This design comes from an exercise in tuning for small area and a short achievable clock period on the open sky130 flow, not from production work. At most, simulation tests tie the RTL to the original design; equivalence was not proved. Not every run is shown, and edits may drop behaviour that the tests do not exercise. No functional check of the RTL was part of runs 3 to 5.

### M1 wires, run 1

Scale bar: 200 µm. Supply wires on this layer in grey.
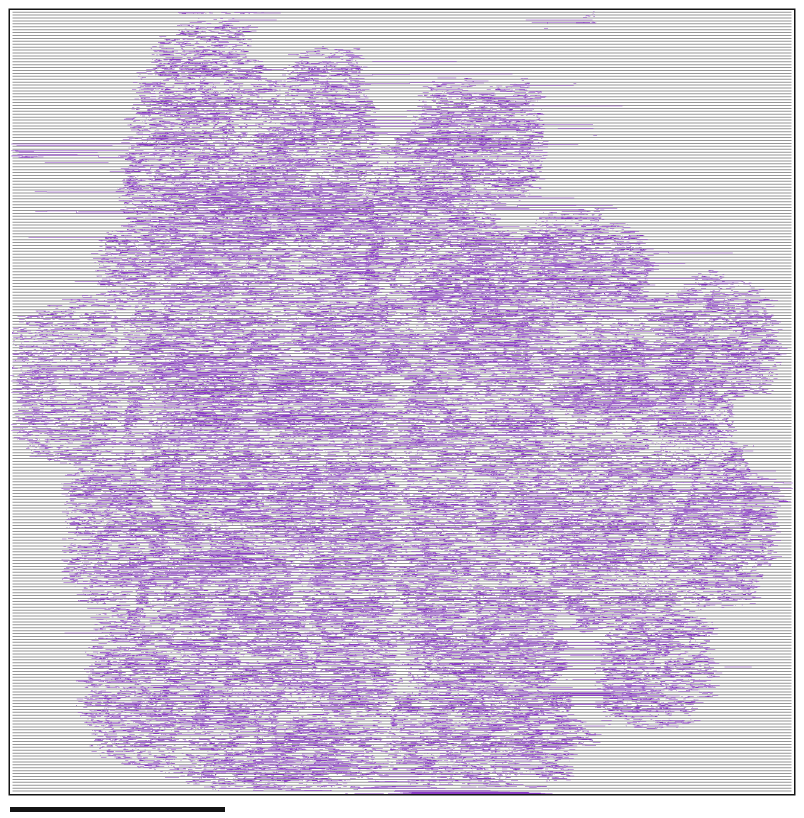
### Met2 routing, run 1

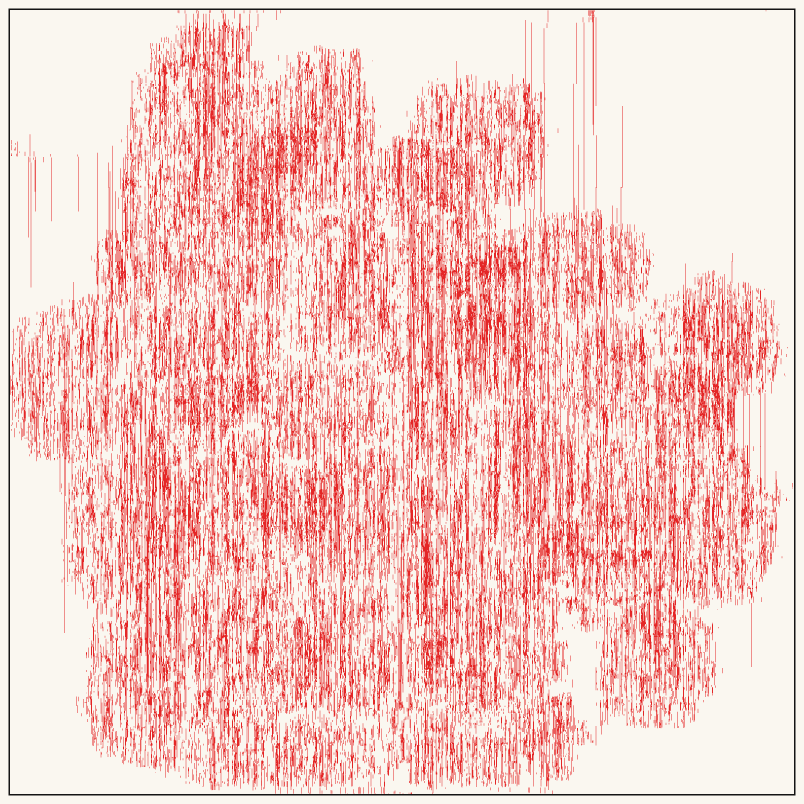
### The metal 3 layer, run 1

Cells faint in the background.
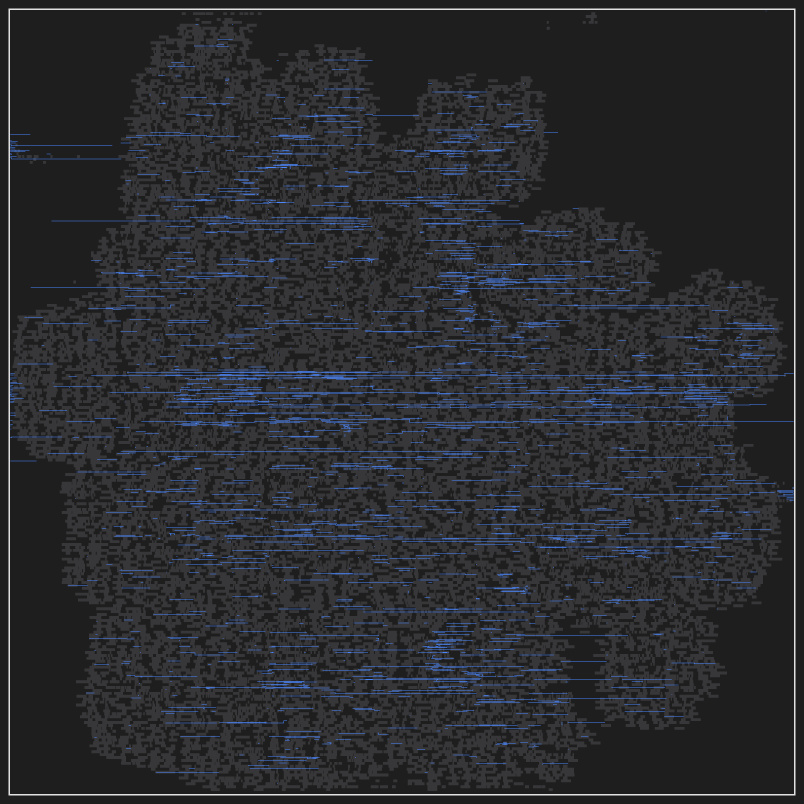
<file path="run.sh">
#!/bin/bash
# synth_recipe.tcl (not shown) runs the flow's synth.tcl, then flattens the netlist and writes it again
# the make line also repeats each setting of config.mk as NAME=value (left out here)
make -C /OpenROAD-flow-scripts/flow DESIGN_CONFIG=/design/flow/config.mk WORK_HOME=/design/flow/orfs CLKGATE_MAP_FILE= SYNTH_SCRIPT=/design/flow/synth_recipe.tcl finish
</file>
<file path="config.mk">
export PLATFORM = sky130hd
export DESIGN_NAME = ml_accelerator
export DESIGN_NICKNAME = ml_accelerator
export VERILOG_FILES = /design/flow/design.v
export SDC_FILE = /design/flow/constraint.sdc
export NUM_CORES = 4
export LEC_CHECK = 0
export CAP_MARGIN = 20
export CORE_MARGIN = 2
export CORE_UTILIZATION = 40
export PLACE_DENSITY = 0.6
export SLEW_MARGIN = 20
</file>
<file path="constraint.sdc">
create_clock -name core_clock -period 17.0 [get_ports {clk}]
set_input_delay 3.4000 -clock core_clock [delete_from_list [all_inputs] [get_ports {clk}]]
set_output_delay 3.4000 -clock core_clock [all_outputs]
set_load 0.01 [all_outputs]
</file>
<file path="design.v">
`timescale 1ns/10ps
module accumulator
    #(
        parameter WIDTH = 16     
    )
    (
        input signed    [WIDTH-1:0]  operand_a,
        input signed    [WIDTH-1:0]  operand_b,
        output signed   [WIDTH-1:0]  result
    );
    assign result = operand_a + operand_b;
endmodule
`timescale 1ns/10ps
module multiplier
    #(
        parameter WIDTH = 16     
    )
    (
        input signed    [WIDTH-1:0]   operand_a, 
        input signed    [WIDTH-1:0]   operand_b,
        output signed   [WIDTH-1:0]  result
    );
    assign result = operand_a * operand_b;
endmodule
`timescale 1ns/10ps
module fifo
    #(
        parameter ADDR_WIDTH  = 3,               
        parameter DATA_WIDTH  = 16,              
        parameter DEPTH       = 2**ADDR_WIDTH    
    )
    (
        input                           clk,
        input                           rstb,
        input                           load_enable, 
        input  signed [DATA_WIDTH-1:0]  value_in,    
        input         [ADDR_WIDTH-1:0]  reg_select,  
        output signed [DATA_WIDTH-1:0]  value_out    
    );
    reg [DATA_WIDTH-1:0] memory [0:DEPTH-1];
    integer i;
    assign value_out = memory[reg_select];
    always @(posedge clk or negedge rstb) begin
        if (!rstb) begin
            for (i = 0; i < DEPTH; i = i + 1) begin
                memory[i] <= 'b0;
            end
        end else begin
            if (load_enable) begin
                for (i = DEPTH-1; i > 0; i = i - 1) begin
                    memory[i] <= memory[i-1];
                end
                memory[0] <= value_in;
            end
        end
    end
endmodule
`timescale 1ns/10ps
module pe
    #(
        parameter BITWIDTH      = 16,
        parameter RF_ADDR_WIDTH = 3,
        parameter RF_DATA_DEPTH = 2**RF_ADDR_WIDTH,
        parameter   LOAD    = 0,
                    MAC     = 1,
                    ACC     = 2,
                    NEXT_ROW= 3
    )
    (
        input   clk,             
        input   rstb,            
        input   ifmap_enable,    
        input   filter_enable,   
        output reg ready,           
        input   signed [BITWIDTH-1:0] ifmap,
        input   signed [BITWIDTH-1:0] filter,
        input   signed [BITWIDTH-1:0] input_psum,
        output  signed [BITWIDTH-1:0] output_psum
    );
    wire signed [BITWIDTH-1:0]          ifmap_from_fifo;
    wire signed [BITWIDTH-1:0]          filter_from_fifo;
    wire signed [BITWIDTH-1:0]          psum_from_fifo;
    reg                                 psum_enable;
    wire signed [BITWIDTH-1:0]          adder_input1;
    wire signed [BITWIDTH-1:0]          adder_input2;
    wire signed [BITWIDTH-1:0]          multiplier_output;
    wire signed [BITWIDTH-1:0]          acc_output;
    reg         [RF_ADDR_WIDTH-1:0]     ifmap_select;
    reg         [RF_ADDR_WIDTH-1:0]     filter_select;
    reg         [RF_ADDR_WIDTH-1:0]     psum_select;
    reg                                 acc_input_psum;
    reg                                 acc_reset;
    reg         [RF_ADDR_WIDTH-1:0]     filter_size;
    reg         [RF_ADDR_WIDTH-1:0]     final_psum_select;
    reg         [RF_ADDR_WIDTH-1:0]     count;
    reg         [2:0]                   pe_state;
    multiplier
        #(
            .WIDTH(BITWIDTH)
        )
        mac_multiplier(
            .operand_a  (filter_from_fifo),
            .operand_b  (ifmap_from_fifo),
            .result     (multiplier_output)
        );     
    accumulator 
        #(
            .WIDTH(BITWIDTH)
        )
        mac_accumulator(
            .operand_a  (adder_input1),
            .operand_b  (adder_input2),
            .result     (acc_output)
        );
    fifo
        #(
            .ADDR_WIDTH (RF_ADDR_WIDTH),
            .DATA_WIDTH (BITWIDTH),
            .DEPTH      (RF_DATA_DEPTH)
        )
        ifmap_fifo
        (
            .clk        (clk),
            .rstb       (rstb),
            .load_enable(ifmap_enable),
            .value_in   (ifmap),
            .reg_select (ifmap_select),
            .value_out  (ifmap_from_fifo)
        );
    fifo
        #(
            .ADDR_WIDTH (RF_ADDR_WIDTH),
            .DATA_WIDTH (BITWIDTH),
            .DEPTH      (RF_DATA_DEPTH)
        )
        filter_fifo
        (
            .clk        (clk),
            .rstb       (rstb),
            .load_enable(filter_enable),
            .value_in   (filter),
            .reg_select (filter_select),
            .value_out  (filter_from_fifo)
        );
        fifo
        #(
            .ADDR_WIDTH (RF_ADDR_WIDTH),
            .DATA_WIDTH (BITWIDTH),
            .DEPTH      (RF_DATA_DEPTH)
        )
        psum_fifo
        (
            .clk        (clk),
            .rstb       (rstb),
            .load_enable(psum_enable),
            .value_in   (acc_output),   
            .reg_select (psum_select),
            .value_out  (psum_from_fifo)
        );
    assign adder_input1 = (acc_input_psum) ? input_psum : multiplier_output; 
    assign adder_input2 = (acc_reset) ? 'sd0 : psum_from_fifo;
    assign output_psum = acc_output;
    always @(posedge clk or negedge rstb) begin
        if (!rstb) begin
            ifmap_select        <= 'b0;
            filter_select       <= 'b0;
            psum_select         <= 'b0;
            psum_enable         <= 'b0;
            acc_input_psum      <= 'b0;
            acc_reset           <= 'b1;
            ready               <= 'b0;
            filter_size         <= 'd3;  
            count               <= 'b0;
            pe_state            <= LOAD;
        end else begin
            case (pe_state)
                LOAD: begin
                    if (count < filter_size) begin
                        count <= (ifmap_enable) ? count + 'b1 : count;
                        acc_input_psum  <= 'b0;
                        acc_reset       <= 'b1;
                        filter_select   <= 'b0;
                        ifmap_select    <= 'b0;
                        psum_select     <= 'b0;
                        psum_enable     <= 'b1;
                        ready           <= 'b1;
                        pe_state        <= LOAD;
                    end else begin
                        count           <= 'b0;      
                        pe_state        <= MAC;      
                    end
                end
                MAC: begin
                    if (count < filter_size) begin
                        count           <= count + 'b1;
                        acc_input_psum  <= 'b0;
                        acc_reset       <= 'b0;
                        filter_select   <= filter_select + 'b1;
                        ifmap_select    <= ifmap_select + 'b1;
                        psum_select     <= 'b0;
                        psum_enable     <= 'b1;
                        ready           <= 'b0;
                        pe_state        <= MAC;
                    end else begin
                        acc_input_psum  <= 'b1;
                        count           <= 'b0;      
                        pe_state        <= ACC;      
                    end
                end
                ACC: begin
                    if (count < filter_size) begin
                        count           <= count + 'b1;
                        acc_input_psum  <= 'b1;
                        acc_reset       <= 'b0;
                        filter_select   <= 'b0;
                        ifmap_select    <= 'b0;
                        psum_select     <= count + 'b1;
                        psum_enable     <= 'b1;
                        ready           <= 'b0;
                        pe_state        <= ACC;
                    end else begin
                        acc_input_psum  <= 'b0;
                        acc_reset       <= 'b1;
                        psum_select     <= 'b0;
                        pe_state        <= NEXT_ROW;
                    end
                end
                NEXT_ROW: begin
                    if (count < filter_size) begin
                        count <= (filter_enable) ? count + 'b1 : count;
                        acc_input_psum  <= 'b0;
                        acc_reset       <= 'b0;
                        filter_select   <= 'b0;
                        ifmap_select    <= 'b0;
                        psum_select     <= 'b0;
                        psum_enable     <= 'b1;
                        ready           <= 'b1;
                        pe_state        <= NEXT_ROW;
                    end else begin
                        acc_input_psum  <= 'b0;
                        acc_reset       <= 'b1;
                        count           <= 'b1;      
                        pe_state        <= MAC;
                    end
                end
                default: begin
                end
            endcase
        end
    end
endmodule
`timescale 1ns/10ps
module multicast_controller
#(
    parameter ADDRESS_WIDTH = 4,
    parameter BITWIDTH      = 16
)
(
    input                           clk,
    input                           rstb,
    input                           program_en,             
    input       [ADDRESS_WIDTH-1:0] scan_tag_in,
    output reg  [ADDRESS_WIDTH-1:0] scan_tag_out,
    input                           controller_enable,   
    output wire                     controller_ready,    
    input       [ADDRESS_WIDTH-1:0] tag,                 
    input       [BITWIDTH-1:0]      input_value,
    output wire                     target_enable,       
    input                           target_ready,        
    output wire [BITWIDTH-1:0]      output_value         
);
    reg [ADDRESS_WIDTH-1:0] tag_id_reg;
    assign target_enable = controller_enable & target_ready & (tag_id_reg == tag);
    assign output_value = (target_enable) ? input_value : 'b0;
    assign controller_ready = target_ready;
    always @(posedge clk or negedge rstb) begin
        if (!rstb) begin
            tag_id_reg      <= 'd0;
            scan_tag_out    <= 'd0;
        end else begin
            if (program_en) begin
                tag_id_reg      <= scan_tag_in;
                scan_tag_out    <= tag_id_reg;
            end
        end
    end
endmodule
`timescale 1ns/10ps
module gin_bus
    #(
        parameter BITWIDTH          = 16,
        parameter TAG_LENGTH        = 4,
        parameter NUM_CONTROLLERS   = 4
    )
    (
        input                           clk,
        input                           rstb,
        input                           program_en,
        input  [TAG_LENGTH-1:0]         scan_tag_in,
        output [TAG_LENGTH-1:0]         scan_tag_next_bus,
        input                           bus_enable,
        output                          bus_ready,
        input  [TAG_LENGTH-1:0]         tag,
        input  [BITWIDTH-1:0]           data_source,
        input  [NUM_CONTROLLERS-1:0]    target_ready,    
        output [NUM_CONTROLLERS-1:0]    target_enable,   
        output [(BITWIDTH*NUM_CONTROLLERS)-1:0] output_value
    );
        wire   [TAG_LENGTH-1:0]         scan_tag_out    [0:NUM_CONTROLLERS];
        wire   [BITWIDTH-1:0]           mc_output       [0:NUM_CONTROLLERS-1];
        wire   [BITWIDTH-1:0]           input_value;
        wire   [NUM_CONTROLLERS-1:0]    controller_ready;
        assign scan_tag_out[0]   = scan_tag_in;
        assign scan_tag_next_bus = scan_tag_out[NUM_CONTROLLERS];
        assign bus_ready = &controller_ready;
        generate
            genvar i;
            for (i = 0; i < NUM_CONTROLLERS; i = i+1) begin : mc_vector
                assign output_value[BITWIDTH*(i+1)-1:(BITWIDTH*i)] = mc_output[i];
                multicast_controller
                #(
                    .ADDRESS_WIDTH  (TAG_LENGTH),
                    .BITWIDTH       (BITWIDTH)
                )
                mc (
                    .clk                (clk),
                    .rstb               (rstb),
                    .program_en            (program_en),
                    .scan_tag_in        (scan_tag_out[i]),
                    .scan_tag_out       (scan_tag_out[i+1]),
                    .controller_enable  (bus_enable),
                    .controller_ready   (controller_ready[i]),
                    .tag                (tag),
                    .input_value        (data_source),
                    .target_enable      (target_enable[i]),
                    .target_ready       (target_ready[i]),
                    .output_value       (mc_output[i])
                );
            end
        endgenerate
endmodule
`timescale 1ns/10ps
module gin
#(
    parameter BITWIDTH          = 16,
    parameter TAG_LENGTH        = 4,
    parameter NUM_CONTROLLERS   = 4,
    parameter Y_BUS_SIZE      = NUM_CONTROLLERS,
    parameter X_BUS_SIZE      = NUM_CONTROLLERS,
    parameter Y_PACKET_LENGTH   = 2*TAG_LENGTH + BITWIDTH,
    parameter X_PACKET_LENGTH   = TAG_LENGTH + BITWIDTH
)
(
    input                           clk,
    input                           rstb,
    input                           program_en,
    input  [TAG_LENGTH-1:0]         scan_tag_in,
    output [TAG_LENGTH-1:0]         scan_tag_out,
    input                           gin_enable,
    output                          gin_ready,
    input  [Y_PACKET_LENGTH-1:0]    data_packet,  
    output [X_BUS_SIZE*Y_BUS_SIZE-1:0] pe_enable,
    input  [X_BUS_SIZE*Y_BUS_SIZE-1:0] pe_ready,
    output [(BITWIDTH*X_BUS_SIZE*Y_BUS_SIZE)-1:0] pe_value
);
    wire [TAG_LENGTH-1:0]                   row_id;
    wire [X_PACKET_LENGTH-1:0]              y_value_to_pass;
    wire [(X_PACKET_LENGTH*Y_BUS_SIZE)-1:0] y_bus_output;
    wire [TAG_LENGTH-1:0]               col_id          [0:Y_BUS_SIZE-1];
    wire [X_PACKET_LENGTH-1:0]          x_data_packet   [0:Y_BUS_SIZE-1];
    wire [(BITWIDTH*X_BUS_SIZE)-1:0]    x_bus_output    [0:Y_BUS_SIZE-1];
    wire [BITWIDTH-1:0]                 x_value_to_pass [0:Y_BUS_SIZE-1];
    wire [Y_BUS_SIZE-1:0]               x_bus_enable;
    wire [Y_BUS_SIZE-1:0]               x_bus_ready; 
    wire [X_BUS_SIZE-1:0]               x_bus_pe_enable [0:Y_BUS_SIZE-1];
    wire [X_BUS_SIZE-1:0]               x_bus_pe_ready  [0:Y_BUS_SIZE-1];
    wire [TAG_LENGTH-1:0]               bus_scan_tag_out[0:Y_BUS_SIZE];
    assign scan_tag_out = bus_scan_tag_out[Y_BUS_SIZE];
    assign row_id = data_packet[Y_PACKET_LENGTH-1:X_PACKET_LENGTH];
    assign y_value_to_pass = data_packet[X_PACKET_LENGTH-1:0];
    assign gin_ready = &x_bus_ready;
    gin_bus
    #(
        .BITWIDTH       (X_PACKET_LENGTH),
        .TAG_LENGTH     (TAG_LENGTH),
        .NUM_CONTROLLERS(Y_BUS_SIZE)
    )
    y_bus
    (
        .clk                (clk),
        .rstb               (rstb),
        .program_en            (program_en),
        .scan_tag_in        (scan_tag_in),
        .scan_tag_next_bus  (bus_scan_tag_out[0]), 
        .bus_enable         (gin_enable),
        .bus_ready          (),
        .tag                (row_id),
        .data_source        (y_value_to_pass),
        .target_enable      (x_bus_enable),
        .target_ready       (x_bus_ready),
        .output_value       (y_bus_output)
    );
    generate
        genvar i;
        for (i = 0; i < Y_BUS_SIZE; i = i+1) begin: x_bus_vector
            assign x_data_packet[i]
                = y_bus_output[X_PACKET_LENGTH*(i+1)-1:(X_PACKET_LENGTH*i)];
            assign col_id[i] = x_data_packet[i][X_PACKET_LENGTH-1:BITWIDTH];
            assign x_value_to_pass[i] = x_data_packet[i][BITWIDTH-1:0];
            assign pe_enable[i*X_BUS_SIZE +: X_BUS_SIZE] = x_bus_pe_enable[i];
            assign pe_value[i*X_BUS_SIZE*BITWIDTH +: X_BUS_SIZE*BITWIDTH] = x_bus_output[i];
            assign x_bus_pe_ready[i] = pe_ready[i*X_BUS_SIZE +: X_BUS_SIZE];
            gin_bus
            #(
                .BITWIDTH       (BITWIDTH),
                .TAG_LENGTH     (TAG_LENGTH),
                .NUM_CONTROLLERS(X_BUS_SIZE)
            )
            x_bus
            (
                .clk                (clk),
                .rstb               (rstb),
                .program_en            (program_en),
                .scan_tag_in        (bus_scan_tag_out[i]),
                .scan_tag_next_bus  (bus_scan_tag_out[i+1]),
                .bus_enable         (x_bus_enable[i]),
                .bus_ready          (x_bus_ready[i]),
                .tag                (col_id[i]),
                .data_source        (x_value_to_pass[i]),
                .target_enable      (x_bus_pe_enable[i]),
                .target_ready       (x_bus_pe_ready[i]),
                .output_value       (x_bus_output[i])
            );
        end
    endgenerate
endmodule
`timescale 1ns/10ps
module ml_accelerator
    #(
        parameter BITWIDTH              = 16,
        parameter PE_Y_SIZE             = 3,
        parameter PE_X_SIZE             = 3,
        parameter TAG_LENGTH            = 4,
        parameter PACKET_LENGTH         = 2*TAG_LENGTH+BITWIDTH,
        parameter NUM_PE                = PE_Y_SIZE*PE_X_SIZE
    )
    (
        input   clk,
        input   rstb,
        input  [PACKET_LENGTH-1:0]          data_packet_ifmap,
        input  [PACKET_LENGTH-1:0]          data_packet_filter,
        output [BITWIDTH*PE_X_SIZE-1:0]     ofmap,
        input  [TAG_LENGTH-1:0]             scan_chain_input_ifmap,
        input  [TAG_LENGTH-1:0]             scan_chain_input_filter,
        output                              ready,
        input                               program_en,
        input                               gin_enable_filter,
        input                               gin_enable_ifmap,
        input                               pe_reset
    );
    genvar i;
    genvar j;
    wire [TAG_LENGTH-1:0]       scan_chain_output_ifmap;
    wire                        gin_ready_ifmap;
    wire [NUM_PE-1:0]           pe_enable_ifmap;
    wire [NUM_PE-1:0]           pe_ready_ifmap;
    wire [BITWIDTH*NUM_PE-1:0]  pe_value_ifmap;
    wire [TAG_LENGTH-1:0]       scan_chain_output_filter;
    wire                        gin_ready_filter;
    wire [NUM_PE-1:0]           pe_enable_filter;
    wire [NUM_PE-1:0]           pe_ready_filter;
    wire [BITWIDTH*NUM_PE-1:0]  pe_value_filter;
    wire [NUM_PE-1:0]           pe_enable;
    wire [NUM_PE-1:0]           pe_ready;
    wire [BITWIDTH*NUM_PE-1:0]  pe_psum;
    wire [BITWIDTH*(NUM_PE+PE_X_SIZE)-1:0] pe_bottom_psum;    
    wire                        pe_reset_signal;
    assign ready = gin_ready_filter & gin_ready_ifmap;
    assign pe_reset_signal = rstb & pe_reset;  
    gin
    #(
        .BITWIDTH           (BITWIDTH),
        .TAG_LENGTH         (TAG_LENGTH),
        .Y_BUS_SIZE         (PE_Y_SIZE),
        .X_BUS_SIZE         (PE_X_SIZE)
    )
    gin_ifmap
    (
        .clk                (clk),
        .rstb               (rstb),
        .program_en            (program_en),
        .scan_tag_in        (scan_chain_input_ifmap),
        .scan_tag_out       (scan_chain_output_ifmap),
        .gin_enable         (gin_enable_ifmap),
        .gin_ready          (gin_ready_ifmap),
        .data_packet        (data_packet_ifmap),
        .pe_enable          (pe_enable_ifmap),
        .pe_ready           (pe_ready),
        .pe_value           (pe_value_ifmap)
    );
    gin
    #(
        .BITWIDTH           (BITWIDTH),
        .TAG_LENGTH         (TAG_LENGTH),
        .Y_BUS_SIZE         (PE_Y_SIZE),
        .X_BUS_SIZE         (PE_X_SIZE)
    )
    gin_filter
    (
        .clk                (clk),
        .rstb               (rstb),
        .program_en            (program_en),
        .scan_tag_in        (scan_chain_input_filter),
        .scan_tag_out       (scan_chain_output_filter),
        .gin_enable         (gin_enable_filter),
        .gin_ready          (gin_ready_filter),
        .data_packet        (data_packet_filter),
        .pe_enable          (pe_enable_filter),
        .pe_ready           (pe_ready),
        .pe_value           (pe_value_filter)
    );
    generate
        for (i = 0; i < PE_Y_SIZE; i = i + 1) begin : pe_row
            for (j = 0; j < PE_X_SIZE; j = j + 1) begin : pe_col
                pe
                #(
                    .BITWIDTH       (BITWIDTH)
                )
                pe_unit
                (
                    .clk            (clk),
                    .rstb           (pe_reset_signal),
                    .ifmap_enable   (pe_enable_ifmap[i*PE_X_SIZE+j]),
                    .filter_enable  (pe_enable_filter[i*PE_X_SIZE+j]),
                    .ifmap          (pe_value_ifmap[(i*PE_X_SIZE + j)*BITWIDTH +: BITWIDTH]),
                    .filter         (pe_value_filter[(i*PE_X_SIZE + j)*BITWIDTH +: BITWIDTH]),
                    .input_psum     (pe_bottom_psum[((i+1)*PE_X_SIZE + j)*BITWIDTH +: BITWIDTH]),
                    .ready          (pe_ready[i*PE_X_SIZE+j]),
                    .output_psum    (pe_bottom_psum[(i*PE_X_SIZE + j)*BITWIDTH +: BITWIDTH])
                );
            end
        end
    endgenerate
    assign pe_bottom_psum[BITWIDTH*(NUM_PE+PE_X_SIZE)-1 : BITWIDTH*NUM_PE] = 'b0;
    generate
        for (i = 0; i < PE_X_SIZE; i = i + 1) begin
            assign ofmap[i*BITWIDTH +: BITWIDTH] = pe_bottom_psum[i*BITWIDTH +: BITWIDTH];
        end
    endgenerate
endmodule
</file>
==> reports/results.tsv, run 1 <==
metric	value	unit
status	complete, no violations	
CP Launch Point	pe_row[2].pe_col[0].pe_unit.filter_select[2]$_DFFE_PN0P_	
Die Ht	731	µm
CP Data Required Time	13.60	ns
max incr delay on CP	0.67	ns
DP HPWL	354000	µm
Max Cap Viol	0	
CP max-delay cell	clkdlybuf4s50_1	
adder-cell share of the synthesized area	11.9	%
gp weighted congestion	0.866	
Hold Path Class	reg2reg	
Final Setup Violations	0	
Clock Latency Late Sink	1.02	ns
Rel. slew slack	21.7	%
H-tree Lvls	5	
Ports	111	
drt pass-1 iters	9	
core area	527000	µm²
Worst R2R Path Depth	43	
Hold Startpoint	pe_row[0].pe_col[2].pe_unit.psum_select[1]$_DFFE_PN0P_	
Critical Path Sink Type	output pin	
worst slew pin tran	1.16	ns
fin. max-slew vios	0	
Synth Area in Compound Gates	8.05	%
die width	731	µm
Fin. Hold Viols	0	
first-pass GRT wire length	833000	µm
initial antenna violation count	46	
post-CTS setup buffers	0	
synth unique cells	84	
Setup crit end	ofmap[15]	
clock slew at reported path FFs	0.06	ns
number of global-route vias before repair	139000	
Final period util	94.5	%
clock root buffer	clkbuf_16	
Fmax	0.0622	GHz
Inserted Clock Buffers	418	
Setup crit start kind	flop	
share of cells above drive strength 1	28.1	%
Initial Utilization	40.1	%
nets@finish	19400	
Final ANT Viol Nets	0	
Top FF cell, synth	dfrtp_1	
DRC	0	
area grow syn2layout	10.8	%
mux contribution to synthesized area	22.1	%
synthesis-stage register bit count	3802	
maximum number of pins on one net before global-route repair	178	
cell count after synthesis	17900	
clock skew	0.0617	ns
mean post-synth cell area	11.8	µm²
CP Class	reg2out	
die area	534000	µm²
EDFF count, synth	0	
hold_buf cts	0	
RSZ-0062 raised after global routing	false	
1st-iter DRT viols	10900	
Worst R2R Start	pe_row[2].pe_col[2].pe_unit.ifmap_select[0]$_DFFE_PN0P_	
grt total ovfl	0	
Tmin final	16.07	ns
Top Registers	pe_row.pe_col.pe_unit.filter_fifo.memory (1152), pe_row.pe_col.pe_unit.ifmap_fifo.memory (1152), pe_row.pe_col.pe_unit.psum_fifo.memory (1152)	
largest family of logic cells by synthesized area	multiplexers	
post-synthesis xor/xnor area fraction	2.44	%
setup TNS	0	ns
Seq/Total Area, Yosys	45.0	%
asr flop ratio synth	100	%
Ys Warns	8	
synthesized area	211000	µm²
WL/cell	21.0	µm
TritonCTS clock tree	built	
top fanout value on the critical path	26	
gr busiest metal	met2	
R2R setup slack	5.69	ns
Clock Path Buffers	4	
Back to the opening pictures, 'M1 wires':
main direction: horizontal
longest straight run: 285 µm
wire length on this layer: 243 mm
Via Count: 137000
GRT met1 Usage: 28.3%
Routed Wire Length: 528000 µm

Back to the opening pictures, 'Met2 routing':
longest straight run: 193 µm
main direction: vertical
share of all routed wire: 45%
nets with wire on the layer: 16736
M2 GR Usage: 31.0%

Back to the opening pictures, 'The metal 3 layer':
longest straight run: 647 µm
wire length on this layer: 30.8 mm
nets with wire on the layer: 889
met3 Use GR: 2.86%

[run 1: synthesized netlist by cell type (all sizes together), types with 90 or more instances]
library cell | number | area (µm²)
a211oi | 103 | 778
buf | 187 | 935
nor2b | 118 | 738
o21ai | 502 | 2520
a22oi | 102 | 766
nand2b | 115 | 719
inv | 1358 | 5100
a222oi | 262 | 2620
a221oi | 236 | 2070
nand2 | 890 | 3340
mux2i | 225 | 2250
nor3 | 202 | 1010
ha | 853 | 10700
nor2 | 1265 | 4760
a21oi | 566 | 2830
mux2 | 3772 | 42500
fa | 720 | 14400
xnor2 | 391 | 3420
mux4 | 90 | 2030
a22o | 90 | 788
dfrtp | 3793 | 94900
clkbuf | 862 | 3240
xor2 | 151 | 1320
[run 1: worst max-delay path, delay by kind of cell (launching register included)]
family	cells	cell delay, ns
AO/OA/AOI/OAI	13	2.26
XOR/XNOR	4	1.22
adder cells (fa/ha/maj)	11	3.81
buffers and inverters	11	1.74
flip-flops	1	0.64
AND/OR/NAND/NOR	10	1.99
[run 1: cells by family after synthesis]
group	Yosys count
flip-flops	3802
XOR/XNOR	560
multiplexers	4087
adder cells (fa/ha/maj)	1573
buffers and inverters	2419
AND/OR/NAND/NOR	2974
AO/OA/AOI/OAI	2454
[run 1: worst min-delay path by stage]
| stage | depth (start not counted) | endpoint | slack (ns) |
|---|---|---|---|
| after floorplan | 2 | pe_row[1].pe_col[0].pe_unit.ready$_DFFE_PN0P_ | 0.45 |
| after global placement | 2 | pe_row[0].pe_col[2].pe_unit.psum_select[1]$_DFFE_PN0P_ | 0.47 |
| after detailed placement | 2 | pe_row[0].pe_col[2].pe_unit.psum_select[1]$_DFFE_PN0P_ | 0.47 |
| after CTS | 2 | flop | 0.48 |
| after global routing | 1 | flop | 0.50 |
| final | 2 | pe_row[0].pe_col[2].pe_unit.psum_select[1]$_DFFE_PN0P_ | 0.48 |
[run 1: per-stage QoR]
| step | cell area (µm²) | utilization (%) | cells | hold WS, ns | setup slack [ns] |
|---|---|---|---|---|---|
| floorplan | 211000 | - | 17900 | 0.449 | -21.36 |
| global placement | 220000 | 41.7 | 24300 | 0.468 | 2.00 |
| detailed placement | 220000 | 41.7 | 24300 | 0.472 | 1.87 |
| CTS | 234000 | 44.4 | 25000 | 0.479 | 0.726 |
| global route | 234000 | 44.4 | 25100 | 0.499 | 0.189 |
| finish | 234000 | 44.4 | 25100 | 0.479 | 0.927 |
[run 1: layout by cell type (no fill, tap or decap), types with 391 or more instances in the layout]
cell type / n
a21oi_1: 561
clkbuf_16: 422
dfrtp_1: 3774
fa_1: 720
ha_1: 853
inv_1: 1358
mux2_2: 3771
nand2_1: 887
nor2_1: 1264
o21ai_0: 451
xnor2_1: 391
[run 1: layout make-up]
type	count	area (µm²)
fillers	48500	293000
diodes	59	148
repair buffers	478	3960
clock inverters	138	1830
clock buffers	616	12200
well taps	6994	8750
flip-flops and latches	3802	95200
multi-input cells	11600	107000
inverters	1370	5140
[run 1: routing by layer]
layer | up-vias | wire, µm
li1 | 62400 | -
met1 | 70500 | 243000
met4 | 22 | 14300
met2 | 3092 | 240000
met3 | 740 | 30800
met5 | - | 150
==> run 2: a larger rewrite; changed files in full <==
==> design.v <==
`timescale 1ns/10ps
module gin_tags
    (
        input             clk,
        input             rstb,
        input             program_en,
        input      [3:0]  scan_in,
        output     [47:0] tags     
    );
    reg [3:0] chain [0:22];
    integer k;
    always @(posedge clk or negedge rstb) begin
        if (!rstb) begin
            for (k = 0; k < 23; k = k + 1) chain[k] <= 4'd0;
        end else if (program_en) begin
            chain[0] <= scan_in;
            for (k = 1; k < 23; k = k + 1) chain[k] <= chain[k-1];
        end
    end
    genvar g;
    generate
        for (g = 0; g < 12; g = g + 1) begin : t
            assign tags[4*g +: 4] = chain[2*g];
        end
    endgenerate
endmodule
module pe_unit
    (
        input             clk,
        input             rstb,
        input             ifmap_enable,
        input             filter_enable,
        input      [15:0] ifmap,
        input      [15:0] filter,
        input      [15:0] input_psum,
        output reg        ready,
        output     [15:0] output_psum
    );
    reg [15:0] fm [0:3];
    reg [15:0] im [0:3];
    reg [15:0] acc;
    reg        ld;       
    reg [3:0]  st;       
    integer k;
    always @(posedge clk or negedge rstb) begin
        if (!rstb) begin
            for (k = 0; k < 4; k = k + 1) begin
                fm[k] <= 16'd0;
                im[k] <= 16'd0;
            end
        end else begin
            if (filter_enable) begin
                fm[0] <= filter;
                for (k = 1; k < 4; k = k + 1) fm[k] <= fm[k-1];
            end
            if (ifmap_enable) begin
                im[0] <= ifmap;
                for (k = 1; k < 4; k = k + 1) im[k] <= im[k-1];
            end
        end
    end
    wire is_acc = !ld && st[3:2] == 2'b01;
    always @(posedge clk or negedge rstb) begin
        if (!rstb) begin
            ld    <= 1'b1;
            st    <= 4'd0;
            ready <= 1'b0;
        end else begin
            ready <= ld;
            if (ld) begin
                if (st == 4'd3) begin
                    ld <= 1'b0;
                    st <= 4'd0;
                end else if (ifmap_enable) begin
                    st <= st + 4'd1;
                end
            end else begin
                st <= (st == 4'd11) ? 4'd4 : st + 4'd1;
            end
        end
    end
    reg [1:0] sel;
    reg       add_acc;
    always @(*) begin
        sel     = 2'd0;
        add_acc = 1'b0;
        if (!ld) begin
            case (st)
                4'd1:  begin sel = 2'd1; add_acc = 1'b1; end
                4'd2:  begin sel = 2'd2; add_acc = 1'b1; end
                4'd3:  begin sel = 2'd3; add_acc = 1'b1; end
                4'd4, 4'd5, 4'd6, 4'd7: add_acc = 1'b1;
                4'd10: begin sel = 2'd1; add_acc = 1'b1; end
                4'd11: begin sel = 2'd2; add_acc = 1'b1; end
                default: ;
            endcase
        end
    end
    wire [15:0] prod = fm[sel] * im[sel];
    wire [15:0] a    = is_acc ? input_psum : prod;
    wire [15:0] b    = add_acc ? acc : 16'd0;
    assign output_psum = a + b;
    always @(posedge clk) begin
        if (!is_acc) acc <= output_psum;
    end
endmodule
module ml_accelerator
    #(
        parameter BITWIDTH              = 16,
        parameter PE_Y_SIZE             = 3,
        parameter PE_X_SIZE             = 3,
        parameter TAG_LENGTH            = 4,
        parameter PACKET_LENGTH         = 2*TAG_LENGTH+BITWIDTH,
        parameter NUM_PE                = PE_Y_SIZE*PE_X_SIZE
    )
    (
        input   clk,
        input   rstb,
        input  [PACKET_LENGTH-1:0]          data_packet_ifmap,
        input  [PACKET_LENGTH-1:0]          data_packet_filter,
        output [BITWIDTH*PE_X_SIZE-1:0]     ofmap,
        input  [TAG_LENGTH-1:0]             scan_chain_input_ifmap,
        input  [TAG_LENGTH-1:0]             scan_chain_input_filter,
        output                              ready,
        input                               program_en,
        input                               gin_enable_filter,
        input                               gin_enable_ifmap,
        input                               pe_reset
    );
    wire pe_rstb = rstb & pe_reset;
    wire [47:0] tags_i, tags_f;
    gin_tags gt_i (.clk(clk), .rstb(rstb), .program_en(program_en),
                   .scan_in(scan_chain_input_ifmap), .tags(tags_i));
    gin_tags gt_f (.clk(clk), .rstb(rstb), .program_en(program_en),
                   .scan_in(scan_chain_input_filter), .tags(tags_f));
    wire [8:0]  pe_ready;
    wire [15:0] psum [0:11];
    assign psum[9]  = 16'd0;
    assign psum[10] = 16'd0;
    assign psum[11] = 16'd0;
    wire [3:0] rt_i = data_packet_ifmap[23:20],  ct_i = data_packet_ifmap[19:16];
    wire [3:0] rt_f = data_packet_filter[23:20], ct_f = data_packet_filter[19:16];
    genvar i, j;
    generate
        for (i = 0; i < 3; i = i + 1) begin : row
            wire row_ready = &pe_ready[3*i +: 3];
            wire row_i = gin_enable_ifmap  & row_ready & (tags_i[4*i +: 4] == rt_i);
            wire row_f = gin_enable_filter & row_ready & (tags_f[4*i +: 4] == rt_f);
            for (j = 0; j < 3; j = j + 1) begin : col
                wire en_i = row_i & (tags_i[4*(3+3*i+j) +: 4] == ct_i);
                wire en_f = row_f & (tags_f[4*(3+3*i+j) +: 4] == ct_f);
                pe_unit u (
                    .clk          (clk),
                    .rstb         (pe_rstb),
                    .ifmap_enable (en_i),
                    .filter_enable(en_f),
                    .ifmap        (data_packet_ifmap[15:0]),
                    .filter       (data_packet_filter[15:0]),
                    .input_psum   (psum[3*(i+1)+j]),
                    .ready        (pe_ready[3*i+j]),
                    .output_psum  (psum[3*i+j])
                );
            end
        end
    endgenerate
    assign ready = &pe_ready;
    assign ofmap = {psum[2], psum[1], psum[0]};
endmodule
==> run 2 against run 1 <==
Against the previous run: global-route usage rose by 0.97 points; fmax grew 2.7%; first-iteration DRC count decreased by 55%; cell area is 48% lower; count of clock-buffer cells in the layout fell by 374; critical path depth down 6; non-clock buffer count decreased by 174.
==> reports/results.tsv, run 2 <==
metric	value	unit	change
clock skew	0.0703	ns	was 0.0617 ns
std cell rows	192		was 267
DR vias/cell	5.25		was 5.45
synthesized area	110000	µm²	was 211000 µm²
H-tree Lvls	4		was 5
Tmin final	15.65	ns	was 16.07 ns
most common cell in the netlist	mux2_2		was dfrtp_1
most frequent cells in the layout	mux2_2 (1441), dfrtp_1 (1381), inv_1 (1324)		was dfrtp_1 (3774), mux2_2 (3771), inv_1 (1358)
TritonCTS clock tree	built		unchanged
asr flop ratio synth	90.6	%	was 100%
Ys Warns	6		was 8
cell count after synthesis	10400		was 17900
Final ANT Viol Nets	0		unchanged
DP HPWL	201000	µm	was 354000 µm
drt pass-1 iters	7		was 9
DRC	0		unchanged
GRT Resource Usage Total	20.6	%	was 19.6%
grt total ovfl	0		unchanged
synthesis-stage register bit count	1534		was 3802
Hold Path Class	reg2reg		unchanged
Synth top area share	31.5	%	was 44.9%
top fanout value on the critical path	34		was 26
CP Class	reg2out		unchanged
Clock Latency Late Sink	0.87	ns	was 1.02 ns
Clock Path Buffers	3		was 4
WL/cell	20.0	µm	was 21.0 µm
Inserted Clock Buffers	171		was 418
post-synthesis simple-gate area fraction	10.8	%	was 6.11%
initial antenna violation count	30		was 46
mux contribution to synthesized area	16.8	%	was 22.1%
# fillers	25500		was 48500
CP Launch Point	row[2].col[1].u.ld$_DFF_PN1_		was pe_row[2].pe_col[0].pe_unit.filter_select[2]$_DFFE_PN0P_
fin. max-slew vios	0		unchanged
hold_buf cts	0		unchanged
Worst R2R Start	row[2].col[1].u.ld$_DFF_PN1_		was pe_row[2].pe_col[2].pe_unit.ifmap_select[0]$_DFFE_PN0P_
Post-synth top cells	mux2_2 (1441), dfrtp_1 (1381), inv_1 (1324)		was dfrtp_1 (3793), mux2_2 (3771), inv_1 (1358)
Final Setup Violations	0		unchanged
post-CTS setup buffers	0		unchanged
1st-iter DRT viols	4882		was 10900
post-synthesis xor/xnor area fraction	4.60	%	was 2.44%
area occupied by multi-input gates	64300	µm²	was 107000 µm²
R2R setup slack	5.95	ns	was 5.69 ns
area occupied by registers	39100	µm²	was 95200 µm²
Max Cap Viol	0		unchanged
Rel. slew slack	19.1	%	was 21.7%
worst hold path cell count	1		was 2
area grow syn2layout	10.7	%	was 10.8%
mean post-synth cell area	10.5	µm²	was 11.8 µm²
Top Registers	row.col.u.fm (576), row.col.u.im (576), row.col.u.acc (144)		was pe_row.pe_col.pe_unit.filter_fifo.memory (1152), pe_row.pe_col.pe_unit.ifmap_fifo.memory (1152), pe_row.pe_col.pe_unit.psum_fifo.memory (1152)
Fmax	0.0639	GHz	was 0.0622 GHz
maximum number of pins on one net before global-route repair	174		was 178
EDFF count, synth	144		was 0
Fin Hold WS	0.491	ns	was 0.479 ns
R2R Path End	row[0].col[1].u.acc[15]$_DFFE_PN_		
Initial Utilization	40.2	%	was 40.1%
largest family of logic cells by synthesized area	adder cells		was multiplexers
Syn Nets	11800		was 19500
Seq/Total Area, Yosys	35.6	%	was 45.0%
Top FF cell, synth	dfrtp_1		unchanged
worst slew pin tran	1.18	ns	was 1.16 ns
clk sinks	1534		was 3802
Fin. Hold Viols	0		unchanged
Critical Path Sink Type	output pin		unchanged
core area	273000	µm²	was 527000 µm²
die area	279000	µm²	was 534000 µm²
port bufs	110		unchanged
Synth Area in Compound Gates	5.93	%	was 8.05%
share of cells above drive strength 1	20.9	%	was 28.1%
CP max-delay cell	dfstp_2		was clkdlybuf4s50_1
crit path DAT	12.25	ns	was 12.67 ns
CP Data Required Time	13.60	ns	about the same
Final period util	92.1	%	was 94.5%
ranking of synthesized cells by area	dfrtp_1 (31%), mux2_2 (15%), fa_1 (13%)		was dfrtp_1 (45%), mux2_2 (20%), fa_1 (6.8%)
most used cell, CP	ha_1		
clock slew at reported path FFs	0.06	ns	about the same
Setup crit end	ofmap[31]		was ofmap[15]
Synth area leader	dfrtp_1		unchanged
cts repair resizes	0		unchanged
adder-cell share of the synthesized area	20.3	%	was 11.9%
commonest non-fill, non-tap cell in the layout	mux2_2		was dfrtp_1
setup TNS	0	ns	unchanged
synth unique cells	85		was 84
status	complete, no violations		unchanged
Setup crit start kind	flop		unchanged
max incr delay on CP	0.94	ns	was 0.67 ns
Worst R2R Path Depth	42		was 43
number of global-route vias before repair	78800		was 139000
nets@finish	11900		was 19400
gp weighted congestion	0.882		was 0.866
clock root buffer	clkbuf_16		unchanged
RSZ-0062 raised after global routing	false		unchanged
first-pass GRT wire length	453000	µm	was 833000 µm
## run 2: worst max-delay path, delay by kind of cell (launching register included)
kind | cells | cell delay [ns]
AOI/OAI and AO/OA | 15 | 3.82
xor gates and xnor gates | 4 | 0.80
adders and majority gates | 10 | 3.76
buffers and inverters | 7 | 1.20
DFF | 1 | 0.94
and+or+nand+nor | 7 | 0.89
## run 2: layout make-up
cell class,instances,share of cell area (%)
flip-flops and latches,1534,32.2
inverters,1326,4.10
diodes,13,0.0268
multi-input cells,7149,52.9
clock buffers,242,4.09
well taps,3589,3.70
clock inverters,73,0.778
repair buffers,304,2.17
## run 2: worst min path at each step
stage	start	endpoint	slack [ns]
2_1_floorplan	row[0].col[0].u.ld$_DFF_PN1_	row[0].col[0].u.ready$_DFF_PN0_	0.39
3_3_place_gp	gt_i.chain[3][0]$_DFFE_PN0P_	gt_i.chain[4][0]$_DFFE_PN0P_	0.48
3_5_place_dp	gt_i.chain[11][3]$_DFFE_PN0P_	gt_i.chain[12][3]$_DFFE_PN0P_	0.49
4_1_cts	row[1].col[0].u.fm[0][9]$_DFFE_PN0P_	row[1].col[0].u.fm[1][9]$_DFFE_PN0P_	0.48
5_1_grt	row[1].col[0].u.fm[1][5]$_DFFE_PN0P_	row[1].col[0].u.fm[2][5]$_DFFE_PN0P_	0.51
6_report	row[1].col[0].u.fm[1][5]$_DFFE_PN0P_	row[1].col[0].u.fm[2][5]$_DFFE_PN0P_	0.49
## run 2: cells by family after synthesis
group | count (synthesis)
AOI/OAI and AO/OA | 1028
xor gates and xnor gates | 551
adders and majority gates | 1341
buffers and inverters | 1738
DFF | 1534
muxes | 1659
and+or+nand+nor | 2570
## run 2: metrics by stage
step	worst slack [ns]	util [%]	cells	instance area (µm²)
global placement	2.38	42.2	13900	115000
finish	1.35	44.4	14200	121000
CTS	1.38	44.4	14200	121000
floorplan	2.02	-	10400	110000
global route	0.482	44.4	14200	121000
detailed placement	2.38	42.2	13900	115000
## run 2: routing by layer
layer  share of wire [%]  track usage, %  vias up  routed length [µm]
li1                    -               -    34400                   -
met1                  44            27.1    38100              125000
met2                  48            34.8     1700              137000
met3                 4.9            2.98      435               14100
met4                 3.1            6.44       10                8780
met5               0.024               0        -                  67
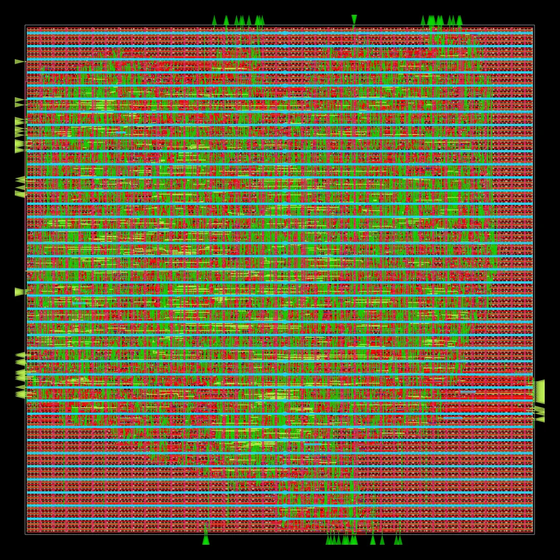
*Full-chip view from the flow's report step, run 2*
die width: 528 µm
Routed Wire Length: 285000 µm
final std cells w/o fill: 14200
Ports: 111

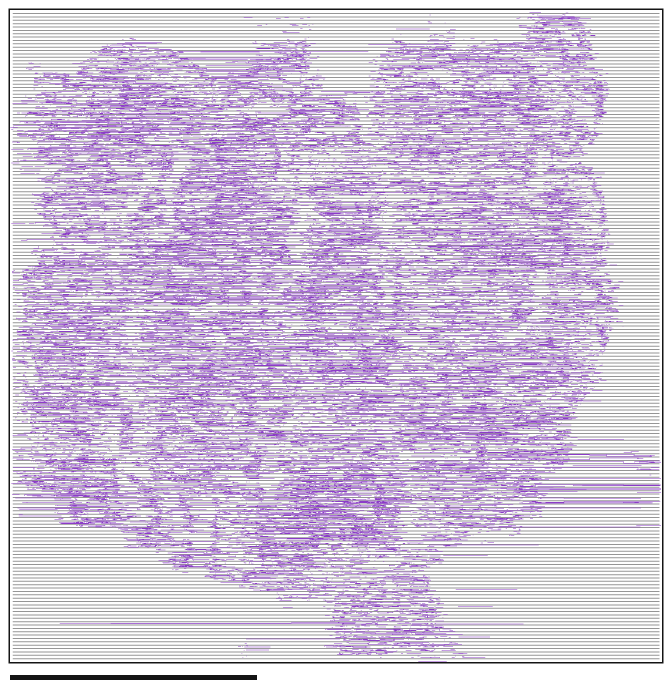
*M1 wires, run 2*
Scale bar: 200 µm. Supply wires on this layer in grey.
share of all routed wire: 44%
longest straight run: 239 µm
GRT met1 Usage: 27.1%
Via Count: 74600

--- run 3 (changed files replaced; the others as in run 2) ---
==> design.v <==
`timescale 1ns/10ps
module gin_tags
    (
        input             clk,
        input             rstb,
        input             program_en,
        input      [3:0]  scan_in,
        output     [47:0] tags     
    );
    reg [3:0] chain [0:22];
    integer k;
    always @(posedge clk or negedge rstb) begin
        if (!rstb) begin
            for (k = 0; k < 23; k = k + 1) chain[k] <= 4'd0;
        end else if (program_en) begin
            chain[0] <= scan_in;
            for (k = 1; k < 23; k = k + 1) chain[k] <= chain[k-1];
        end
    end
    genvar g;
    generate
        for (g = 0; g < 12; g = g + 1) begin : t
            assign tags[4*g +: 4] = chain[2*g];
        end
    endgenerate
endmodule
module pe_unit
    #(
        parameter TOP = 0    
    )
    (
        input             clk,
        input             rstb,
        input             ifmap_enable,    
        input             filter_enable,   
        input             gin_enable_ifmap,
        input             gin_enable_filter,
        input             row_ready,
        input      [7:0]  tag_i,           
        input      [7:0]  tag_f,
        input      [7:0]  own_i,           
        input      [7:0]  own_f,
        input      [15:0] ifmap,
        input      [15:0] filter,
        output reg        ready,
        output            in_acc_n,    
        output     [15:0] v,           
        output     [15:0] o_a,
        output     [7:0]  o_one,
        output     [7:0]  o_two,
        output     [7:0]  o_neg,
        output     [15:0] o_z,
        output     [15:0] o_acc,
        input             m_in_acc_n,
        input      [15:0] m_a,
        input      [7:0]  m_one,
        input      [7:0]  m_two,
        input      [7:0]  m_neg,
        input      [15:0] m_z,
        input      [15:0] m_acc,
        input      [15:0] b_a,
        input      [7:0]  b_one,
        input      [7:0]  b_two,
        input      [7:0]  b_neg,
        input      [15:0] b_z
    );
    reg [15:0] fm [0:3];
    reg [15:0] im [0:3];
    reg [3:0]  fv, iv;
    reg [15:0] acc;
    reg        ld;       
    reg [3:0]  st;       
    reg        in_acc;   
    reg [15:0] cs_s, cs_c;
    integer k;
    always @(posedge clk) begin
        if (filter_enable) begin
            fm[0] <= filter;
            for (k = 1; k < 4; k = k + 1) fm[k] <= fm[k-1];
        end
        if (ifmap_enable) begin
            im[0] <= ifmap;
            for (k = 1; k < 4; k = k + 1) im[k] <= im[k-1];
        end
    end
    always @(posedge clk or negedge rstb) begin
        if (!rstb) begin
            fv <= 4'd0;
            iv <= 4'd0;
        end else begin
            if (filter_enable) fv <= {fv[2:0], 1'b1};
            if (ifmap_enable)  iv <= {iv[2:0], 1'b1};
        end
    end
    wire ifmap_op  = gin_enable_ifmap  & row_ready & (tag_i == own_i);
    wire filter_op = gin_enable_filter & row_ready & (tag_f == own_f);
    wire [15:0] f0 = fm[0] & {16{fv[0]}};
    wire [15:0] i0 = im[0] & {16{iv[0]}};
    wire [3:0] st_n = ld ? ((st == 4'd3) ? 4'd0 : (ifmap_enable ? st + 4'd1 : st))
                         : ((st == 4'd11) ? 4'd4 : st + 4'd1);
    wire       ld_n = ld & (st != 4'd3);
    assign in_acc_n = !ld && (st == 4'd3 || st == 4'd4 || st == 4'd5 ||
                              st == 4'd6 || st == 4'd11);
    always @(posedge clk or negedge rstb) begin
        if (!rstb) begin
            ld     <= 1'b1;
            st     <= 4'd0;
            ready  <= 1'b0;
            in_acc <= 1'b0;
        end else begin
            ready  <= ld;
            ld     <= ld_n;
            st     <= st_n;
            in_acc <= in_acc_n;
        end
    end
    reg [1:0] nsel;     
    reg       nzero;    
    reg       nadd;     
    always @(*) begin
        nsel  = 2'd0;
        nzero = 1'b0;
        nadd  = 1'b0;
        if (!ld) begin
            case (st)
                4'd0:  begin nsel = 2'd1; nadd = 1'b1; end
                4'd1:  begin nsel = 2'd2; nadd = 1'b1; end
                4'd2:  begin nsel = 2'd3; nadd = 1'b1; end
                4'd3, 4'd4, 4'd5, 4'd6, 4'd11: begin nzero = 1'b1; nadd = 1'b1; end
                4'd9:  begin nsel = 2'd1; nadd = 1'b1; end
                4'd10: begin nsel = 2'd2; nadd = 1'b1; end
                default: ;
            endcase
        end
    end
    wire        gfv = !nzero & fv[nsel];
    wire        giv = !nzero & iv[nsel];
    wire [15:0] gf = fm[nsel] & {16{gfv}};
    wire [15:0] gi = im[nsel] & {16{giv}};
    wire [15:0] opf = filter_op ? (ld ? filter : f0) : gf;
    wire [7:0] xo, xt, xn, go, gt, gn;
    booth_enc ex (.b(ld ? ifmap : i0), .d_one(xo), .d_two(xt), .d_neg(xn));
    booth_enc eg (.b(gi), .d_one(go), .d_two(gt), .d_neg(gn));
    wire [7:0] d_one = ifmap_op ? xo : go;
    wire [7:0] d_two = ifmap_op ? xt : gt;
    wire [7:0] d_neg = ifmap_op ? xn : gn;
    add16 vadd (.a(cs_s), .b(cs_c), .y(v));
    wire [15:0] acc_n = in_acc ? acc : v;
    always @(posedge clk) acc <= acc_n;
    wire [15:0] z = nadd ? acc_n : 16'd0;
    assign o_a   = opf;
    assign o_one = d_one;
    assign o_two = d_two;
    assign o_neg = d_neg;
    assign o_z   = z;
    assign o_acc = acc_n;
    wire [15:0] ns, nc;
    generate
        if (TOP) begin : t
            wire        sm = nzero & !m_in_acc_n;
            wire        sb = nzero & m_in_acc_n;
            wire [15:0] zm = m_z + acc_n;
            wire [15:0] zb = b_z + acc_n + m_acc;
            wire [15:0] a   = opf   | (m_a   & {16{sm}}) | (b_a   & {16{sb}});
            wire [7:0]  one = d_one | (m_one & {8{sm}})  | (b_one & {8{sb}});
            wire [7:0]  two = d_two | (m_two & {8{sm}})  | (b_two & {8{sb}});
            wire [7:0]  neg = d_neg | (m_neg & {8{sm}})  | (b_neg & {8{sb}});
            wire [15:0] zz  = sm ? zm : sb ? zb : z;
            assign ma = a;
            assign m_o = one;
            assign m_t = two;
            assign m_n = neg;
            assign mz = zz;
        end else begin : t
            assign ma = opf;
            assign m_o = d_one;
            assign m_t = d_two;
            assign m_n = d_neg;
            assign mz = z;
        end
    endgenerate
    wire [15:0] ma, mz;
    wire [7:0]  m_o, m_t, m_n;
    wire pp0_0 = ((m_o[0] & ma[0]) | (m_t[0] & 1'b0)) ^ m_n[0];
    wire pp0_1 = ((m_o[0] & ma[1]) | (m_t[0] & ma[0])) ^ m_n[0];
    wire pp0_2 = ((m_o[0] & ma[2]) | (m_t[0] & ma[1])) ^ m_n[0];
    wire pp0_3 = ((m_o[0] & ma[3]) | (m_t[0] & ma[2])) ^ m_n[0];
    wire pp0_4 = ((m_o[0] & ma[4]) | (m_t[0] & ma[3])) ^ m_n[0];
    wire pp0_5 = ((m_o[0] & ma[5]) | (m_t[0] & ma[4])) ^ m_n[0];
    wire pp0_6 = ((m_o[0] & ma[6]) | (m_t[0] & ma[5])) ^ m_n[0];
    wire pp0_7 = ((m_o[0] & ma[7]) | (m_t[0] & ma[6])) ^ m_n[0];
    wire pp0_8 = ((m_o[0] & ma[8]) | (m_t[0] & ma[7])) ^ m_n[0];
    wire pp0_9 = ((m_o[0] & ma[9]) | (m_t[0] & ma[8])) ^ m_n[0];
    wire pp0_10 = ((m_o[0] & ma[10]) | (m_t[0] & ma[9])) ^ m_n[0];
    wire pp0_11 = ((m_o[0] & ma[11]) | (m_t[0] & ma[10])) ^ m_n[0];
    wire pp0_12 = ((m_o[0] & ma[12]) | (m_t[0] & ma[11])) ^ m_n[0];
    wire pp0_13 = ((m_o[0] & ma[13]) | (m_t[0] & ma[12])) ^ m_n[0];
    wire pp0_14 = ((m_o[0] & ma[14]) | (m_t[0] & ma[13])) ^ m_n[0];
    wire pp0_15 = ((m_o[0] & ma[15]) | (m_t[0] & ma[14])) ^ m_n[0];
    wire pp1_0 = ((m_o[1] & ma[0]) | (m_t[1] & 1'b0)) ^ m_n[1];
    wire pp1_1 = ((m_o[1] & ma[1]) | (m_t[1] & ma[0])) ^ m_n[1];
    wire pp1_2 = ((m_o[1] & ma[2]) | (m_t[1] & ma[1])) ^ m_n[1];
    wire pp1_3 = ((m_o[1] & ma[3]) | (m_t[1] & ma[2])) ^ m_n[1];
    wire pp1_4 = ((m_o[1] & ma[4]) | (m_t[1] & ma[3])) ^ m_n[1];
    wire pp1_5 = ((m_o[1] & ma[5]) | (m_t[1] & ma[4])) ^ m_n[1];
    wire pp1_6 = ((m_o[1] & ma[6]) | (m_t[1] & ma[5])) ^ m_n[1];
    wire pp1_7 = ((m_o[1] & ma[7]) | (m_t[1] & ma[6])) ^ m_n[1];
    wire pp1_8 = ((m_o[1] & ma[8]) | (m_t[1] & ma[7])) ^ m_n[1];
    wire pp1_9 = ((m_o[1] & ma[9]) | (m_t[1] & ma[8])) ^ m_n[1];
    wire pp1_10 = ((m_o[1] & ma[10]) | (m_t[1] & ma[9])) ^ m_n[1];
    wire pp1_11 = ((m_o[1] & ma[11]) | (m_t[1] & ma[10])) ^ m_n[1];
    wire pp1_12 = ((m_o[1] & ma[12]) | (m_t[1] & ma[11])) ^ m_n[1];
    wire pp1_13 = ((m_o[1] & ma[13]) | (m_t[1] & ma[12])) ^ m_n[1];
    wire pp2_0 = ((m_o[2] & ma[0]) | (m_t[2] & 1'b0)) ^ m_n[2];
    wire pp2_1 = ((m_o[2] & ma[1]) | (m_t[2] & ma[0])) ^ m_n[2];
    wire pp2_2 = ((m_o[2] & ma[2]) | (m_t[2] & ma[1])) ^ m_n[2];
    wire pp2_3 = ((m_o[2] & ma[3]) | (m_t[2] & ma[2])) ^ m_n[2];
    wire pp2_4 = ((m_o[2] & ma[4]) | (m_t[2] & ma[3])) ^ m_n[2];
    wire pp2_5 = ((m_o[2] & ma[5]) | (m_t[2] & ma[4])) ^ m_n[2];
    wire pp2_6 = ((m_o[2] & ma[6]) | (m_t[2] & ma[5])) ^ m_n[2];
    wire pp2_7 = ((m_o[2] & ma[7]) | (m_t[2] & ma[6])) ^ m_n[2];
    wire pp2_8 = ((m_o[2] & ma[8]) | (m_t[2] & ma[7])) ^ m_n[2];
    wire pp2_9 = ((m_o[2] & ma[9]) | (m_t[2] & ma[8])) ^ m_n[2];
    wire pp2_10 = ((m_o[2] & ma[10]) | (m_t[2] & ma[9])) ^ m_n[2];
    wire pp2_11 = ((m_o[2] & ma[11]) | (m_t[2] & ma[10])) ^ m_n[2];
    wire pp3_0 = ((m_o[3] & ma[0]) | (m_t[3] & 1'b0)) ^ m_n[3];
    wire pp3_1 = ((m_o[3] & ma[1]) | (m_t[3] & ma[0])) ^ m_n[3];
    wire pp3_2 = ((m_o[3] & ma[2]) | (m_t[3] & ma[1])) ^ m_n[3];
    wire pp3_3 = ((m_o[3] & ma[3]) | (m_t[3] & ma[2])) ^ m_n[3];
    wire pp3_4 = ((m_o[3] & ma[4]) | (m_t[3] & ma[3])) ^ m_n[3];
    wire pp3_5 = ((m_o[3] & ma[5]) | (m_t[3] & ma[4])) ^ m_n[3];
    wire pp3_6 = ((m_o[3] & ma[6]) | (m_t[3] & ma[5])) ^ m_n[3];
    wire pp3_7 = ((m_o[3] & ma[7]) | (m_t[3] & ma[6])) ^ m_n[3];
    wire pp3_8 = ((m_o[3] & ma[8]) | (m_t[3] & ma[7])) ^ m_n[3];
    wire pp3_9 = ((m_o[3] & ma[9]) | (m_t[3] & ma[8])) ^ m_n[3];
    wire pp4_0 = ((m_o[4] & ma[0]) | (m_t[4] & 1'b0)) ^ m_n[4];
    wire pp4_1 = ((m_o[4] & ma[1]) | (m_t[4] & ma[0])) ^ m_n[4];
    wire pp4_2 = ((m_o[4] & ma[2]) | (m_t[4] & ma[1])) ^ m_n[4];
    wire pp4_3 = ((m_o[4] & ma[3]) | (m_t[4] & ma[2])) ^ m_n[4];
    wire pp4_4 = ((m_o[4] & ma[4]) | (m_t[4] & ma[3])) ^ m_n[4];
    wire pp4_5 = ((m_o[4] & ma[5]) | (m_t[4] & ma[4])) ^ m_n[4];
    wire pp4_6 = ((m_o[4] & ma[6]) | (m_t[4] & ma[5])) ^ m_n[4];
    wire pp4_7 = ((m_o[4] & ma[7]) | (m_t[4] & ma[6])) ^ m_n[4];
    wire pp5_0 = ((m_o[5] & ma[0]) | (m_t[5] & 1'b0)) ^ m_n[5];
    wire pp5_1 = ((m_o[5] & ma[1]) | (m_t[5] & ma[0])) ^ m_n[5];
    wire pp5_2 = ((m_o[5] & ma[2]) | (m_t[5] & ma[1])) ^ m_n[5];
    wire pp5_3 = ((m_o[5] & ma[3]) | (m_t[5] & ma[2])) ^ m_n[5];
    wire pp5_4 = ((m_o[5] & ma[4]) | (m_t[5] & ma[3])) ^ m_n[5];
    wire pp5_5 = ((m_o[5] & ma[5]) | (m_t[5] & ma[4])) ^ m_n[5];
    wire pp6_0 = ((m_o[6] & ma[0]) | (m_t[6] & 1'b0)) ^ m_n[6];
    wire pp6_1 = ((m_o[6] & ma[1]) | (m_t[6] & ma[0])) ^ m_n[6];
    wire pp6_2 = ((m_o[6] & ma[2]) | (m_t[6] & ma[1])) ^ m_n[6];
    wire pp6_3 = ((m_o[6] & ma[3]) | (m_t[6] & ma[2])) ^ m_n[6];
    wire x7_0 = m_o[7] & ma[0];
    wire x7_1 = (m_o[7] & ma[1]) | (m_t[7] & ma[0]);
    wire pp7_0 = x7_0;
    wire pp7_1 = x7_1 ^ (m_n[7] & x7_0);
    wire mt_1 = pp0_8 ^ pp1_6;
    wire mt_2 = pp0_8 & pp1_6;
    wire mt_3 = pp0_9 ^ pp1_7;
    wire mt_4 = pp0_9 & pp1_7;
    wire mt_5 = pp0_10 ^ pp1_8 ^ pp2_6;
    wire mt_6 = (pp0_10 & pp1_8) | (pp0_10 & pp2_6) | (pp1_8 & pp2_6);
    wire mt_7 = pp3_4 ^ pp4_2;
    wire mt_8 = pp3_4 & pp4_2;
    wire mt_9 = pp0_11 ^ pp1_9 ^ pp2_7;
    wire mt_10 = (pp0_11 & pp1_9) | (pp0_11 & pp2_7) | (pp1_9 & pp2_7);
    wire mt_11 = pp3_5 ^ pp4_3;
    wire mt_12 = pp3_5 & pp4_3;
    wire mt_13 = pp0_12 ^ pp1_10 ^ pp2_8;
    wire mt_14 = (pp0_12 & pp1_10) | (pp0_12 & pp2_8) | (pp1_10 & pp2_8);
    wire mt_15 = pp3_6 ^ pp4_4 ^ pp5_2;
    wire mt_16 = (pp3_6 & pp4_4) | (pp3_6 & pp5_2) | (pp4_4 & pp5_2);
    wire mt_17 = pp6_0 ^ m_n[6];
    wire mt_18 = pp6_0 & m_n[6];
    wire mt_19 = pp0_13 ^ pp1_11 ^ pp2_9;
    wire mt_20 = (pp0_13 & pp1_11) | (pp0_13 & pp2_9) | (pp1_11 & pp2_9);
    wire mt_21 = pp3_7 ^ pp4_5 ^ pp5_3;
    wire mt_22 = (pp3_7 & pp4_5) | (pp3_7 & pp5_3) | (pp4_5 & pp5_3);
    wire mt_23 = pp6_1 ^ mz[13];
    wire mt_24 = pp6_1 & mz[13];
    wire mt_25 = pp0_14 ^ pp1_12 ^ pp2_10;
    wire mt_26 = (pp0_14 & pp1_12) | (pp0_14 & pp2_10) | (pp1_12 & pp2_10);
    wire mt_27 = pp3_8 ^ pp4_6 ^ pp5_4;
    wire mt_28 = (pp3_8 & pp4_6) | (pp3_8 & pp5_4) | (pp4_6 & pp5_4);
    wire mt_29 = pp6_2 ^ pp7_0 ^ mz[14];
    wire mt_30 = (pp6_2 & pp7_0) | (pp6_2 & mz[14]) | (pp7_0 & mz[14]);
    wire mt_31;
    xor3 mt_31_x (.a(pp0_15), .b(pp1_13), .c(pp2_11), .y(mt_31));
    wire mt_33;
    xor3 mt_33_x (.a(pp3_9), .b(pp4_7), .c(pp5_5), .y(mt_33));
    wire mt_35;
    xor3 mt_35_x (.a(pp6_3), .b(pp7_1), .c(mz[15]), .y(mt_35));
    wire mt_37 = pp0_4 ^ pp1_2;
    wire mt_38 = pp0_4 & pp1_2;
    wire mt_39 = pp0_5 ^ pp1_3;
    wire mt_40 = pp0_5 & pp1_3;
    wire mt_41 = pp0_6 ^ pp1_4 ^ pp2_2;
    wire mt_42 = (pp0_6 & pp1_4) | (pp0_6 & pp2_2) | (pp1_4 & pp2_2);
    wire mt_43 = pp3_0 ^ m_n[3];
    wire mt_44 = pp3_0 & m_n[3];
    wire mt_45 = pp0_7 ^ pp1_5 ^ pp2_3;
    wire mt_46 = (pp0_7 & pp1_5) | (pp0_7 & pp2_3) | (pp1_5 & pp2_3);
    wire mt_47 = pp3_1 ^ mz[7];
    wire mt_48 = pp3_1 & mz[7];
    wire mt_49 = pp2_4 ^ pp3_2 ^ pp4_0;
    wire mt_50 = (pp2_4 & pp3_2) | (pp2_4 & pp4_0) | (pp3_2 & pp4_0);
    wire mt_51 = m_n[4] ^ mz[8] ^ mt_1;
    wire mt_52 = (m_n[4] & mz[8]) | (m_n[4] & mt_1) | (mz[8] & mt_1);
    wire mt_53 = pp2_5 ^ pp3_3 ^ pp4_1;
    wire mt_54 = (pp2_5 & pp3_3) | (pp2_5 & pp4_1) | (pp3_3 & pp4_1);
    wire mt_55 = mz[9] ^ mt_2 ^ mt_3;
    wire mt_56 = (mz[9] & mt_2) | (mz[9] & mt_3) | (mt_2 & mt_3);
    wire mt_57 = pp5_0 ^ m_n[5] ^ mz[10];
    wire mt_58 = (pp5_0 & m_n[5]) | (pp5_0 & mz[10]) | (m_n[5] & mz[10]);
    wire mt_59 = mt_4 ^ mt_5 ^ mt_7;
    wire mt_60 = (mt_4 & mt_5) | (mt_4 & mt_7) | (mt_5 & mt_7);
    wire mt_61 = pp5_1 ^ mz[11] ^ mt_6;
    wire mt_62 = (pp5_1 & mz[11]) | (pp5_1 & mt_6) | (mz[11] & mt_6);
    wire mt_63 = mt_8 ^ mt_9 ^ mt_11;
    wire mt_64 = (mt_8 & mt_9) | (mt_8 & mt_11) | (mt_9 & mt_11);
    wire mt_65 = mz[12] ^ mt_10 ^ mt_12;
    wire mt_66 = (mz[12] & mt_10) | (mz[12] & mt_12) | (mt_10 & mt_12);
    wire mt_67 = mt_13 ^ mt_15 ^ mt_17;
    wire mt_68 = (mt_13 & mt_15) | (mt_13 & mt_17) | (mt_15 & mt_17);
    wire mt_69 = mt_14 ^ mt_16 ^ mt_18;
    wire mt_70 = (mt_14 & mt_16) | (mt_14 & mt_18) | (mt_16 & mt_18);
    wire mt_71 = mt_19 ^ mt_21 ^ mt_23;
    wire mt_72 = (mt_19 & mt_21) | (mt_19 & mt_23) | (mt_21 & mt_23);
    wire mt_73 = mt_20 ^ mt_22 ^ mt_24;
    wire mt_74 = (mt_20 & mt_22) | (mt_20 & mt_24) | (mt_22 & mt_24);
    wire mt_75 = mt_25 ^ mt_27 ^ mt_29;
    wire mt_76 = (mt_25 & mt_27) | (mt_25 & mt_29) | (mt_27 & mt_29);
    wire mt_77;
    xor3 mt_77_x (.a(mt_26), .b(mt_28), .c(mt_30), .y(mt_77));
    wire mt_79;
    xor3 mt_79_x (.a(mt_31), .b(mt_33), .c(mt_35), .y(mt_79));
    wire mt_81 = pp0_2 ^ pp1_0;
    wire mt_82 = pp0_2 & pp1_0;
    wire mt_83 = pp0_3 ^ pp1_1;
    wire mt_84 = pp0_3 & pp1_1;
    wire mt_85 = pp2_0 ^ m_n[2] ^ mz[4];
    wire mt_86 = (pp2_0 & m_n[2]) | (pp2_0 & mz[4]) | (m_n[2] & mz[4]);
    wire mt_87 = pp2_1 ^ mz[5] ^ mt_38;
    wire mt_88 = (pp2_1 & mz[5]) | (pp2_1 & mt_38) | (mz[5] & mt_38);
    wire mt_89 = mz[6] ^ mt_40 ^ mt_41;
    wire mt_90 = (mz[6] & mt_40) | (mz[6] & mt_41) | (mt_40 & mt_41);
    wire mt_91 = mt_42 ^ mt_44 ^ mt_45;
    wire mt_92 = (mt_42 & mt_44) | (mt_42 & mt_45) | (mt_44 & mt_45);
    wire mt_93 = mt_46 ^ mt_48 ^ mt_49;
    wire mt_94 = (mt_46 & mt_48) | (mt_46 & mt_49) | (mt_48 & mt_49);
    wire mt_95 = mt_50 ^ mt_52 ^ mt_53;
    wire mt_96 = (mt_50 & mt_52) | (mt_50 & mt_53) | (mt_52 & mt_53);
    wire mt_97 = mt_54 ^ mt_56 ^ mt_57;
    wire mt_98 = (mt_54 & mt_56) | (mt_54 & mt_57) | (mt_56 & mt_57);
    wire mt_99 = mt_58 ^ mt_60 ^ mt_61;
    wire mt_100 = (mt_58 & mt_60) | (mt_58 & mt_61) | (mt_60 & mt_61);
    wire mt_101 = mt_62 ^ mt_64 ^ mt_65;
    wire mt_102 = (mt_62 & mt_64) | (mt_62 & mt_65) | (mt_64 & mt_65);
    wire mt_103 = mt_66 ^ mt_68 ^ mt_69;
    wire mt_104 = (mt_66 & mt_68) | (mt_66 & mt_69) | (mt_68 & mt_69);
    wire mt_105 = mt_70 ^ mt_72 ^ mt_73;
    wire mt_106 = (mt_70 & mt_72) | (mt_70 & mt_73) | (mt_72 & mt_73);
    wire mt_107;
    xor3 mt_107_x (.a(mt_74), .b(mt_76), .c(mt_77), .y(mt_107));
    wire mt_109 = pp0_0 ^ m_n[0];
    wire mt_110 = pp0_0 & m_n[0];
    wire mt_111 = pp0_1 ^ mz[1];
    wire mt_112 = pp0_1 & mz[1];
    wire mt_113 = m_n[1] ^ mz[2] ^ mt_81;
    wire mt_114 = (m_n[1] & mz[2]) | (m_n[1] & mt_81) | (mz[2] & mt_81);
    wire mt_115 = mz[3] ^ mt_82 ^ mt_83;
    wire mt_116 = (mz[3] & mt_82) | (mz[3] & mt_83) | (mt_82 & mt_83);
    wire mt_117 = mt_37 ^ mt_84 ^ mt_85;
    wire mt_118 = (mt_37 & mt_84) | (mt_37 & mt_85) | (mt_84 & mt_85);
    wire mt_119 = mt_39 ^ mt_86 ^ mt_87;
    wire mt_120 = (mt_39 & mt_86) | (mt_39 & mt_87) | (mt_86 & mt_87);
    wire mt_121 = mt_43 ^ mt_88 ^ mt_89;
    wire mt_122 = (mt_43 & mt_88) | (mt_43 & mt_89) | (mt_88 & mt_89);
    wire mt_123 = mt_47 ^ mt_90 ^ mt_91;
    wire mt_124 = (mt_47 & mt_90) | (mt_47 & mt_91) | (mt_90 & mt_91);
    wire mt_125 = mt_51 ^ mt_92 ^ mt_93;
    wire mt_126 = (mt_51 & mt_92) | (mt_51 & mt_93) | (mt_92 & mt_93);
    wire mt_127 = mt_55 ^ mt_94 ^ mt_95;
    wire mt_128 = (mt_55 & mt_94) | (mt_55 & mt_95) | (mt_94 & mt_95);
    wire mt_129 = mt_59 ^ mt_96 ^ mt_97;
    wire mt_130 = (mt_59 & mt_96) | (mt_59 & mt_97) | (mt_96 & mt_97);
    wire mt_131 = mt_63 ^ mt_98 ^ mt_99;
    wire mt_132 = (mt_63 & mt_98) | (mt_63 & mt_99) | (mt_98 & mt_99);
    wire mt_133 = mt_67 ^ mt_100 ^ mt_101;
    wire mt_134 = (mt_67 & mt_100) | (mt_67 & mt_101) | (mt_100 & mt_101);
    wire mt_135 = mt_71 ^ mt_102 ^ mt_103;
    wire mt_136 = (mt_71 & mt_102) | (mt_71 & mt_103) | (mt_102 & mt_103);
    wire mt_137 = mt_75 ^ mt_104 ^ mt_105;
    wire mt_138 = (mt_75 & mt_104) | (mt_75 & mt_105) | (mt_104 & mt_105);
    wire mt_139;
    xor3 mt_139_x (.a(mt_79), .b(mt_106), .c(mt_107), .y(mt_139));
    assign ns = {mt_138, mt_136, mt_134, mt_132, mt_130, mt_128, mt_126, mt_124, mt_122, mt_120, mt_118, mt_116, mt_114, mt_112, mt_110, mz[0]};
    assign nc = {mt_139, mt_137, mt_135, mt_133, mt_131, mt_129, mt_127, mt_125, mt_123, mt_121, mt_119, mt_117, mt_115, mt_113, mt_111, mt_109};
    always @(posedge clk or negedge rstb) begin
        if (!rstb) begin
            cs_s <= 16'd0;
            cs_c <= 16'd0;
        end else begin
            cs_s <= ns;
            cs_c <= nc;
        end
    end
endmodule
module pe_en
    (
        input       row_hit,
        input [3:0] col_tag,
        input [3:0] x_tag,
        output      en
    );
    assign en = row_hit & (col_tag == x_tag);
endmodule
module ml_accelerator
    #(
        parameter BITWIDTH              = 16,
        parameter PE_Y_SIZE             = 3,
        parameter PE_X_SIZE             = 3,
        parameter TAG_LENGTH            = 4,
        parameter PACKET_LENGTH         = 2*TAG_LENGTH+BITWIDTH,
        parameter NUM_PE                = PE_Y_SIZE*PE_X_SIZE
    )
    (
        input   clk,
        input   rstb,
        input  [PACKET_LENGTH-1:0]          data_packet_ifmap,
        input  [PACKET_LENGTH-1:0]          data_packet_filter,
        output [BITWIDTH*PE_X_SIZE-1:0]     ofmap,
        input  [TAG_LENGTH-1:0]             scan_chain_input_ifmap,
        input  [TAG_LENGTH-1:0]             scan_chain_input_filter,
        output                              ready,
        input                               program_en,
        input                               gin_enable_filter,
        input                               gin_enable_ifmap,
        input                               pe_reset
    );
    wire pe_rstb = rstb & pe_reset;
    wire [47:0] tags_i, tags_f;
    gin_tags gt_i (.clk(clk), .rstb(rstb), .program_en(program_en),
                   .scan_in(scan_chain_input_ifmap), .tags(tags_i));
    gin_tags gt_f (.clk(clk), .rstb(rstb), .program_en(program_en),
                   .scan_in(scan_chain_input_filter), .tags(tags_f));
    wire [8:0]  pe_ready;
    wire [8:0]  pe_acc_n;
    wire [15:0] pe_v   [0:8];
    wire [15:0] pe_a   [0:8];
    wire [7:0]  pe_one [0:8];
    wire [7:0]  pe_two [0:8];
    wire [7:0]  pe_neg [0:8];
    wire [15:0] pe_z   [0:8];
    wire [15:0] pe_acc [0:8];
    wire [3:0] rt_i = data_packet_ifmap[23:20],  ct_i = data_packet_ifmap[19:16];
    wire [3:0] rt_f = data_packet_filter[23:20], ct_f = data_packet_filter[19:16];
    genvar i, j;
    generate
        for (i = 0; i < 3; i = i + 1) begin : row
            wire row_ready = &pe_ready[3*i +: 3];
            wire hit_i = gin_enable_ifmap  & row_ready & (tags_i[4*i +: 4] == rt_i);
            wire hit_f = gin_enable_filter & row_ready & (tags_f[4*i +: 4] == rt_f);
            for (j = 0; j < 3; j = j + 1) begin : col
                wire en_i, en_f;
                pe_en tei (.row_hit(hit_i), .col_tag(ct_i),
                           .x_tag(tags_i[4*(3+3*i+j) +: 4]), .en(en_i));
                pe_en tef (.row_hit(hit_f), .col_tag(ct_f),
                           .x_tag(tags_f[4*(3+3*i+j) +: 4]), .en(en_f));
                pe_unit #(.TOP(i == 0)) u (
                    .clk          (clk),
                    .rstb         (pe_rstb),
                    .ifmap_enable (en_i),
                    .filter_enable(en_f),
                    .gin_enable_ifmap (gin_enable_ifmap),
                    .gin_enable_filter(gin_enable_filter),
                    .row_ready    (row_ready),
                    .tag_i        (data_packet_ifmap[23:16]),
                    .tag_f        (data_packet_filter[23:16]),
                    .own_i        ({tags_i[4*i +: 4], tags_i[4*(3+3*i+j) +: 4]}),
                    .own_f        ({tags_f[4*i +: 4], tags_f[4*(3+3*i+j) +: 4]}),
                    .ifmap        (data_packet_ifmap[15:0]),
                    .filter       (data_packet_filter[15:0]),
                    .ready        (pe_ready[3*i+j]),
                    .in_acc_n     (pe_acc_n[3*i+j]),
                    .v            (pe_v[3*i+j]),
                    .o_a          (pe_a[3*i+j]),
                    .o_one        (pe_one[3*i+j]),
                    .o_two        (pe_two[3*i+j]),
                    .o_neg        (pe_neg[3*i+j]),
                    .o_z          (pe_z[3*i+j]),
                    .o_acc        (pe_acc[3*i+j]),
                    .m_in_acc_n   (i == 0 ? pe_acc_n[3+j] : 1'b0),
                    .m_a          (i == 0 ? pe_a[3+j]     : 16'd0),
                    .m_one        (i == 0 ? pe_one[3+j]   : 8'd0),
                    .m_two        (i == 0 ? pe_two[3+j]   : 8'd0),
                    .m_neg        (i == 0 ? pe_neg[3+j]   : 8'd0),
                    .m_z          (i == 0 ? pe_z[3+j]     : 16'd0),
                    .m_acc        (i == 0 ? pe_acc[3+j]   : 16'd0),
                    .b_a          (i == 0 ? pe_a[6+j]     : 16'd0),
                    .b_one        (i == 0 ? pe_one[6+j]   : 8'd0),
                    .b_two        (i == 0 ? pe_two[6+j]   : 8'd0),
                    .b_neg        (i == 0 ? pe_neg[6+j]   : 8'd0),
                    .b_z          (i == 0 ? pe_z[6+j]     : 16'd0)
                );
            end
        end
    endgenerate
    assign ready = &pe_ready;
    assign ofmap = {pe_v[2], pe_v[1], pe_v[0]};
endmodule
module xor3 (input a, input b, input c, output y);
    assign y = a ^ b ^ c;
endmodule
module xor2 (input a, input b, output y);
    assign y = a ^ b;
endmodule
module booth_enc
    (
        input  [15:0] b,
        output [7:0]  d_one,
        output [7:0]  d_two,
        output [7:0]  d_neg
    );
    assign d_one[0] = b[0] ^ 1'b0;
    assign d_two[0] = (b[1] & ~b[0] & ~1'b0) | (~b[1] & b[0] & 1'b0);
    assign d_neg[0] = b[1];
    assign d_one[1] = b[2] ^ b[1];
    assign d_two[1] = (b[3] & ~b[2] & ~b[1]) | (~b[3] & b[2] & b[1]);
    assign d_neg[1] = b[3];
    assign d_one[2] = b[4] ^ b[3];
    assign d_two[2] = (b[5] & ~b[4] & ~b[3]) | (~b[5] & b[4] & b[3]);
    assign d_neg[2] = b[5];
    assign d_one[3] = b[6] ^ b[5];
    assign d_two[3] = (b[7] & ~b[6] & ~b[5]) | (~b[7] & b[6] & b[5]);
    assign d_neg[3] = b[7];
    assign d_one[4] = b[8] ^ b[7];
    assign d_two[4] = (b[9] & ~b[8] & ~b[7]) | (~b[9] & b[8] & b[7]);
    assign d_neg[4] = b[9];
    assign d_one[5] = b[10] ^ b[9];
    assign d_two[5] = (b[11] & ~b[10] & ~b[9]) | (~b[11] & b[10] & b[9]);
    assign d_neg[5] = b[11];
    assign d_one[6] = b[12] ^ b[11];
    assign d_two[6] = (b[13] & ~b[12] & ~b[11]) | (~b[13] & b[12] & b[11]);
    assign d_neg[6] = b[13];
    assign d_one[7] = b[14] ^ b[13];
    assign d_two[7] = (b[15] & ~b[14] & ~b[13]) | (~b[15] & b[14] & b[13]);
    assign d_neg[7] = b[15];
endmodule
module add16 (input [15:0] a, input [15:0] b, output [15:0] y);
    assign y = a + b;
endmodule
==> config.mk <==
export PLATFORM = sky130hd
export DESIGN_NAME = ml_accelerator
export DESIGN_NICKNAME = ml_accelerator
export VERILOG_FILES = /design/flow/design.v
export SDC_FILE = /design/flow/constraint.sdc
export NUM_CORES = 4
export LEC_CHECK = 0
export CAP_MARGIN = 20
export CORE_MARGIN = 2
export CORE_UTILIZATION = 55
export PLACE_DENSITY = 0.7
export SLEW_MARGIN = 40
export SYNTH_HIERARCHICAL = 1
export SYNTH_MINIMUM_KEEP_SIZE = 0
==> run 3 against run 2 <==
Against the previous run: fmax grew 65%; area after synthesis grew 14%; global-route usage grew 13 points; register-to-register slack gained 3.4 ns; core utilization grew 16 points; cell area grew 12%; critical path type is now in2reg; critical endpoint is now row[0].col[2].u.cs_c[14]$_DFF_PN0_.
==> reports/results.tsv, run 3 <==
metric	value	unit	change
TritonCTS clock tree	built		unchanged
CP Class	in2reg		was reg2out
Fin Hold WS	0.413	ns	was 0.491 ns
initial antenna violation count	26		was 30
Ys Warns	15		was 6
DP HPWL	283000	µm	was 201000 µm
Final Setup Violations	0		unchanged
gr busiest metal	met2		unchanged
Critical Path Sink Type	flop		was output pin
DR vias/cell	6.41		was 5.25
DRC	0		unchanged
area grow syn2layout	9.12	%	was 10.7%
Rel. slew slack	38.9	%	was 19.1%
most used cell, CP	fa_1		was ha_1
grt total ovfl	0		unchanged
Inserted Clock Buffers	207		was 171
Final period util	55.7	%	was 92.1%
die area	231000	µm²	was 279000 µm²
clk sinks	1903		was 1534
clock slew at reported path FFs	0.06	ns	about the same
area occupied by registers	52700	µm²	was 39100 µm²
CP Data Required Time	17.81	ns	was 13.60 ns
M2 GR Usage	51.7	%	was 34.8%
first-pass GRT wire length	588000	µm	was 453000 µm
family with the most delay on the worst path	adder cells		was compound AO/OA/AOI/OAI gates
crit path DAT	10.28	ns	was 12.25 ns
Final ANT Viol Nets	0		unchanged
core area	227000	µm²	was 273000 µm²
Die Ht	481	µm	was 528 µm
Top Registers	row.col.u.fm (576), row.col.u.im (576)		was row.col.u.fm (576), row.col.u.im (576), row.col.u.acc (144)
die width	481	µm	was 528 µm
maximum number of pins on one net before global-route repair	131		was 174
Setup crit start kind	input pin		was flop
Fmax	0.106	GHz	was 0.0639 GHz
Initial Utilization	55.2	%	was 40.2%
clock root buffer	clkbuf_16		unchanged
status	complete, no violations		unchanged
max incr delay on CP	0.79	ns	was 0.94 ns
synthesized area	125000	µm²	was 110000 µm²
setup TNS	0	ns	unchanged
hold_buf cts	0		unchanged
Syn Nets	12200		was 11800
gp weighted congestion	1.01		was 0.882
cts repair resizes	0		unchanged
fin. max-slew vios	0		unchanged
Routed Wire Length	395000	µm	was 285000 µm
most frequent cells in the layout	edfxtp_1 (1152), inv_1 (807), nand2_1 (775)		was mux2_2 (1441), dfrtp_1 (1381), inv_1 (1324)
share of cells above drive strength 1	13.9	%	was 20.9%
top fanout value on the critical path	17		was 34
Fin. Hold Viols	0		unchanged
GRT Resource Usage Total	33.7	%	was 20.6%
WL/cell	27.5	µm	was 20.0 µm
drt pass-1 iters	8		was 7
cell count after synthesis	11200		was 10400
Clock Path Buffers	3		unchanged
port bufs	110		unchanged
H-tree Lvls	4		unchanged
clock skew	0.0684	ns	was 0.0703 ns
Clock Latency Late Sink	0.90	ns	was 0.87 ns
CP max-delay cell	clkdlybuf4s50_1		was dfstp_2
Tmin final	9.47	ns	was 15.65 ns
Max Cap Viol	0		unchanged
run 3: final cells by class:
| class | instances | area share [%] |
|---|---|---|
| clock buffer | 273 | 4.27 |
| sequential | 1903 | 38.6 |
| timing repair buffer | 419 | 2.56 |
| tap | 3009 | 2.76 |
| inverter | 849 | 2.33 |
| clock inverter | 121 | 1.14 |
| multi-input combinational | 7774 | 48.4 |
| antenna | 10 | 0.0183 |
run 3: final timing paths:
check	start	end	slack [ns]	cells after the start
max reg2reg	row[2].col[2].u.st[0]$_DFFE_PN0P_	row[0].col[2].u.cs_c[12]$_DFF_PN0_	9.36	21
max	data_packet_filter[23]	row[0].col[2].u.cs_c[14]$_DFF_PN0_	7.53	20
min	row[0].col[0].u.im[2][8]$_DFFE_PP_	row[0].col[0].u.im[3][8]$_DFFE_PP_	0.41	0
max in group asynchronous	rstb	row[1].col[1].u.in_acc$_DFF_PN0_	12.00	4
min reg2reg	row[0].col[0].u.im[2][8]$_DFFE_PP_	row[0].col[0].u.im[3][8]$_DFFE_PP_	0.41	0
min in group asynchronous	rstb	gt_i.chain[3][3]$_DFFE_PN0P_	2.45	1
run 3: layer usage:
layer,vias up,wire length [µm]
li1,40400,-
met1,46300,164000
met2,4596,177000
met3,728,36600
met4,2,18100
met5,-,20
run 3: worst reg2reg max path: cells and delay by family, from the launching register on:
kind	cells	cell delay, ns
adders and majority gates	5	2.25
and+or+nand+nor	4	1.70
AOI/OAI and AO/OA	5	1.21
muxes	2	0.92
buffers and inverters	4	0.73
DFF	1	0.42
xor gates and xnor gates	1	0.26
run 3: through the flow:
| stage | cells | worst slack [ns] | cell area [µm²] |
|---|---|---|---|
| after floorplan | 11200 | 6.45 | 125000 |
| after CTS | 14300 | 7.72 | 136000 |
| after global placement | 13900 | 6.53 | 129000 |
| final | 14400 | 7.53 | 137000 |
| after detailed placement | 13900 | 6.82 | 129000 |
| after global routing | 14300 | 7.34 | 137000 |
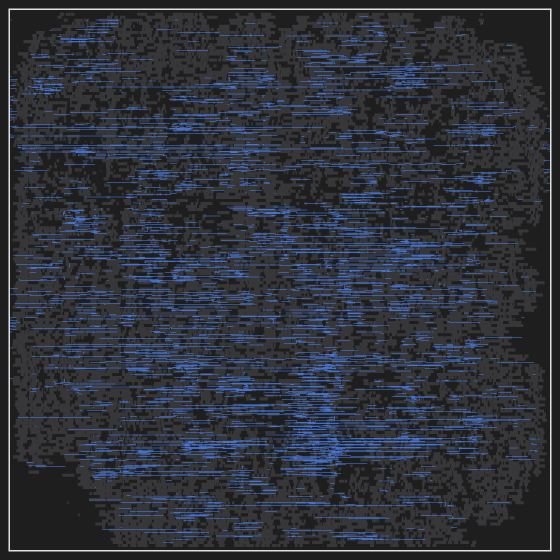
*The metal 3 layer, run 3*
Cells faint in the background.
share of all routed wire: 9.3%
longest straight run: 229 µm
Via Count: 92100
met3 Use GR: 6.58%

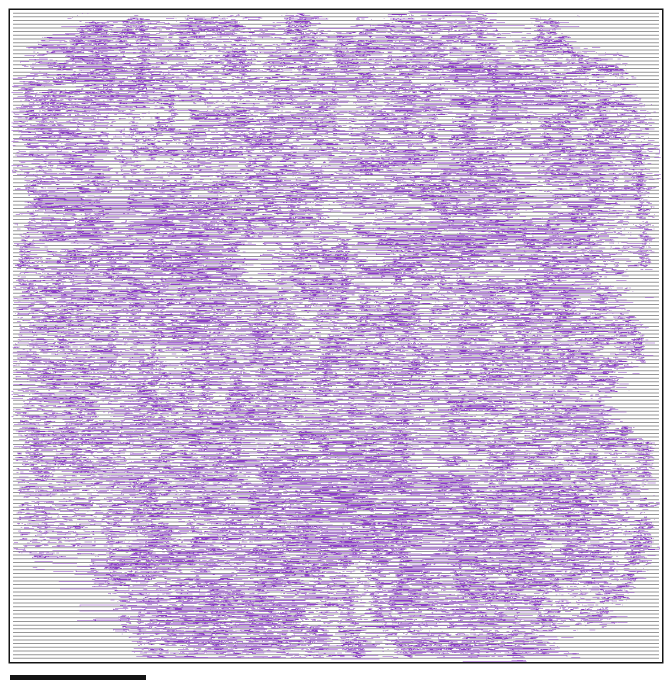
*M1 wires, run 3*
Scale bar: 100 µm. Supply wires on this layer in grey.
longest straight run: 150 µm
share of all routed wire: 41%

==> run 4: too many edits to list; what changed since run 3 <==
design.v: 553 -> 583 lines; modules unchanged: 5
  pe_unit: edited, 383 -> 152 lines
  tag_en: new, 12 lines
  ml_accelerator: edited, 94 -> 95 lines
  mul_cs: new, 251 lines
  removed: add16
==> module tag_en as of run 4 <==
module tag_en
    (
        input       gin_enable,
        input       row_ready,
        input [3:0] row_tag,
        input [3:0] col_tag,
        input [3:0] y_tag,
        input [3:0] x_tag,
        output      en
    );
    assign en = gin_enable & row_ready & (row_tag == y_tag) & (col_tag == x_tag);
endmodule
==> module pe_unit as of run 4 <==
module pe_unit
    #(
        parameter TOP = 0    
    )
    (
        input             clk,
        input             rstb,
        input             ifmap_enable,    
        input             filter_enable,   
        input             ifmap_op,        
        input             filter_op,       
        input      [15:0] ifmap,
        input      [15:0] filter,
        output reg        ready,
        output            in_acc_n,    
        output     [15:0] v,           
        output     [15:0] o_a,
        output     [7:0]  o_one,
        output     [7:0]  o_two,
        output     [7:0]  o_neg,
        output     [15:0] o_z,
        output     [15:0] o_acc,
        input             m_in_acc_n,
        input      [15:0] m_a,
        input      [7:0]  m_one,
        input      [7:0]  m_two,
        input      [7:0]  m_neg,
        input      [15:0] m_z,
        input      [15:0] m_acc,
        input      [15:0] b_a,
        input      [7:0]  b_one,
        input      [7:0]  b_two,
        input      [7:0]  b_neg,
        input      [15:0] b_z
    );
    reg [15:0] fm [0:3];
    reg [15:0] im [0:3];
    reg [3:0]  fv, iv;
    reg [15:0] acc;
    reg        ld;       
    reg [3:0]  st;       
    reg        in_acc;   
    reg [15:0] cs_s, cs_c;
    integer k;
    always @(posedge clk) begin
        if (filter_enable) begin
            fm[0] <= filter;
            for (k = 1; k < 4; k = k + 1) fm[k] <= fm[k-1];
        end
        if (ifmap_enable) begin
            im[0] <= ifmap;
            for (k = 1; k < 4; k = k + 1) im[k] <= im[k-1];
        end
    end
    always @(posedge clk or negedge rstb) begin
        if (!rstb) begin
            fv <= 4'd0;
            iv <= 4'd0;
        end else begin
            if (filter_enable) fv <= {fv[2:0], 1'b1};
            if (ifmap_enable)  iv <= {iv[2:0], 1'b1};
        end
    end
    wire [15:0] f0 = fm[0] & {16{fv[0]}};
    wire [15:0] i0 = im[0] & {16{iv[0]}};
    wire [3:0] st_n = ld ? ((st == 4'd3) ? 4'd0 : (ifmap_enable ? st + 4'd1 : st))
                         : ((st == 4'd11) ? 4'd4 : st + 4'd1);
    wire       ld_n = ld & (st != 4'd3);
    assign in_acc_n = !ld && (st == 4'd3 || st == 4'd4 || st == 4'd5 ||
                              st == 4'd6 || st == 4'd11);
    always @(posedge clk or negedge rstb) begin
        if (!rstb) begin
            ld     <= 1'b1;
            st     <= 4'd0;
            ready  <= 1'b0;
            in_acc <= 1'b0;
        end else begin
            ready  <= ld;
            ld     <= ld_n;
            st     <= st_n;
            in_acc <= in_acc_n;
        end
    end
    reg [1:0] nsel;     
    reg       nzero;    
    reg       nadd;     
    always @(*) begin
        nsel  = 2'd0;
        nzero = 1'b0;
        nadd  = 1'b0;
        if (!ld) begin
            case (st)
                4'd0:  begin nsel = 2'd1; nadd = 1'b1; end
                4'd1:  begin nsel = 2'd2; nadd = 1'b1; end
                4'd2:  begin nsel = 2'd3; nadd = 1'b1; end
                4'd3, 4'd4, 4'd5, 4'd6, 4'd11: begin nzero = 1'b1; nadd = 1'b1; end
                4'd9:  begin nsel = 2'd1; nadd = 1'b1; end
                4'd10: begin nsel = 2'd2; nadd = 1'b1; end
                default: ;
            endcase
        end
    end
    wire        gfv = !nzero & fv[nsel];
    wire        giv = !nzero & iv[nsel];
    wire [15:0] gf = fm[nsel] & {16{gfv}};
    wire [15:0] gi = im[nsel] & {16{giv}};
    wire [15:0] opf = filter_op ? (ld ? filter : f0) : gf;
    wire [7:0] xo, xt, xn, go, gt, gn;
    booth_enc ex (.b(ld ? ifmap : i0), .d_one(xo), .d_two(xt), .d_neg(xn));
    booth_enc eg (.b(gi), .d_one(go), .d_two(gt), .d_neg(gn));
    wire [7:0] d_one = ifmap_op ? xo : go;
    wire [7:0] d_two = ifmap_op ? xt : gt;
    wire [7:0] d_neg = ifmap_op ? xn : gn;
    assign v = cs_s + cs_c;
    wire [15:0] acc_n = in_acc ? acc : v;
    always @(posedge clk) acc <= acc_n;
    wire [15:0] z = nadd ? acc_n : 16'd0;
    assign o_a   = opf;
    assign o_one = d_one;
    assign o_two = d_two;
    assign o_neg = d_neg;
    assign o_z   = z;
    assign o_acc = acc_n;
    wire [15:0] ns, nc;
    generate
        if (TOP) begin : t
            wire        sm = nzero & !m_in_acc_n;
            wire        sb = nzero & m_in_acc_n;
            wire [15:0] zm = m_z + acc_n;
            wire [15:0] zb = b_z + acc_n + m_acc;
            wire [15:0] a   = opf   | (m_a   & {16{sm}}) | (b_a   & {16{sb}});
            wire [7:0]  one = d_one | (m_one & {8{sm}})  | (b_one & {8{sb}});
            wire [7:0]  two = d_two | (m_two & {8{sm}})  | (b_two & {8{sb}});
            wire [7:0]  neg = d_neg | (m_neg & {8{sm}})  | (b_neg & {8{sb}});
            wire [15:0] zz  = sm ? zm : sb ? zb : z;
            mul_cs m (.a(a), .d_one(one), .d_two(two), .d_neg(neg),
                      .z(zz), .s(ns), .c(nc));
        end else begin : t
            mul_cs m (.a(opf), .d_one(d_one), .d_two(d_two), .d_neg(d_neg),
                      .z(z), .s(ns), .c(nc));
        end
    endgenerate
    always @(posedge clk or negedge rstb) begin
        if (!rstb) begin
            cs_s <= 16'd0;
            cs_c <= 16'd0;
        end else begin
            cs_s <= ns;
            cs_c <= nc;
        end
    end
endmodule
==> run 4 against run 3 <==
Against the previous run: setup slack better by 0.26 ns; critical path depth decreased by 3; non-clock buffer count decreased by 31; clock skew is 0.011 ns higher; cell area down 0.23%; fmax up 2.9%; synthesized cell count is 5.5% higher; highest routed layer unchanged.
==> reports/results.tsv, run 4 <==
metric	value	unit	change
Setup crit start kind	input pin		unchanged
H-tree Lvls	4		unchanged
clk sinks	1903		unchanged
hold_buf cts	0		unchanged
top fanout value on the critical path	17		unchanged
Top Registers	row.col.u.fm (576), row.col.u.im (576)		unchanged
Hold Path Class	reg2reg		unchanged
Fmax	0.109	GHz	was 0.106 GHz
status	complete, no violations		unchanged
clock skew	0.0798	ns	was 0.0684 ns
maximum number of pins on one net before global-route repair	84		was 131
drt pass-1 iters	7		was 8
Rel. slew slack	35.9	%	was 38.9%
Clock Path Buffers	3		unchanged
share of cells above drive strength 1	13.7	%	was 13.9%
placed standard-cell area	129000	µm²	about the same
post-route cell area	136000	µm²	was 137000 µm²
commonest non-fill, non-tap cell in the layout	edfxtp_1		unchanged
Inserted Clock Buffers	206		was 207
CP Class	in2reg		unchanged
nets@finish	12200		was 12100
cell count after synthesis	11800		was 11200
Clock Latency Late Sink	0.89	ns	was 0.90 ns
DRC	0		unchanged
Critical Path Sink Type	flop		unchanged
clock root buffer	clkbuf_16		unchanged
DR vias/cell	6.33		was 6.41
WL/cell	25.7	µm	was 27.5 µm
worst slew pin tran	0.952	ns	was 0.905 ns
Ys Warns	15		unchanged
TritonCTS clock tree	built		unchanged
gp weighted congestion	0.963		was 1.01
Max Cap Viol	0		unchanged
synthesized area	129000	µm²	was 125000 µm²
grt total ovfl	0		unchanged
port bufs	110		unchanged
Final period util	54.2	%	was 55.7%
Ports	111		unchanged
Tmin final	9.21	ns	was 9.47 ns
DP HPWL	261000	µm	was 283000 µm
Final Setup Violations	0		unchanged
initial antenna violation count	16		was 26
Fin. Hold Viols	0		unchanged
core area	233000	µm²	was 227000 µm²
area occupied by multi-input gates	66800	µm²	was 66100 µm²
Via Count	91800		was 92100
Syn Nets	12800		was 12200
worst slack at placement	6.94	ns	was 6.82 ns
post-CTS setup buffers	0		unchanged
mean post-synth cell area	10.9	µm²	was 11.2 µm²
Initial Utilization	55.3	%	was 55.2%
clock slew at reported path FFs	0.07	ns	was 0.06 ns
Final ANT Viol Nets	0		unchanged
area occupied by registers	52700	µm²	about the same
1st-iter DRT viols	10800		was 11100
# fillers	19100		was 18400
crit path DAT	9.97	ns	was 10.28 ns
most frequent cells in the layout	edfxtp_1 (1152), nand2_1 (1141), xnor2_1 (771)		was edfxtp_1 (1152), inv_1 (807), nand2_1 (775)
number of global-route vias before repair	90600		was 90400
GRT Resource Usage Total	31.0	%	was 33.7%
final worst slack	7.79	ns	was 7.53 ns
setup TNS	0	ns	unchanged
RSZ-0062 raised after global routing	false		unchanged
area grow syn2layout	5.93	%	was 9.12%
cts repair resizes	0		unchanged
CP Data Required Time	17.76	ns	was 17.81 ns
first-pass GRT wire length	566000	µm	was 588000 µm
die area	238000	µm²	was 231000 µm²
fin. max-slew vios	0		unchanged
[run 4: through the flow]
| stage | hold slack [ns] | std cells | util, % |
|---|---|---|---|
| floorplan | 0.388 | 11800 | - |
| finish | 0.426 | 14500 | 58.6 |
| global route | 0.440 | 14500 | 58.6 |
| CTS | 0.420 | 14500 | 58.5 |
| detailed placement | 0.431 | 14100 | 55.5 |
| global placement | 0.428 | 14100 | 55.3 |
[run 4: final cells by class]
| cell class | instances | area share, % |
|---|---|---|
| clock inverters | 106 | 0.984 |
| clock buffers | 288 | 4.24 |
| well taps | 3043 | 2.79 |
| inverters | 714 | 1.97 |
| flip-flops and latches | 1903 | 38.7 |
| repair buffers | 388 | 2.32 |
| multi-input cells | 8062 | 49.0 |
| diodes | 6 | 0.0110 |
[run 4: path summary, 6_finish.rpt]
check / slack, ns / cells past startpoint / startpoint / endpoint
max: 7.79 / 17 / data_packet_filter[23] / row[0].col[1].u.cs_c[13]$_DFF_PN0_
min: 0.43 / 0 / row[1].col[0].u.im[2][10]$_DFFE_PP_ / row[1].col[0].u.im[3][10]$_DFFE_PP_
max reg2reg: 9.68 / 21 / row[2].col[2].u.st[0]$_DFFE_PN0P_ / row[0].col[2].u.cs_c[13]$_DFF_PN0_
min reg2reg: 0.43 / 0 / row[1].col[0].u.im[2][10]$_DFFE_PP_ / row[1].col[0].u.im[3][10]$_DFFE_PP_
max in group asynchronous: 11.73 / 5 / rstb / row[0].col[1].u.ld$_DFF_PN1_
min in group asynchronous: 2.55 / 1 / rstb / gt_f.chain[1][1]$_DFFE_PN0P_
[run 4: critical path: stages]
cell,delay [ns]
clkdlybuf4s50_1,0.80
xnor2_1,0.28
nand3_1,0.16
nor3_4,0.06
buf_4,0.22
or3_1,0.69
o21ai_1,0.77
mux2i_1,0.38
o21bai_1,0.64
a22oi_1,0.22
xnor2_1,0.19
fa_1,0.45
fa_1,0.49
inv_1,0.05
fa_1,0.52
inv_1,0.06
fa_1,0.52
[run 4: per-layer routing]
| metal | up-vias | global-route usage, % | share of wire (%) |
|---|---|---|---|
| li1 | 40800 | - | - |
| met1 | 46200 | 43.7 | 42 |
| met2 | 4161 | 47.6 | 45 |
| met3 | 669 | 5.59 | 8.9 |
| met4 | 2 | 11.8 | 4.1 |
| met5 | - | 0.694 | 0.057 |
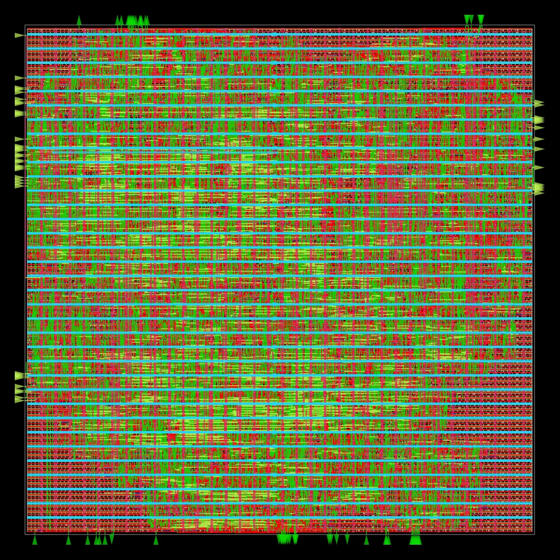
*Full-chip view from the flow's report step, run 4*
Core Util, Final: 58.6%
Routed Wire Length: 373000 µm
Die Ht: 488 µm
std cell rows: 177
die width: 488 µm

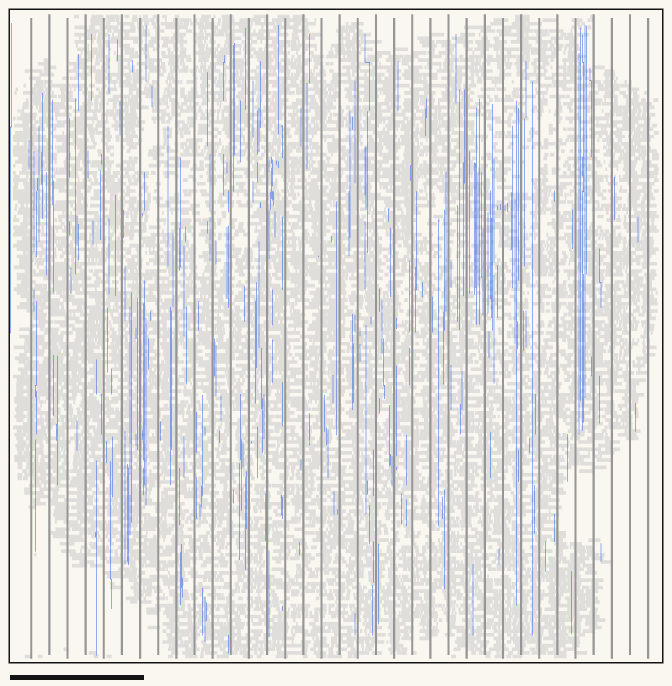
*The metal 4 layer, run 4*
Scale bar: 100 µm. Supply wires on this layer in grey. Cells faint in the background.
longest straight run: 414 µm
wire length on this layer: 15300 µm

## Run 5: large edit since run 4, in outline
design.v: 583 -> 880 lines; modules unchanged: 7
  pe_unit: edited, 152 -> 123 lines
  ml_accelerator: edited, 95 -> 96 lines
  mul_cs_z2: new, 252 lines
  sum4: new, 73 lines
==> module ml_accelerator as of run 5 <==
module ml_accelerator
    #(
        parameter BITWIDTH              = 16,
        parameter PE_Y_SIZE             = 3,
        parameter PE_X_SIZE             = 3,
        parameter TAG_LENGTH            = 4,
        parameter PACKET_LENGTH         = 2*TAG_LENGTH+BITWIDTH,
        parameter NUM_PE                = PE_Y_SIZE*PE_X_SIZE
    )
    (
        input   clk,
        input   rstb,
        input  [PACKET_LENGTH-1:0]          data_packet_ifmap,
        input  [PACKET_LENGTH-1:0]          data_packet_filter,
        output [BITWIDTH*PE_X_SIZE-1:0]     ofmap,
        input  [TAG_LENGTH-1:0]             scan_chain_input_ifmap,
        input  [TAG_LENGTH-1:0]             scan_chain_input_filter,
        output                              ready,
        input                               program_en,
        input                               gin_enable_filter,
        input                               gin_enable_ifmap,
        input                               pe_reset
    );
    wire pe_rstb = rstb & pe_reset;
    wire [47:0] tags_i, tags_f;
    gin_tags gt_i (.clk(clk), .rstb(rstb), .program_en(program_en),
                   .scan_in(scan_chain_input_ifmap), .tags(tags_i));
    gin_tags gt_f (.clk(clk), .rstb(rstb), .program_en(program_en),
                   .scan_in(scan_chain_input_filter), .tags(tags_f));
    wire [8:0]  pe_ready;
    wire [8:0]  pe_acc;
    wire [8:0]  pe_acc_n;
    wire [15:0] pe_s [0:8];
    wire [15:0] pe_c [0:8];
    wire [15:0] pe_an [0:8];
    wire [3:0] rt_i = data_packet_ifmap[23:20],  ct_i = data_packet_ifmap[19:16];
    wire [3:0] rt_f = data_packet_filter[23:20], ct_f = data_packet_filter[19:16];
    genvar i, j;
    generate
        for (i = 0; i < 3; i = i + 1) begin : row
            wire row_ready = &pe_ready[3*i +: 3];
            wire hit_i = gin_enable_ifmap  & row_ready & (tags_i[4*i +: 4] == rt_i);
            wire hit_f = gin_enable_filter & row_ready & (tags_f[4*i +: 4] == rt_f);
            for (j = 0; j < 3; j = j + 1) begin : col
                wire en_i, en_f, op_i, op_f;
                pe_en tei (.row_hit(hit_i), .col_tag(ct_i),
                           .x_tag(tags_i[4*(3+3*i+j) +: 4]), .en(en_i));
                tag_en toi (.gin_enable(gin_enable_ifmap), .row_ready(row_ready),
                            .row_tag(rt_i), .col_tag(ct_i), .y_tag(tags_i[4*i +: 4]),
                            .x_tag(tags_i[4*(3+3*i+j) +: 4]), .en(op_i));
                pe_en tef (.row_hit(hit_f), .col_tag(ct_f),
                           .x_tag(tags_f[4*(3+3*i+j) +: 4]), .en(en_f));
                tag_en tof (.gin_enable(gin_enable_filter), .row_ready(row_ready),
                            .row_tag(rt_f), .col_tag(ct_f), .y_tag(tags_f[4*i +: 4]),
                            .x_tag(tags_f[4*(3+3*i+j) +: 4]), .en(op_f));
                pe_unit #(.TOP(i == 0)) u (
                    .clk          (clk),
                    .rstb         (pe_rstb),
                    .ifmap_enable (en_i),
                    .filter_enable(en_f),
                    .ifmap_op     (op_i),
                    .filter_op    (op_f),
                    .ifmap        (data_packet_ifmap[15:0]),
                    .filter       (data_packet_filter[15:0]),
                    .ready        (pe_ready[3*i+j]),
                    .in_acc       (pe_acc[3*i+j]),
                    .in_acc_n     (pe_acc_n[3*i+j]),
                    .cs_s         (pe_s[3*i+j]),
                    .cs_c         (pe_c[3*i+j]),
                    .acc_next     (pe_an[3*i+j]),
                    .up_acc_n     (i == 0 ? pe_acc_n[3+j] : 1'b0),
                    .up_acc       (i == 0 ? pe_an[3+j] : 16'd0)
                );
            end
        end
        for (j = 0; j < 3; j = j + 1) begin : outcol
            reg sm, sb;
            always @(posedge clk or negedge pe_rstb) begin
                if (!pe_rstb) begin
                    sm <= 1'b0;
                    sb <= 1'b0;
                end else begin
                    sm <= pe_acc_n[j] & !pe_acc_n[3+j];
                    sb <= pe_acc_n[j] & pe_acc_n[3+j];
                end
            end
            sum4 s4 (
                .r0(pe_s[j]), .r1(pe_c[j]),
                .r2((pe_s[3+j] & {16{sm}}) | (pe_s[6+j] & {16{sb}})),
                .r3((pe_c[3+j] & {16{sm}}) | (pe_c[6+j] & {16{sb}})),
                .y(ofmap[16*j +: 16])
            );
        end
    endgenerate
    assign ready = &pe_ready;
endmodule
--- a/config.mk
+++ b/config.mk
@@ -6,9 +6,9 @@
 export NUM_CORES = 4
 export LEC_CHECK = 0
-export CAP_MARGIN = 20
+export CAP_MARGIN = 50
 export CORE_MARGIN = 2
 export CORE_UTILIZATION = 55
 export PLACE_DENSITY = 0.7
-export SLEW_MARGIN = 40
+export SLEW_MARGIN = 80
 export SYNTH_HIERARCHICAL = 1
 export SYNTH_MINIMUM_KEEP_SIZE = 0
==> run 5 against run 4 <==
Against the previous run: still clean on timing, DRC and antenna; register-to-register slack better by 1.1 ns; cell area is 7.0% higher; count of clock-buffer cells in the layout is 14 lower; flip-flop and latch count is 6 higher; fmax is 2.7% higher; cell count is 0.13% lower; critical endpoint is now ofmap[41]; highest routed layer is now met4.
==> reports/results.tsv, run 5 <==
metric	value	unit	change
R2R setup slack	10.81	ns	was 9.68 ns
Fmax	0.112	GHz	was 0.109 GHz
status	complete, no violations		unchanged
worst path cell trace	buf_6, a22o_1, inv_1, fa_1, fa_1, inv_1, ha_2, nor2_1, a2111oi_4, clkdlybuf4s50_1, clkdlybuf4s50_1, o311ai_2, clkdlybuf4s50_1		was clkdlybuf4s50_1, xnor2_1, nand3_1, nor3_4, buf_4, or3_1, o21ai_1, mux2i_1, o21bai_1, a22oi_1, xnor2_1, fa_1, fa_1, inv_1, fa_1, inv_1, fa_1
Core Util, Final	63.3	%	was 58.6%
Clock Path Buffers	3		unchanged
std cell rows	176		was 177
maximum number of pins on one net before global-route repair	49		was 84
RSZ-0062 raised after global routing	false		unchanged
area grow syn2layout	14.2	%	was 5.93%
CP max-delay cell	clkdlybuf4s50_1		unchanged
Routed Wire Length	358000	µm	was 373000 µm
clock skew	0.0545	ns	was 0.0798 ns
Critical Path Sink Type	output pin		was flop
die width	486	µm	was 488 µm
most used cell, CP	clkdlybuf4s50_1		was fa_1
grt total ovfl	0		unchanged
nets@finish	12200		about the same
initial antenna violation count	12		was 16
setup TNS	0	ns	unchanged
Die Ht	486	µm	was 488 µm
post-route cell area	146000	µm²	was 136000 µm²
die area	236000	µm²	was 238000 µm²
commonest non-fill, non-tap cell in the layout	edfxtp_1		unchanged
DP HPWL	261000	µm	about the same
CP Class	reg2out		was in2reg
Rel. slew slack	77.9	%	was 35.9%
hold_buf cts	0		unchanged
share of cells above drive strength 1	21.2	%	was 13.7%
Initial Utilization	55.4	%	was 55.3%
cts repair resizes	0		unchanged
crit path DAT	5.57	ns	was 9.97 ns
fin. max-slew vios	0		unchanged
number of global-route vias before repair	90700		was 90600
Max Cap Viol	0		unchanged
Tmin final	8.97	ns	was 9.21 ns
Fin. Hold Viols	0		unchanged
M2 GR Usage	45.9	%	was 47.6%
met3 Use GR	4.64	%	was 5.59%
DRC	0		unchanged
port bufs	110		unchanged
Final Setup Violations	0		unchanged
synthesized area	128000	µm²	was 129000 µm²
1st-iter DRT viols	9526		was 10800
Final ANT Viol Nets	0		unchanged
Inserted Clock Buffers	208		was 206
drt pass-1 iters	6		was 7
Setup crit start kind	flop		was input pin
GRT Resource Usage Total	29.7	%	was 31.0%
clock slew at reported path FFs	0.06	ns	was 0.07 ns
clk sinks	1909		was 1903
post-CTS setup buffers	0		unchanged
Syn Nets	12400		was 12800
final std cells w/o fill	14500		about the same
max incr delay on CP	0.56	ns	was 0.80 ns
Final period util	52.7	%	was 54.2%
top fanout value on the critical path	22		was 17
Top Registers	row.col.u.fm (576), row.col.u.im (576)		unchanged
clock root buffer	clkbuf_16		unchanged
cell count after synthesis	11500		was 11800
first-pass GRT wire length	549000	µm	was 566000 µm
gr busiest metal	met2		unchanged
H-tree Lvls	4		unchanged
gp weighted congestion	0.926		was 0.963
CP Data Required Time	13.60	ns	was 17.76 ns
placed cell count	14000		was 14100
placed standard-cell area	137000	µm²	was 129000 µm²
core area	231000	µm²	was 233000 µm²
mean post-synth cell area	11.1	µm²	was 10.9 µm²
Ports	111		unchanged
GRT met1 Usage	42.1	%	was 43.7%
TritonCTS clock tree	built		unchanged
DR vias/cell	6.26		was 6.33
Ys Warns	15		unchanged
worst slew pin tran	0.331	ns	was 0.952 ns
most frequent cells in the layout	edfxtp_1 (1152), nand2_1 (937), inv_1 (875)		was edfxtp_1 (1152), nand2_1 (1141), xnor2_1 (771)
Via Count	90700		was 91800
Hold Path Class	reg2reg		unchanged
WL/cell	24.7	µm	was 25.7 µm
Clock Latency Late Sink	0.88	ns	was 0.89 ns
[run 5: layer usage]
metal  vias up  share of wire (%)  routed length (µm)
li1      40200                  -                   -
met4         0                4.5               16200
met5         -                  0                   0
met1     45800                 42              151000
met2      4040                 45              162000
met3       721                7.9               28300
[run 5: worst max-delay path, delay by kind of cell (launching register included)]
family                     cells  cell delay, ns
adders and majority gates      3            1.45
and+or+nand+nor                1            0.13
buffers and inverters          6            1.89
DFF                            1            0.54
AOI/OAI and AO/OA              3            0.69
[run 5: area by class of cell]
| class | count | area (µm²) |
|---|---|---|
| Clock buffer | 274 | 5740 |
| Sequential cell | 1909 | 53000 |
| Inverter | 897 | 3400 |
| Timing Repair Buffer | 678 | 8750 |
| Multi-Input combinational cell | 7583 | 69700 |
| Fill cell | 17300 | 84700 |
| Tap cell | 3026 | 3790 |
| Antenna cell | 3 | 7.51 |
| Clock inverter | 121 | 1540 |
[run 5: final timing paths]
kind | cells past startpoint | to | from
setup / recovery | 13 | ofmap[41] | outcol[2].sm$_DFF_PN0_
hold / removal | 0 | row[1].col[2].u.im[3][12]$_DFFE_PP_ | row[1].col[2].u.im[2][12]$_DFFE_PP_
setup reg to reg | 24 | row[0].col[0].u.cs_c[14]$_DFF_PN0_ | row[0].col[0].u.st[0]$_DFFE_PN0P_
hold reg to reg | 0 | row[1].col[2].u.im[3][12]$_DFFE_PP_ | row[1].col[2].u.im[2][12]$_DFFE_PP_
max in group asynchronous | 9 | row[2].col[1].u.ld$_DFF_PN1_ | pe_reset
min in group asynchronous | 1 | gt_f.chain[4][3]$_DFFE_PN0P_ | rstb
[run 5: metrics by stage]
step	hold WS, ns	setup slack, ns
2_1_floorplan	0.388	6.34
3_3_place_gp	0.424	7.75
3_5_place_dp	0.429	8.33
4_1_cts	0.436	7.97
5_1_grt	0.433	7.89
6_report	0.424	8.03
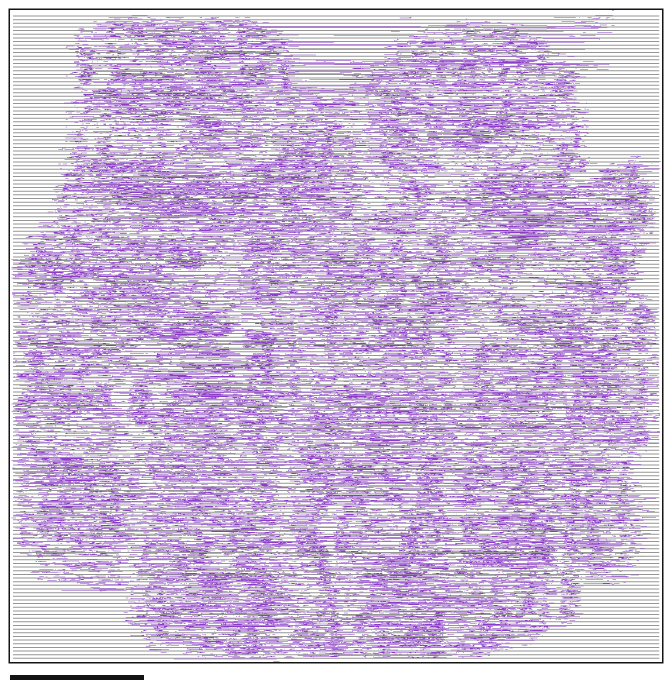
*M1 wires, run 5*
Scale bar: 100 µm. Supply wires on this layer in grey.
longest straight run: 152 µm
share of all routed wire: 42%
main direction: horizontal
nets with wire on the layer: 11516

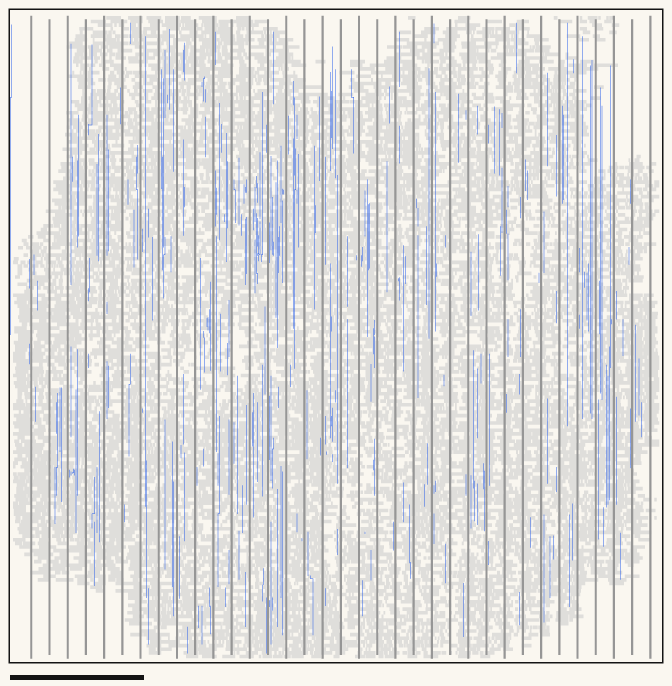
*The metal 4 layer, run 5*
Scale bar: 100 µm. Supply wires on this layer in grey. Cells faint in the background.
nets with wire on the layer: 226
main direction: vertical
share of all routed wire: 4.5%
wire length on this layer: 16200 µm

==> inputs of run 6 (changes only) <==
--- a/design.v
+++ b/design.v
@@ -147,15 +147,6 @@
         end
     end
 endmodule
-module pe_en
-    (
-        input       row_hit,
-        input [3:0] col_tag,
-        input [3:0] x_tag,
-        output      en
-    );
-    assign en = row_hit & (col_tag == x_tag);
-endmodule
 module tag_en
     (
         input       gin_enable,
@@ -209,17 +200,17 @@
     generate
         for (i = 0; i < 3; i = i + 1) begin : row
             wire row_ready = &pe_ready[3*i +: 3];
-            wire hit_i = gin_enable_ifmap  & row_ready & (tags_i[4*i +: 4] == rt_i);
-            wire hit_f = gin_enable_filter & row_ready & (tags_f[4*i +: 4] == rt_f);
             for (j = 0; j < 3; j = j + 1) begin : col
                 wire en_i, en_f, op_i, op_f;
-                pe_en tei (.row_hit(hit_i), .col_tag(ct_i),
-                           .x_tag(tags_i[4*(3+3*i+j) +: 4]), .en(en_i));
+                tag_en tei (.gin_enable(gin_enable_ifmap), .row_ready(row_ready),
+                            .row_tag(rt_i), .col_tag(ct_i), .y_tag(tags_i[4*i +: 4]),
+                            .x_tag(tags_i[4*(3+3*i+j) +: 4]), .en(en_i));
                 tag_en toi (.gin_enable(gin_enable_ifmap), .row_ready(row_ready),
                             .row_tag(rt_i), .col_tag(ct_i), .y_tag(tags_i[4*i +: 4]),
                             .x_tag(tags_i[4*(3+3*i+j) +: 4]), .en(op_i));
-                pe_en tef (.row_hit(hit_f), .col_tag(ct_f),
-                           .x_tag(tags_f[4*(3+3*i+j) +: 4]), .en(en_f));
+                tag_en tef (.gin_enable(gin_enable_filter), .row_ready(row_ready),
+                            .row_tag(rt_f), .col_tag(ct_f), .y_tag(tags_f[4*i +: 4]),
+                            .x_tag(tags_f[4*(3+3*i+j) +: 4]), .en(en_f));
                 tag_en tof (.gin_enable(gin_enable_filter), .row_ready(row_ready),
                             .row_tag(rt_f), .col_tag(ct_f), .y_tag(tags_f[4*i +: 4]),
                             .x_tag(tags_f[4*(3+3*i+j) +: 4]), .en(op_f));
--- a/config.mk
+++ b/config.mk
@@ -5,10 +5,10 @@
 export SDC_FILE = /design/flow/constraint.sdc
 export NUM_CORES = 4
 export LEC_CHECK = 0
-export CAP_MARGIN = 50
+export CAP_MARGIN = 20
 export CORE_MARGIN = 2
 export CORE_UTILIZATION = 55
 export PLACE_DENSITY = 0.7
-export SLEW_MARGIN = 80
+export SLEW_MARGIN = 40
 export SYNTH_HIERARCHICAL = 1
 export SYNTH_MINIMUM_KEEP_SIZE = 0
==> run 6 against run 5 <==
Against the previous run: still clean; sequential share of layout area grew 2.8 points; via count decreased by 2.3%; setup slack worse by 0.36 ns; area after synthesis grew 0.30%; count of clock-buffer cells in the layout is 12 lower; cell count down 2.3%.
==> reports/results.tsv, run 6 <==
metric	value	unit	change
most frequent cells in the layout	edfxtp_1 (1152), nand2_1 (947), xnor2_1 (837)		was edfxtp_1 (1152), nand2_1 (937), inv_1 (875)
grt total ovfl	0		unchanged
Ys Warns	15		unchanged
final worst slack	7.68	ns	was 8.03 ns
placed standard-cell area	128000	µm²	was 137000 µm²
first-pass GRT wire length	535000	µm	was 549000 µm
Max Cap Viol	0		unchanged
clock root buffer	clkbuf_16		unchanged
CP Class	reg2out		unchanged
status	complete, no violations		unchanged
GRT Resource Usage Total	29.2	%	was 29.7%
final std cells w/o fill	14200		was 14500
core area	232000	µm²	was 231000 µm²
Fin Hold WS	0.399	ns	was 0.424 ns
Final Setup Violations	0		unchanged
Hold Path Class	reg2reg		unchanged
top fanout value on the critical path	32		was 22
Top Registers	row.col.u.fm (576), row.col.u.im (576)		unchanged
worst slew pin tran	0.901	ns	was 0.331 ns
std cell rows	177		was 176
hold_buf cts	0		unchanged
Clock Path Buffers	3		unchanged
commonest non-fill, non-tap cell in the layout	edfxtp_1		unchanged
port bufs	110		unchanged
1st-iter DRT viols	9945		was 9526
DRC	0		unchanged
R2R setup slack	10.53	ns	was 10.81 ns
clock slew at reported path FFs	0.07	ns	was 0.06 ns
setup TNS	0	ns	unchanged
drt pass-1 iters	7		was 6
cell count after synthesis	11500		about the same
share of cells above drive strength 1	13.8	%	was 21.2%
synthesized area	128000	µm²	about the same
placed cell count	13800		was 14000
Initial Utilization	55.2	%	was 55.4%
Tmin final	9.32	ns	was 8.97 ns
Final period util	54.8	%	was 52.7%
initial antenna violation count	25		was 12
Fin. Hold Viols	0		unchanged
TritonCTS clock tree	built		unchanged
Clock Latency Late Sink	0.88	ns	about the same
clock skew	0.0569	ns	was 0.0545 ns
Final ANT Viol Nets	0		unchanged
maximum number of pins on one net before global-route repair	82		was 49
WL/cell	24.8	µm	was 24.7 µm
area grow syn2layout	5.34	%	was 14.2%
H-tree Lvls	4		unchanged
DR vias/cell	6.26		about the same
Fmax	0.107	GHz	was 0.112 GHz
gp weighted congestion	0.953		was 0.926
-- run 6: changes by cell type in the layout (fill, tap and decap cells not counted), sizes merged, moves of 19 or more --
cell,previous run,this run
nand2b,214,195
nand3,207,240
xor2,373,342
clkbuf,299,265
xnor2,701,840
buf,551,243
inv,908,855
-- run 6: path summary, 6_finish.rpt --
path,start,end,cells after the start
worst max-delay path,outcol[1].sm$_DFF_PN0_,ofmap[31],12
worst max register to register,row[0].col[1].u.st[0]$_DFFE_PN0P_,row[0].col[1].u.cs_c[14]$_DFF_PN0_,19
worst min register to register,row[1].col[1].u.im[1][0]$_DFFE_PP_,row[1].col[1].u.im[2][0]$_DFFE_PP_,0
max in group asynchronous,rstb,row[0].col[0].u.st[1]$_DFFE_PN0P_,5
min in group asynchronous,rstb,gt_f.chain[13][3]$_DFFE_PN0P_,1
worst min-delay path,row[1].col[1].u.im[1][0]$_DFFE_PP_,row[1].col[1].u.im[2][0]$_DFFE_PP_,0
-- run 6: area by class of cell --
cell class | instances | area [µm²] | share of cell area [%]
flip-flops and latches | 1909 | 52800 | 39.2
clock inverters | 130 | 1470 | 1.09
well taps | 3043 | 3810 | 2.82
diodes | 7 | 17.5 | 0.0130
clock buffers | 262 | 5660 | 4.19
multi-input cells | 7653 | 65500 | 48.5
repair buffers | 317 | 2570 | 1.90
inverters | 834 | 3130 | 2.32
-- run 6: worst max-delay path, stage by stage, from the launching register on --
cell             delay, ns
dfrtp_2               0.74
a22o_1                0.24
inv_1                 0.11
fa_1                  0.49
fa_1                  0.52
inv_1                 0.07
ha_1                  0.31
a211oi_1              0.54
o211ai_1              0.28
a221oi_1              0.70
xnor2_1               0.20
buf_4                 0.22
clkdlybuf4s50_1       0.61
-- run 6: routing by layer --
layer | vias up | GRT usage (%) | part of all wire (%)
li1 | 39400 | - | -
met4 | 6 | 11.9 | 4.5
met1 | 44700 | 40.6 | 42
met2 | 3854 | 44.8 | 45
met5 | - | 0 | 0.068
met3 | 664 | 5.80 | 8.4
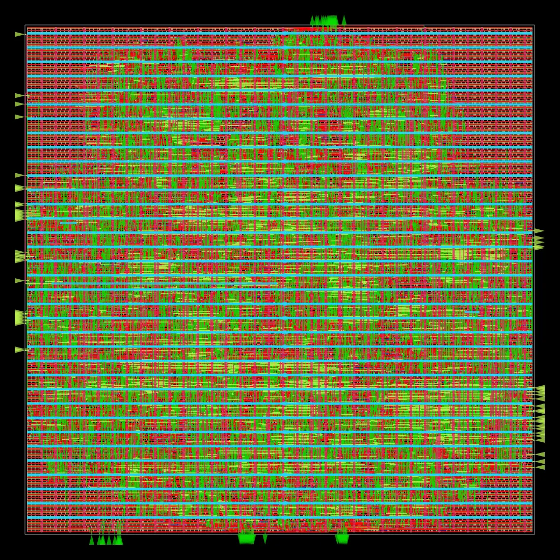
*Full-chip view from the flow's report step, run 6*
Core Util, Final: 58.1%
die area: 237000 µm²
post-route cell area: 135000 µm²
die width: 487 µm
Routed Wire Length: 351000 µm

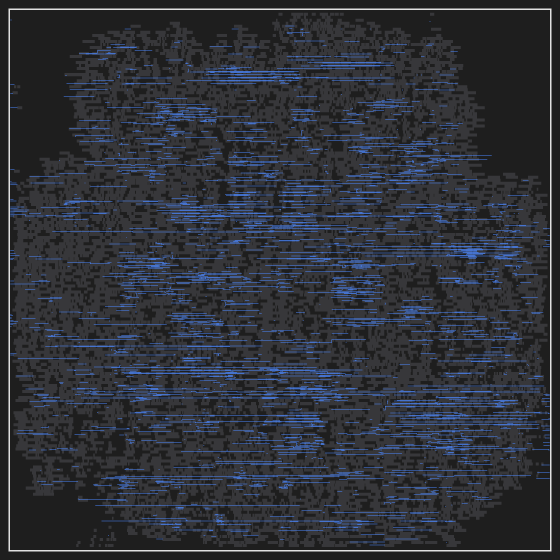
*The metal 3 layer, run 6*
Cells faint in the background.
share of all routed wire: 8.4%
main direction: horizontal
Via Count: 88600
met3 Use GR: 5.80%


==> notes/layouts.md <==
Pictures saved along the way, in no particular order.

Met2 routing.
picture 1
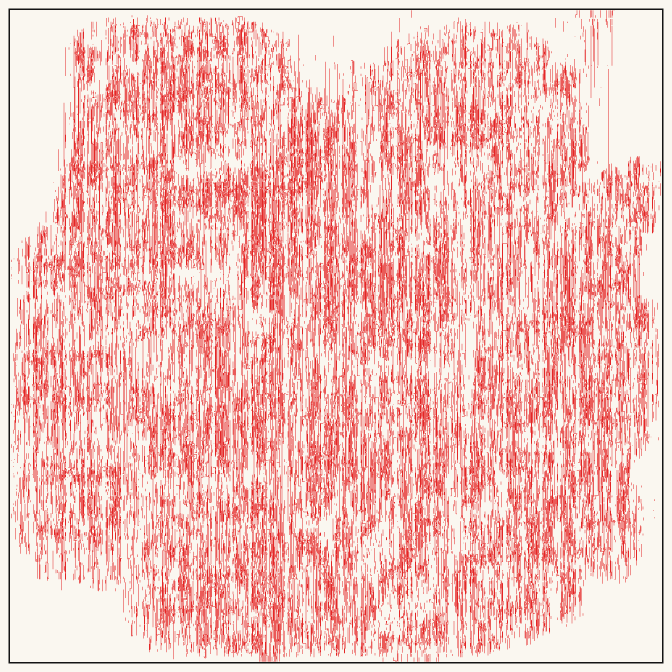
picture 2
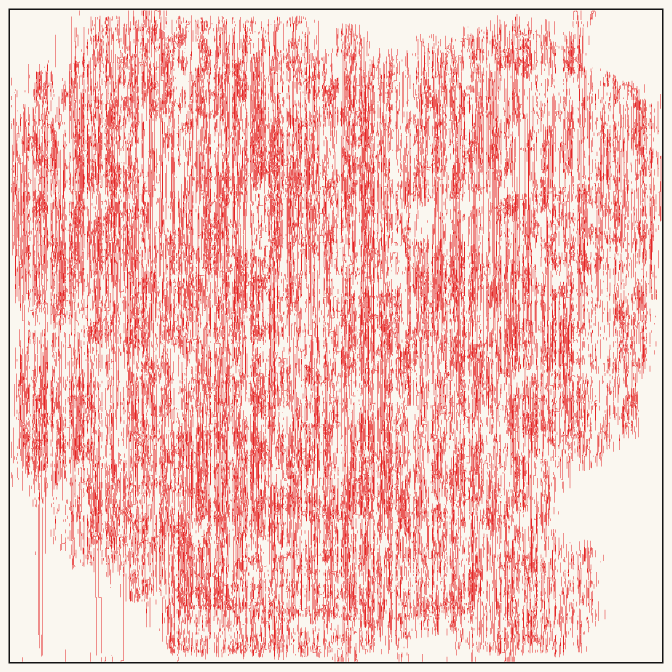
picture 3
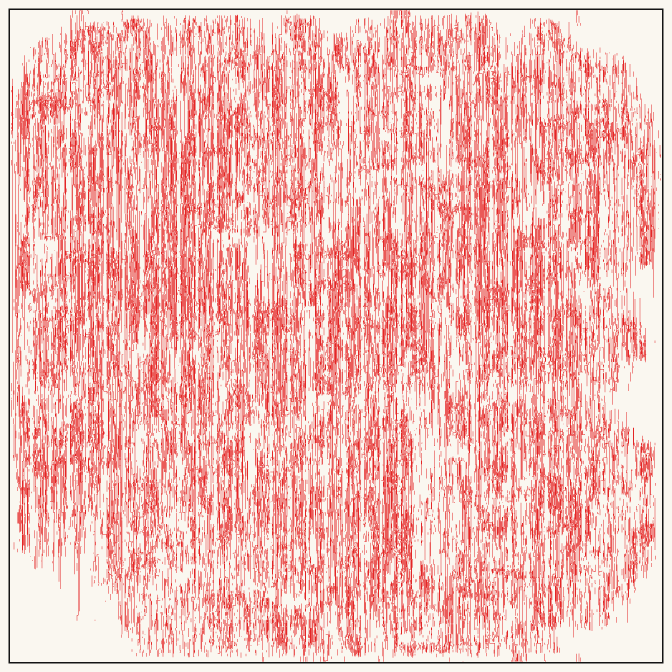
picture 4
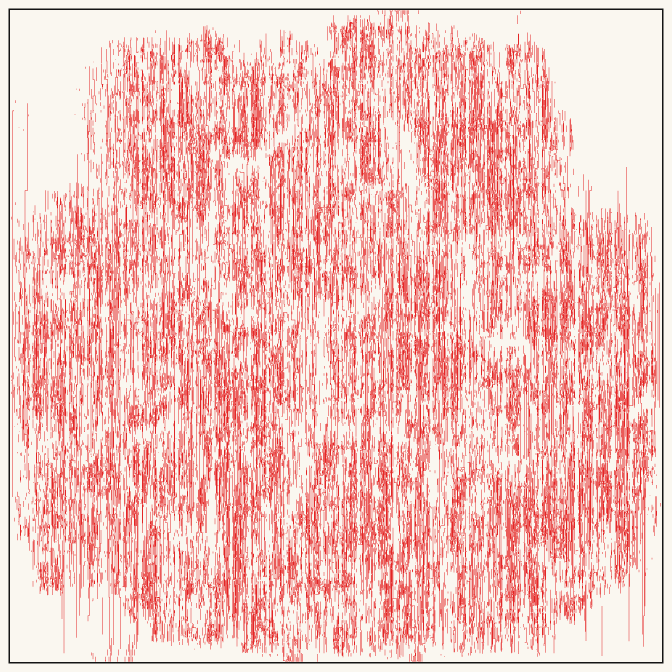
picture 5
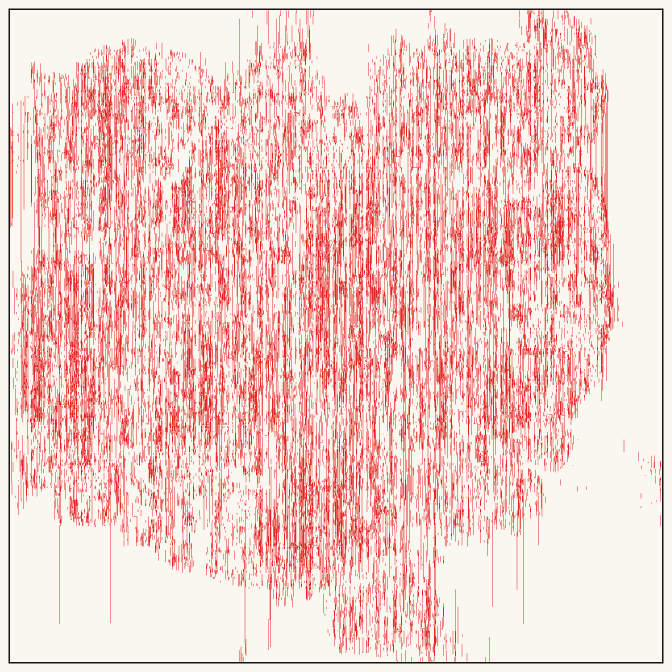
run 3: picture 3
run 2: picture 5
run 4: picture 2
run 5: picture 1
run 6: picture 4

-- re-timing with driven ports --
In the flow no input, the clock included, has a driving cell. The finished layouts below were timed again as built, in two steps. Step 1 assumes that a clkbuf_16 drives the clock port and a buf_2 every other input. Step 2 also shifts input and output timing later by t, the mid clock arrival at the registers, as if the neighbouring blocks saw the same clock. a / b / c = ideal ports / drivers / drivers and shift; a / b = the first two.
run | t (ns) | setup WS [ns] | hold WS [ns]
run 1 | 1.119 | 0.927 / 0.797 / 1.916 | 0.479 / 0.479 / 0.479
run 2 | 0.913 | 1.349 / 1.255 / 2.168 | 0.491 / 0.491 / 0.491
run 3 | 0.970 | 7.530 / 7.601 / 6.631 | 0.413 / 0.413 / 0.413
run 4 | 0.948 | 7.795 / 7.865 / 6.917 | 0.426 / 0.426 / 0.426
run 5 | 0.947 | 8.033 / 7.943 / 8.203 | 0.424 / 0.424 / 0.424
run 6 | 0.943 | 7.678 / 7.584 / 8.193 | 0.399 / 0.399 / 0.399
After both steps setup and hold are still met in every run listed. The setup slack of run 3, which loses most, moves by +0.071 ns with the drivers and by -0.899 ns with both steps.
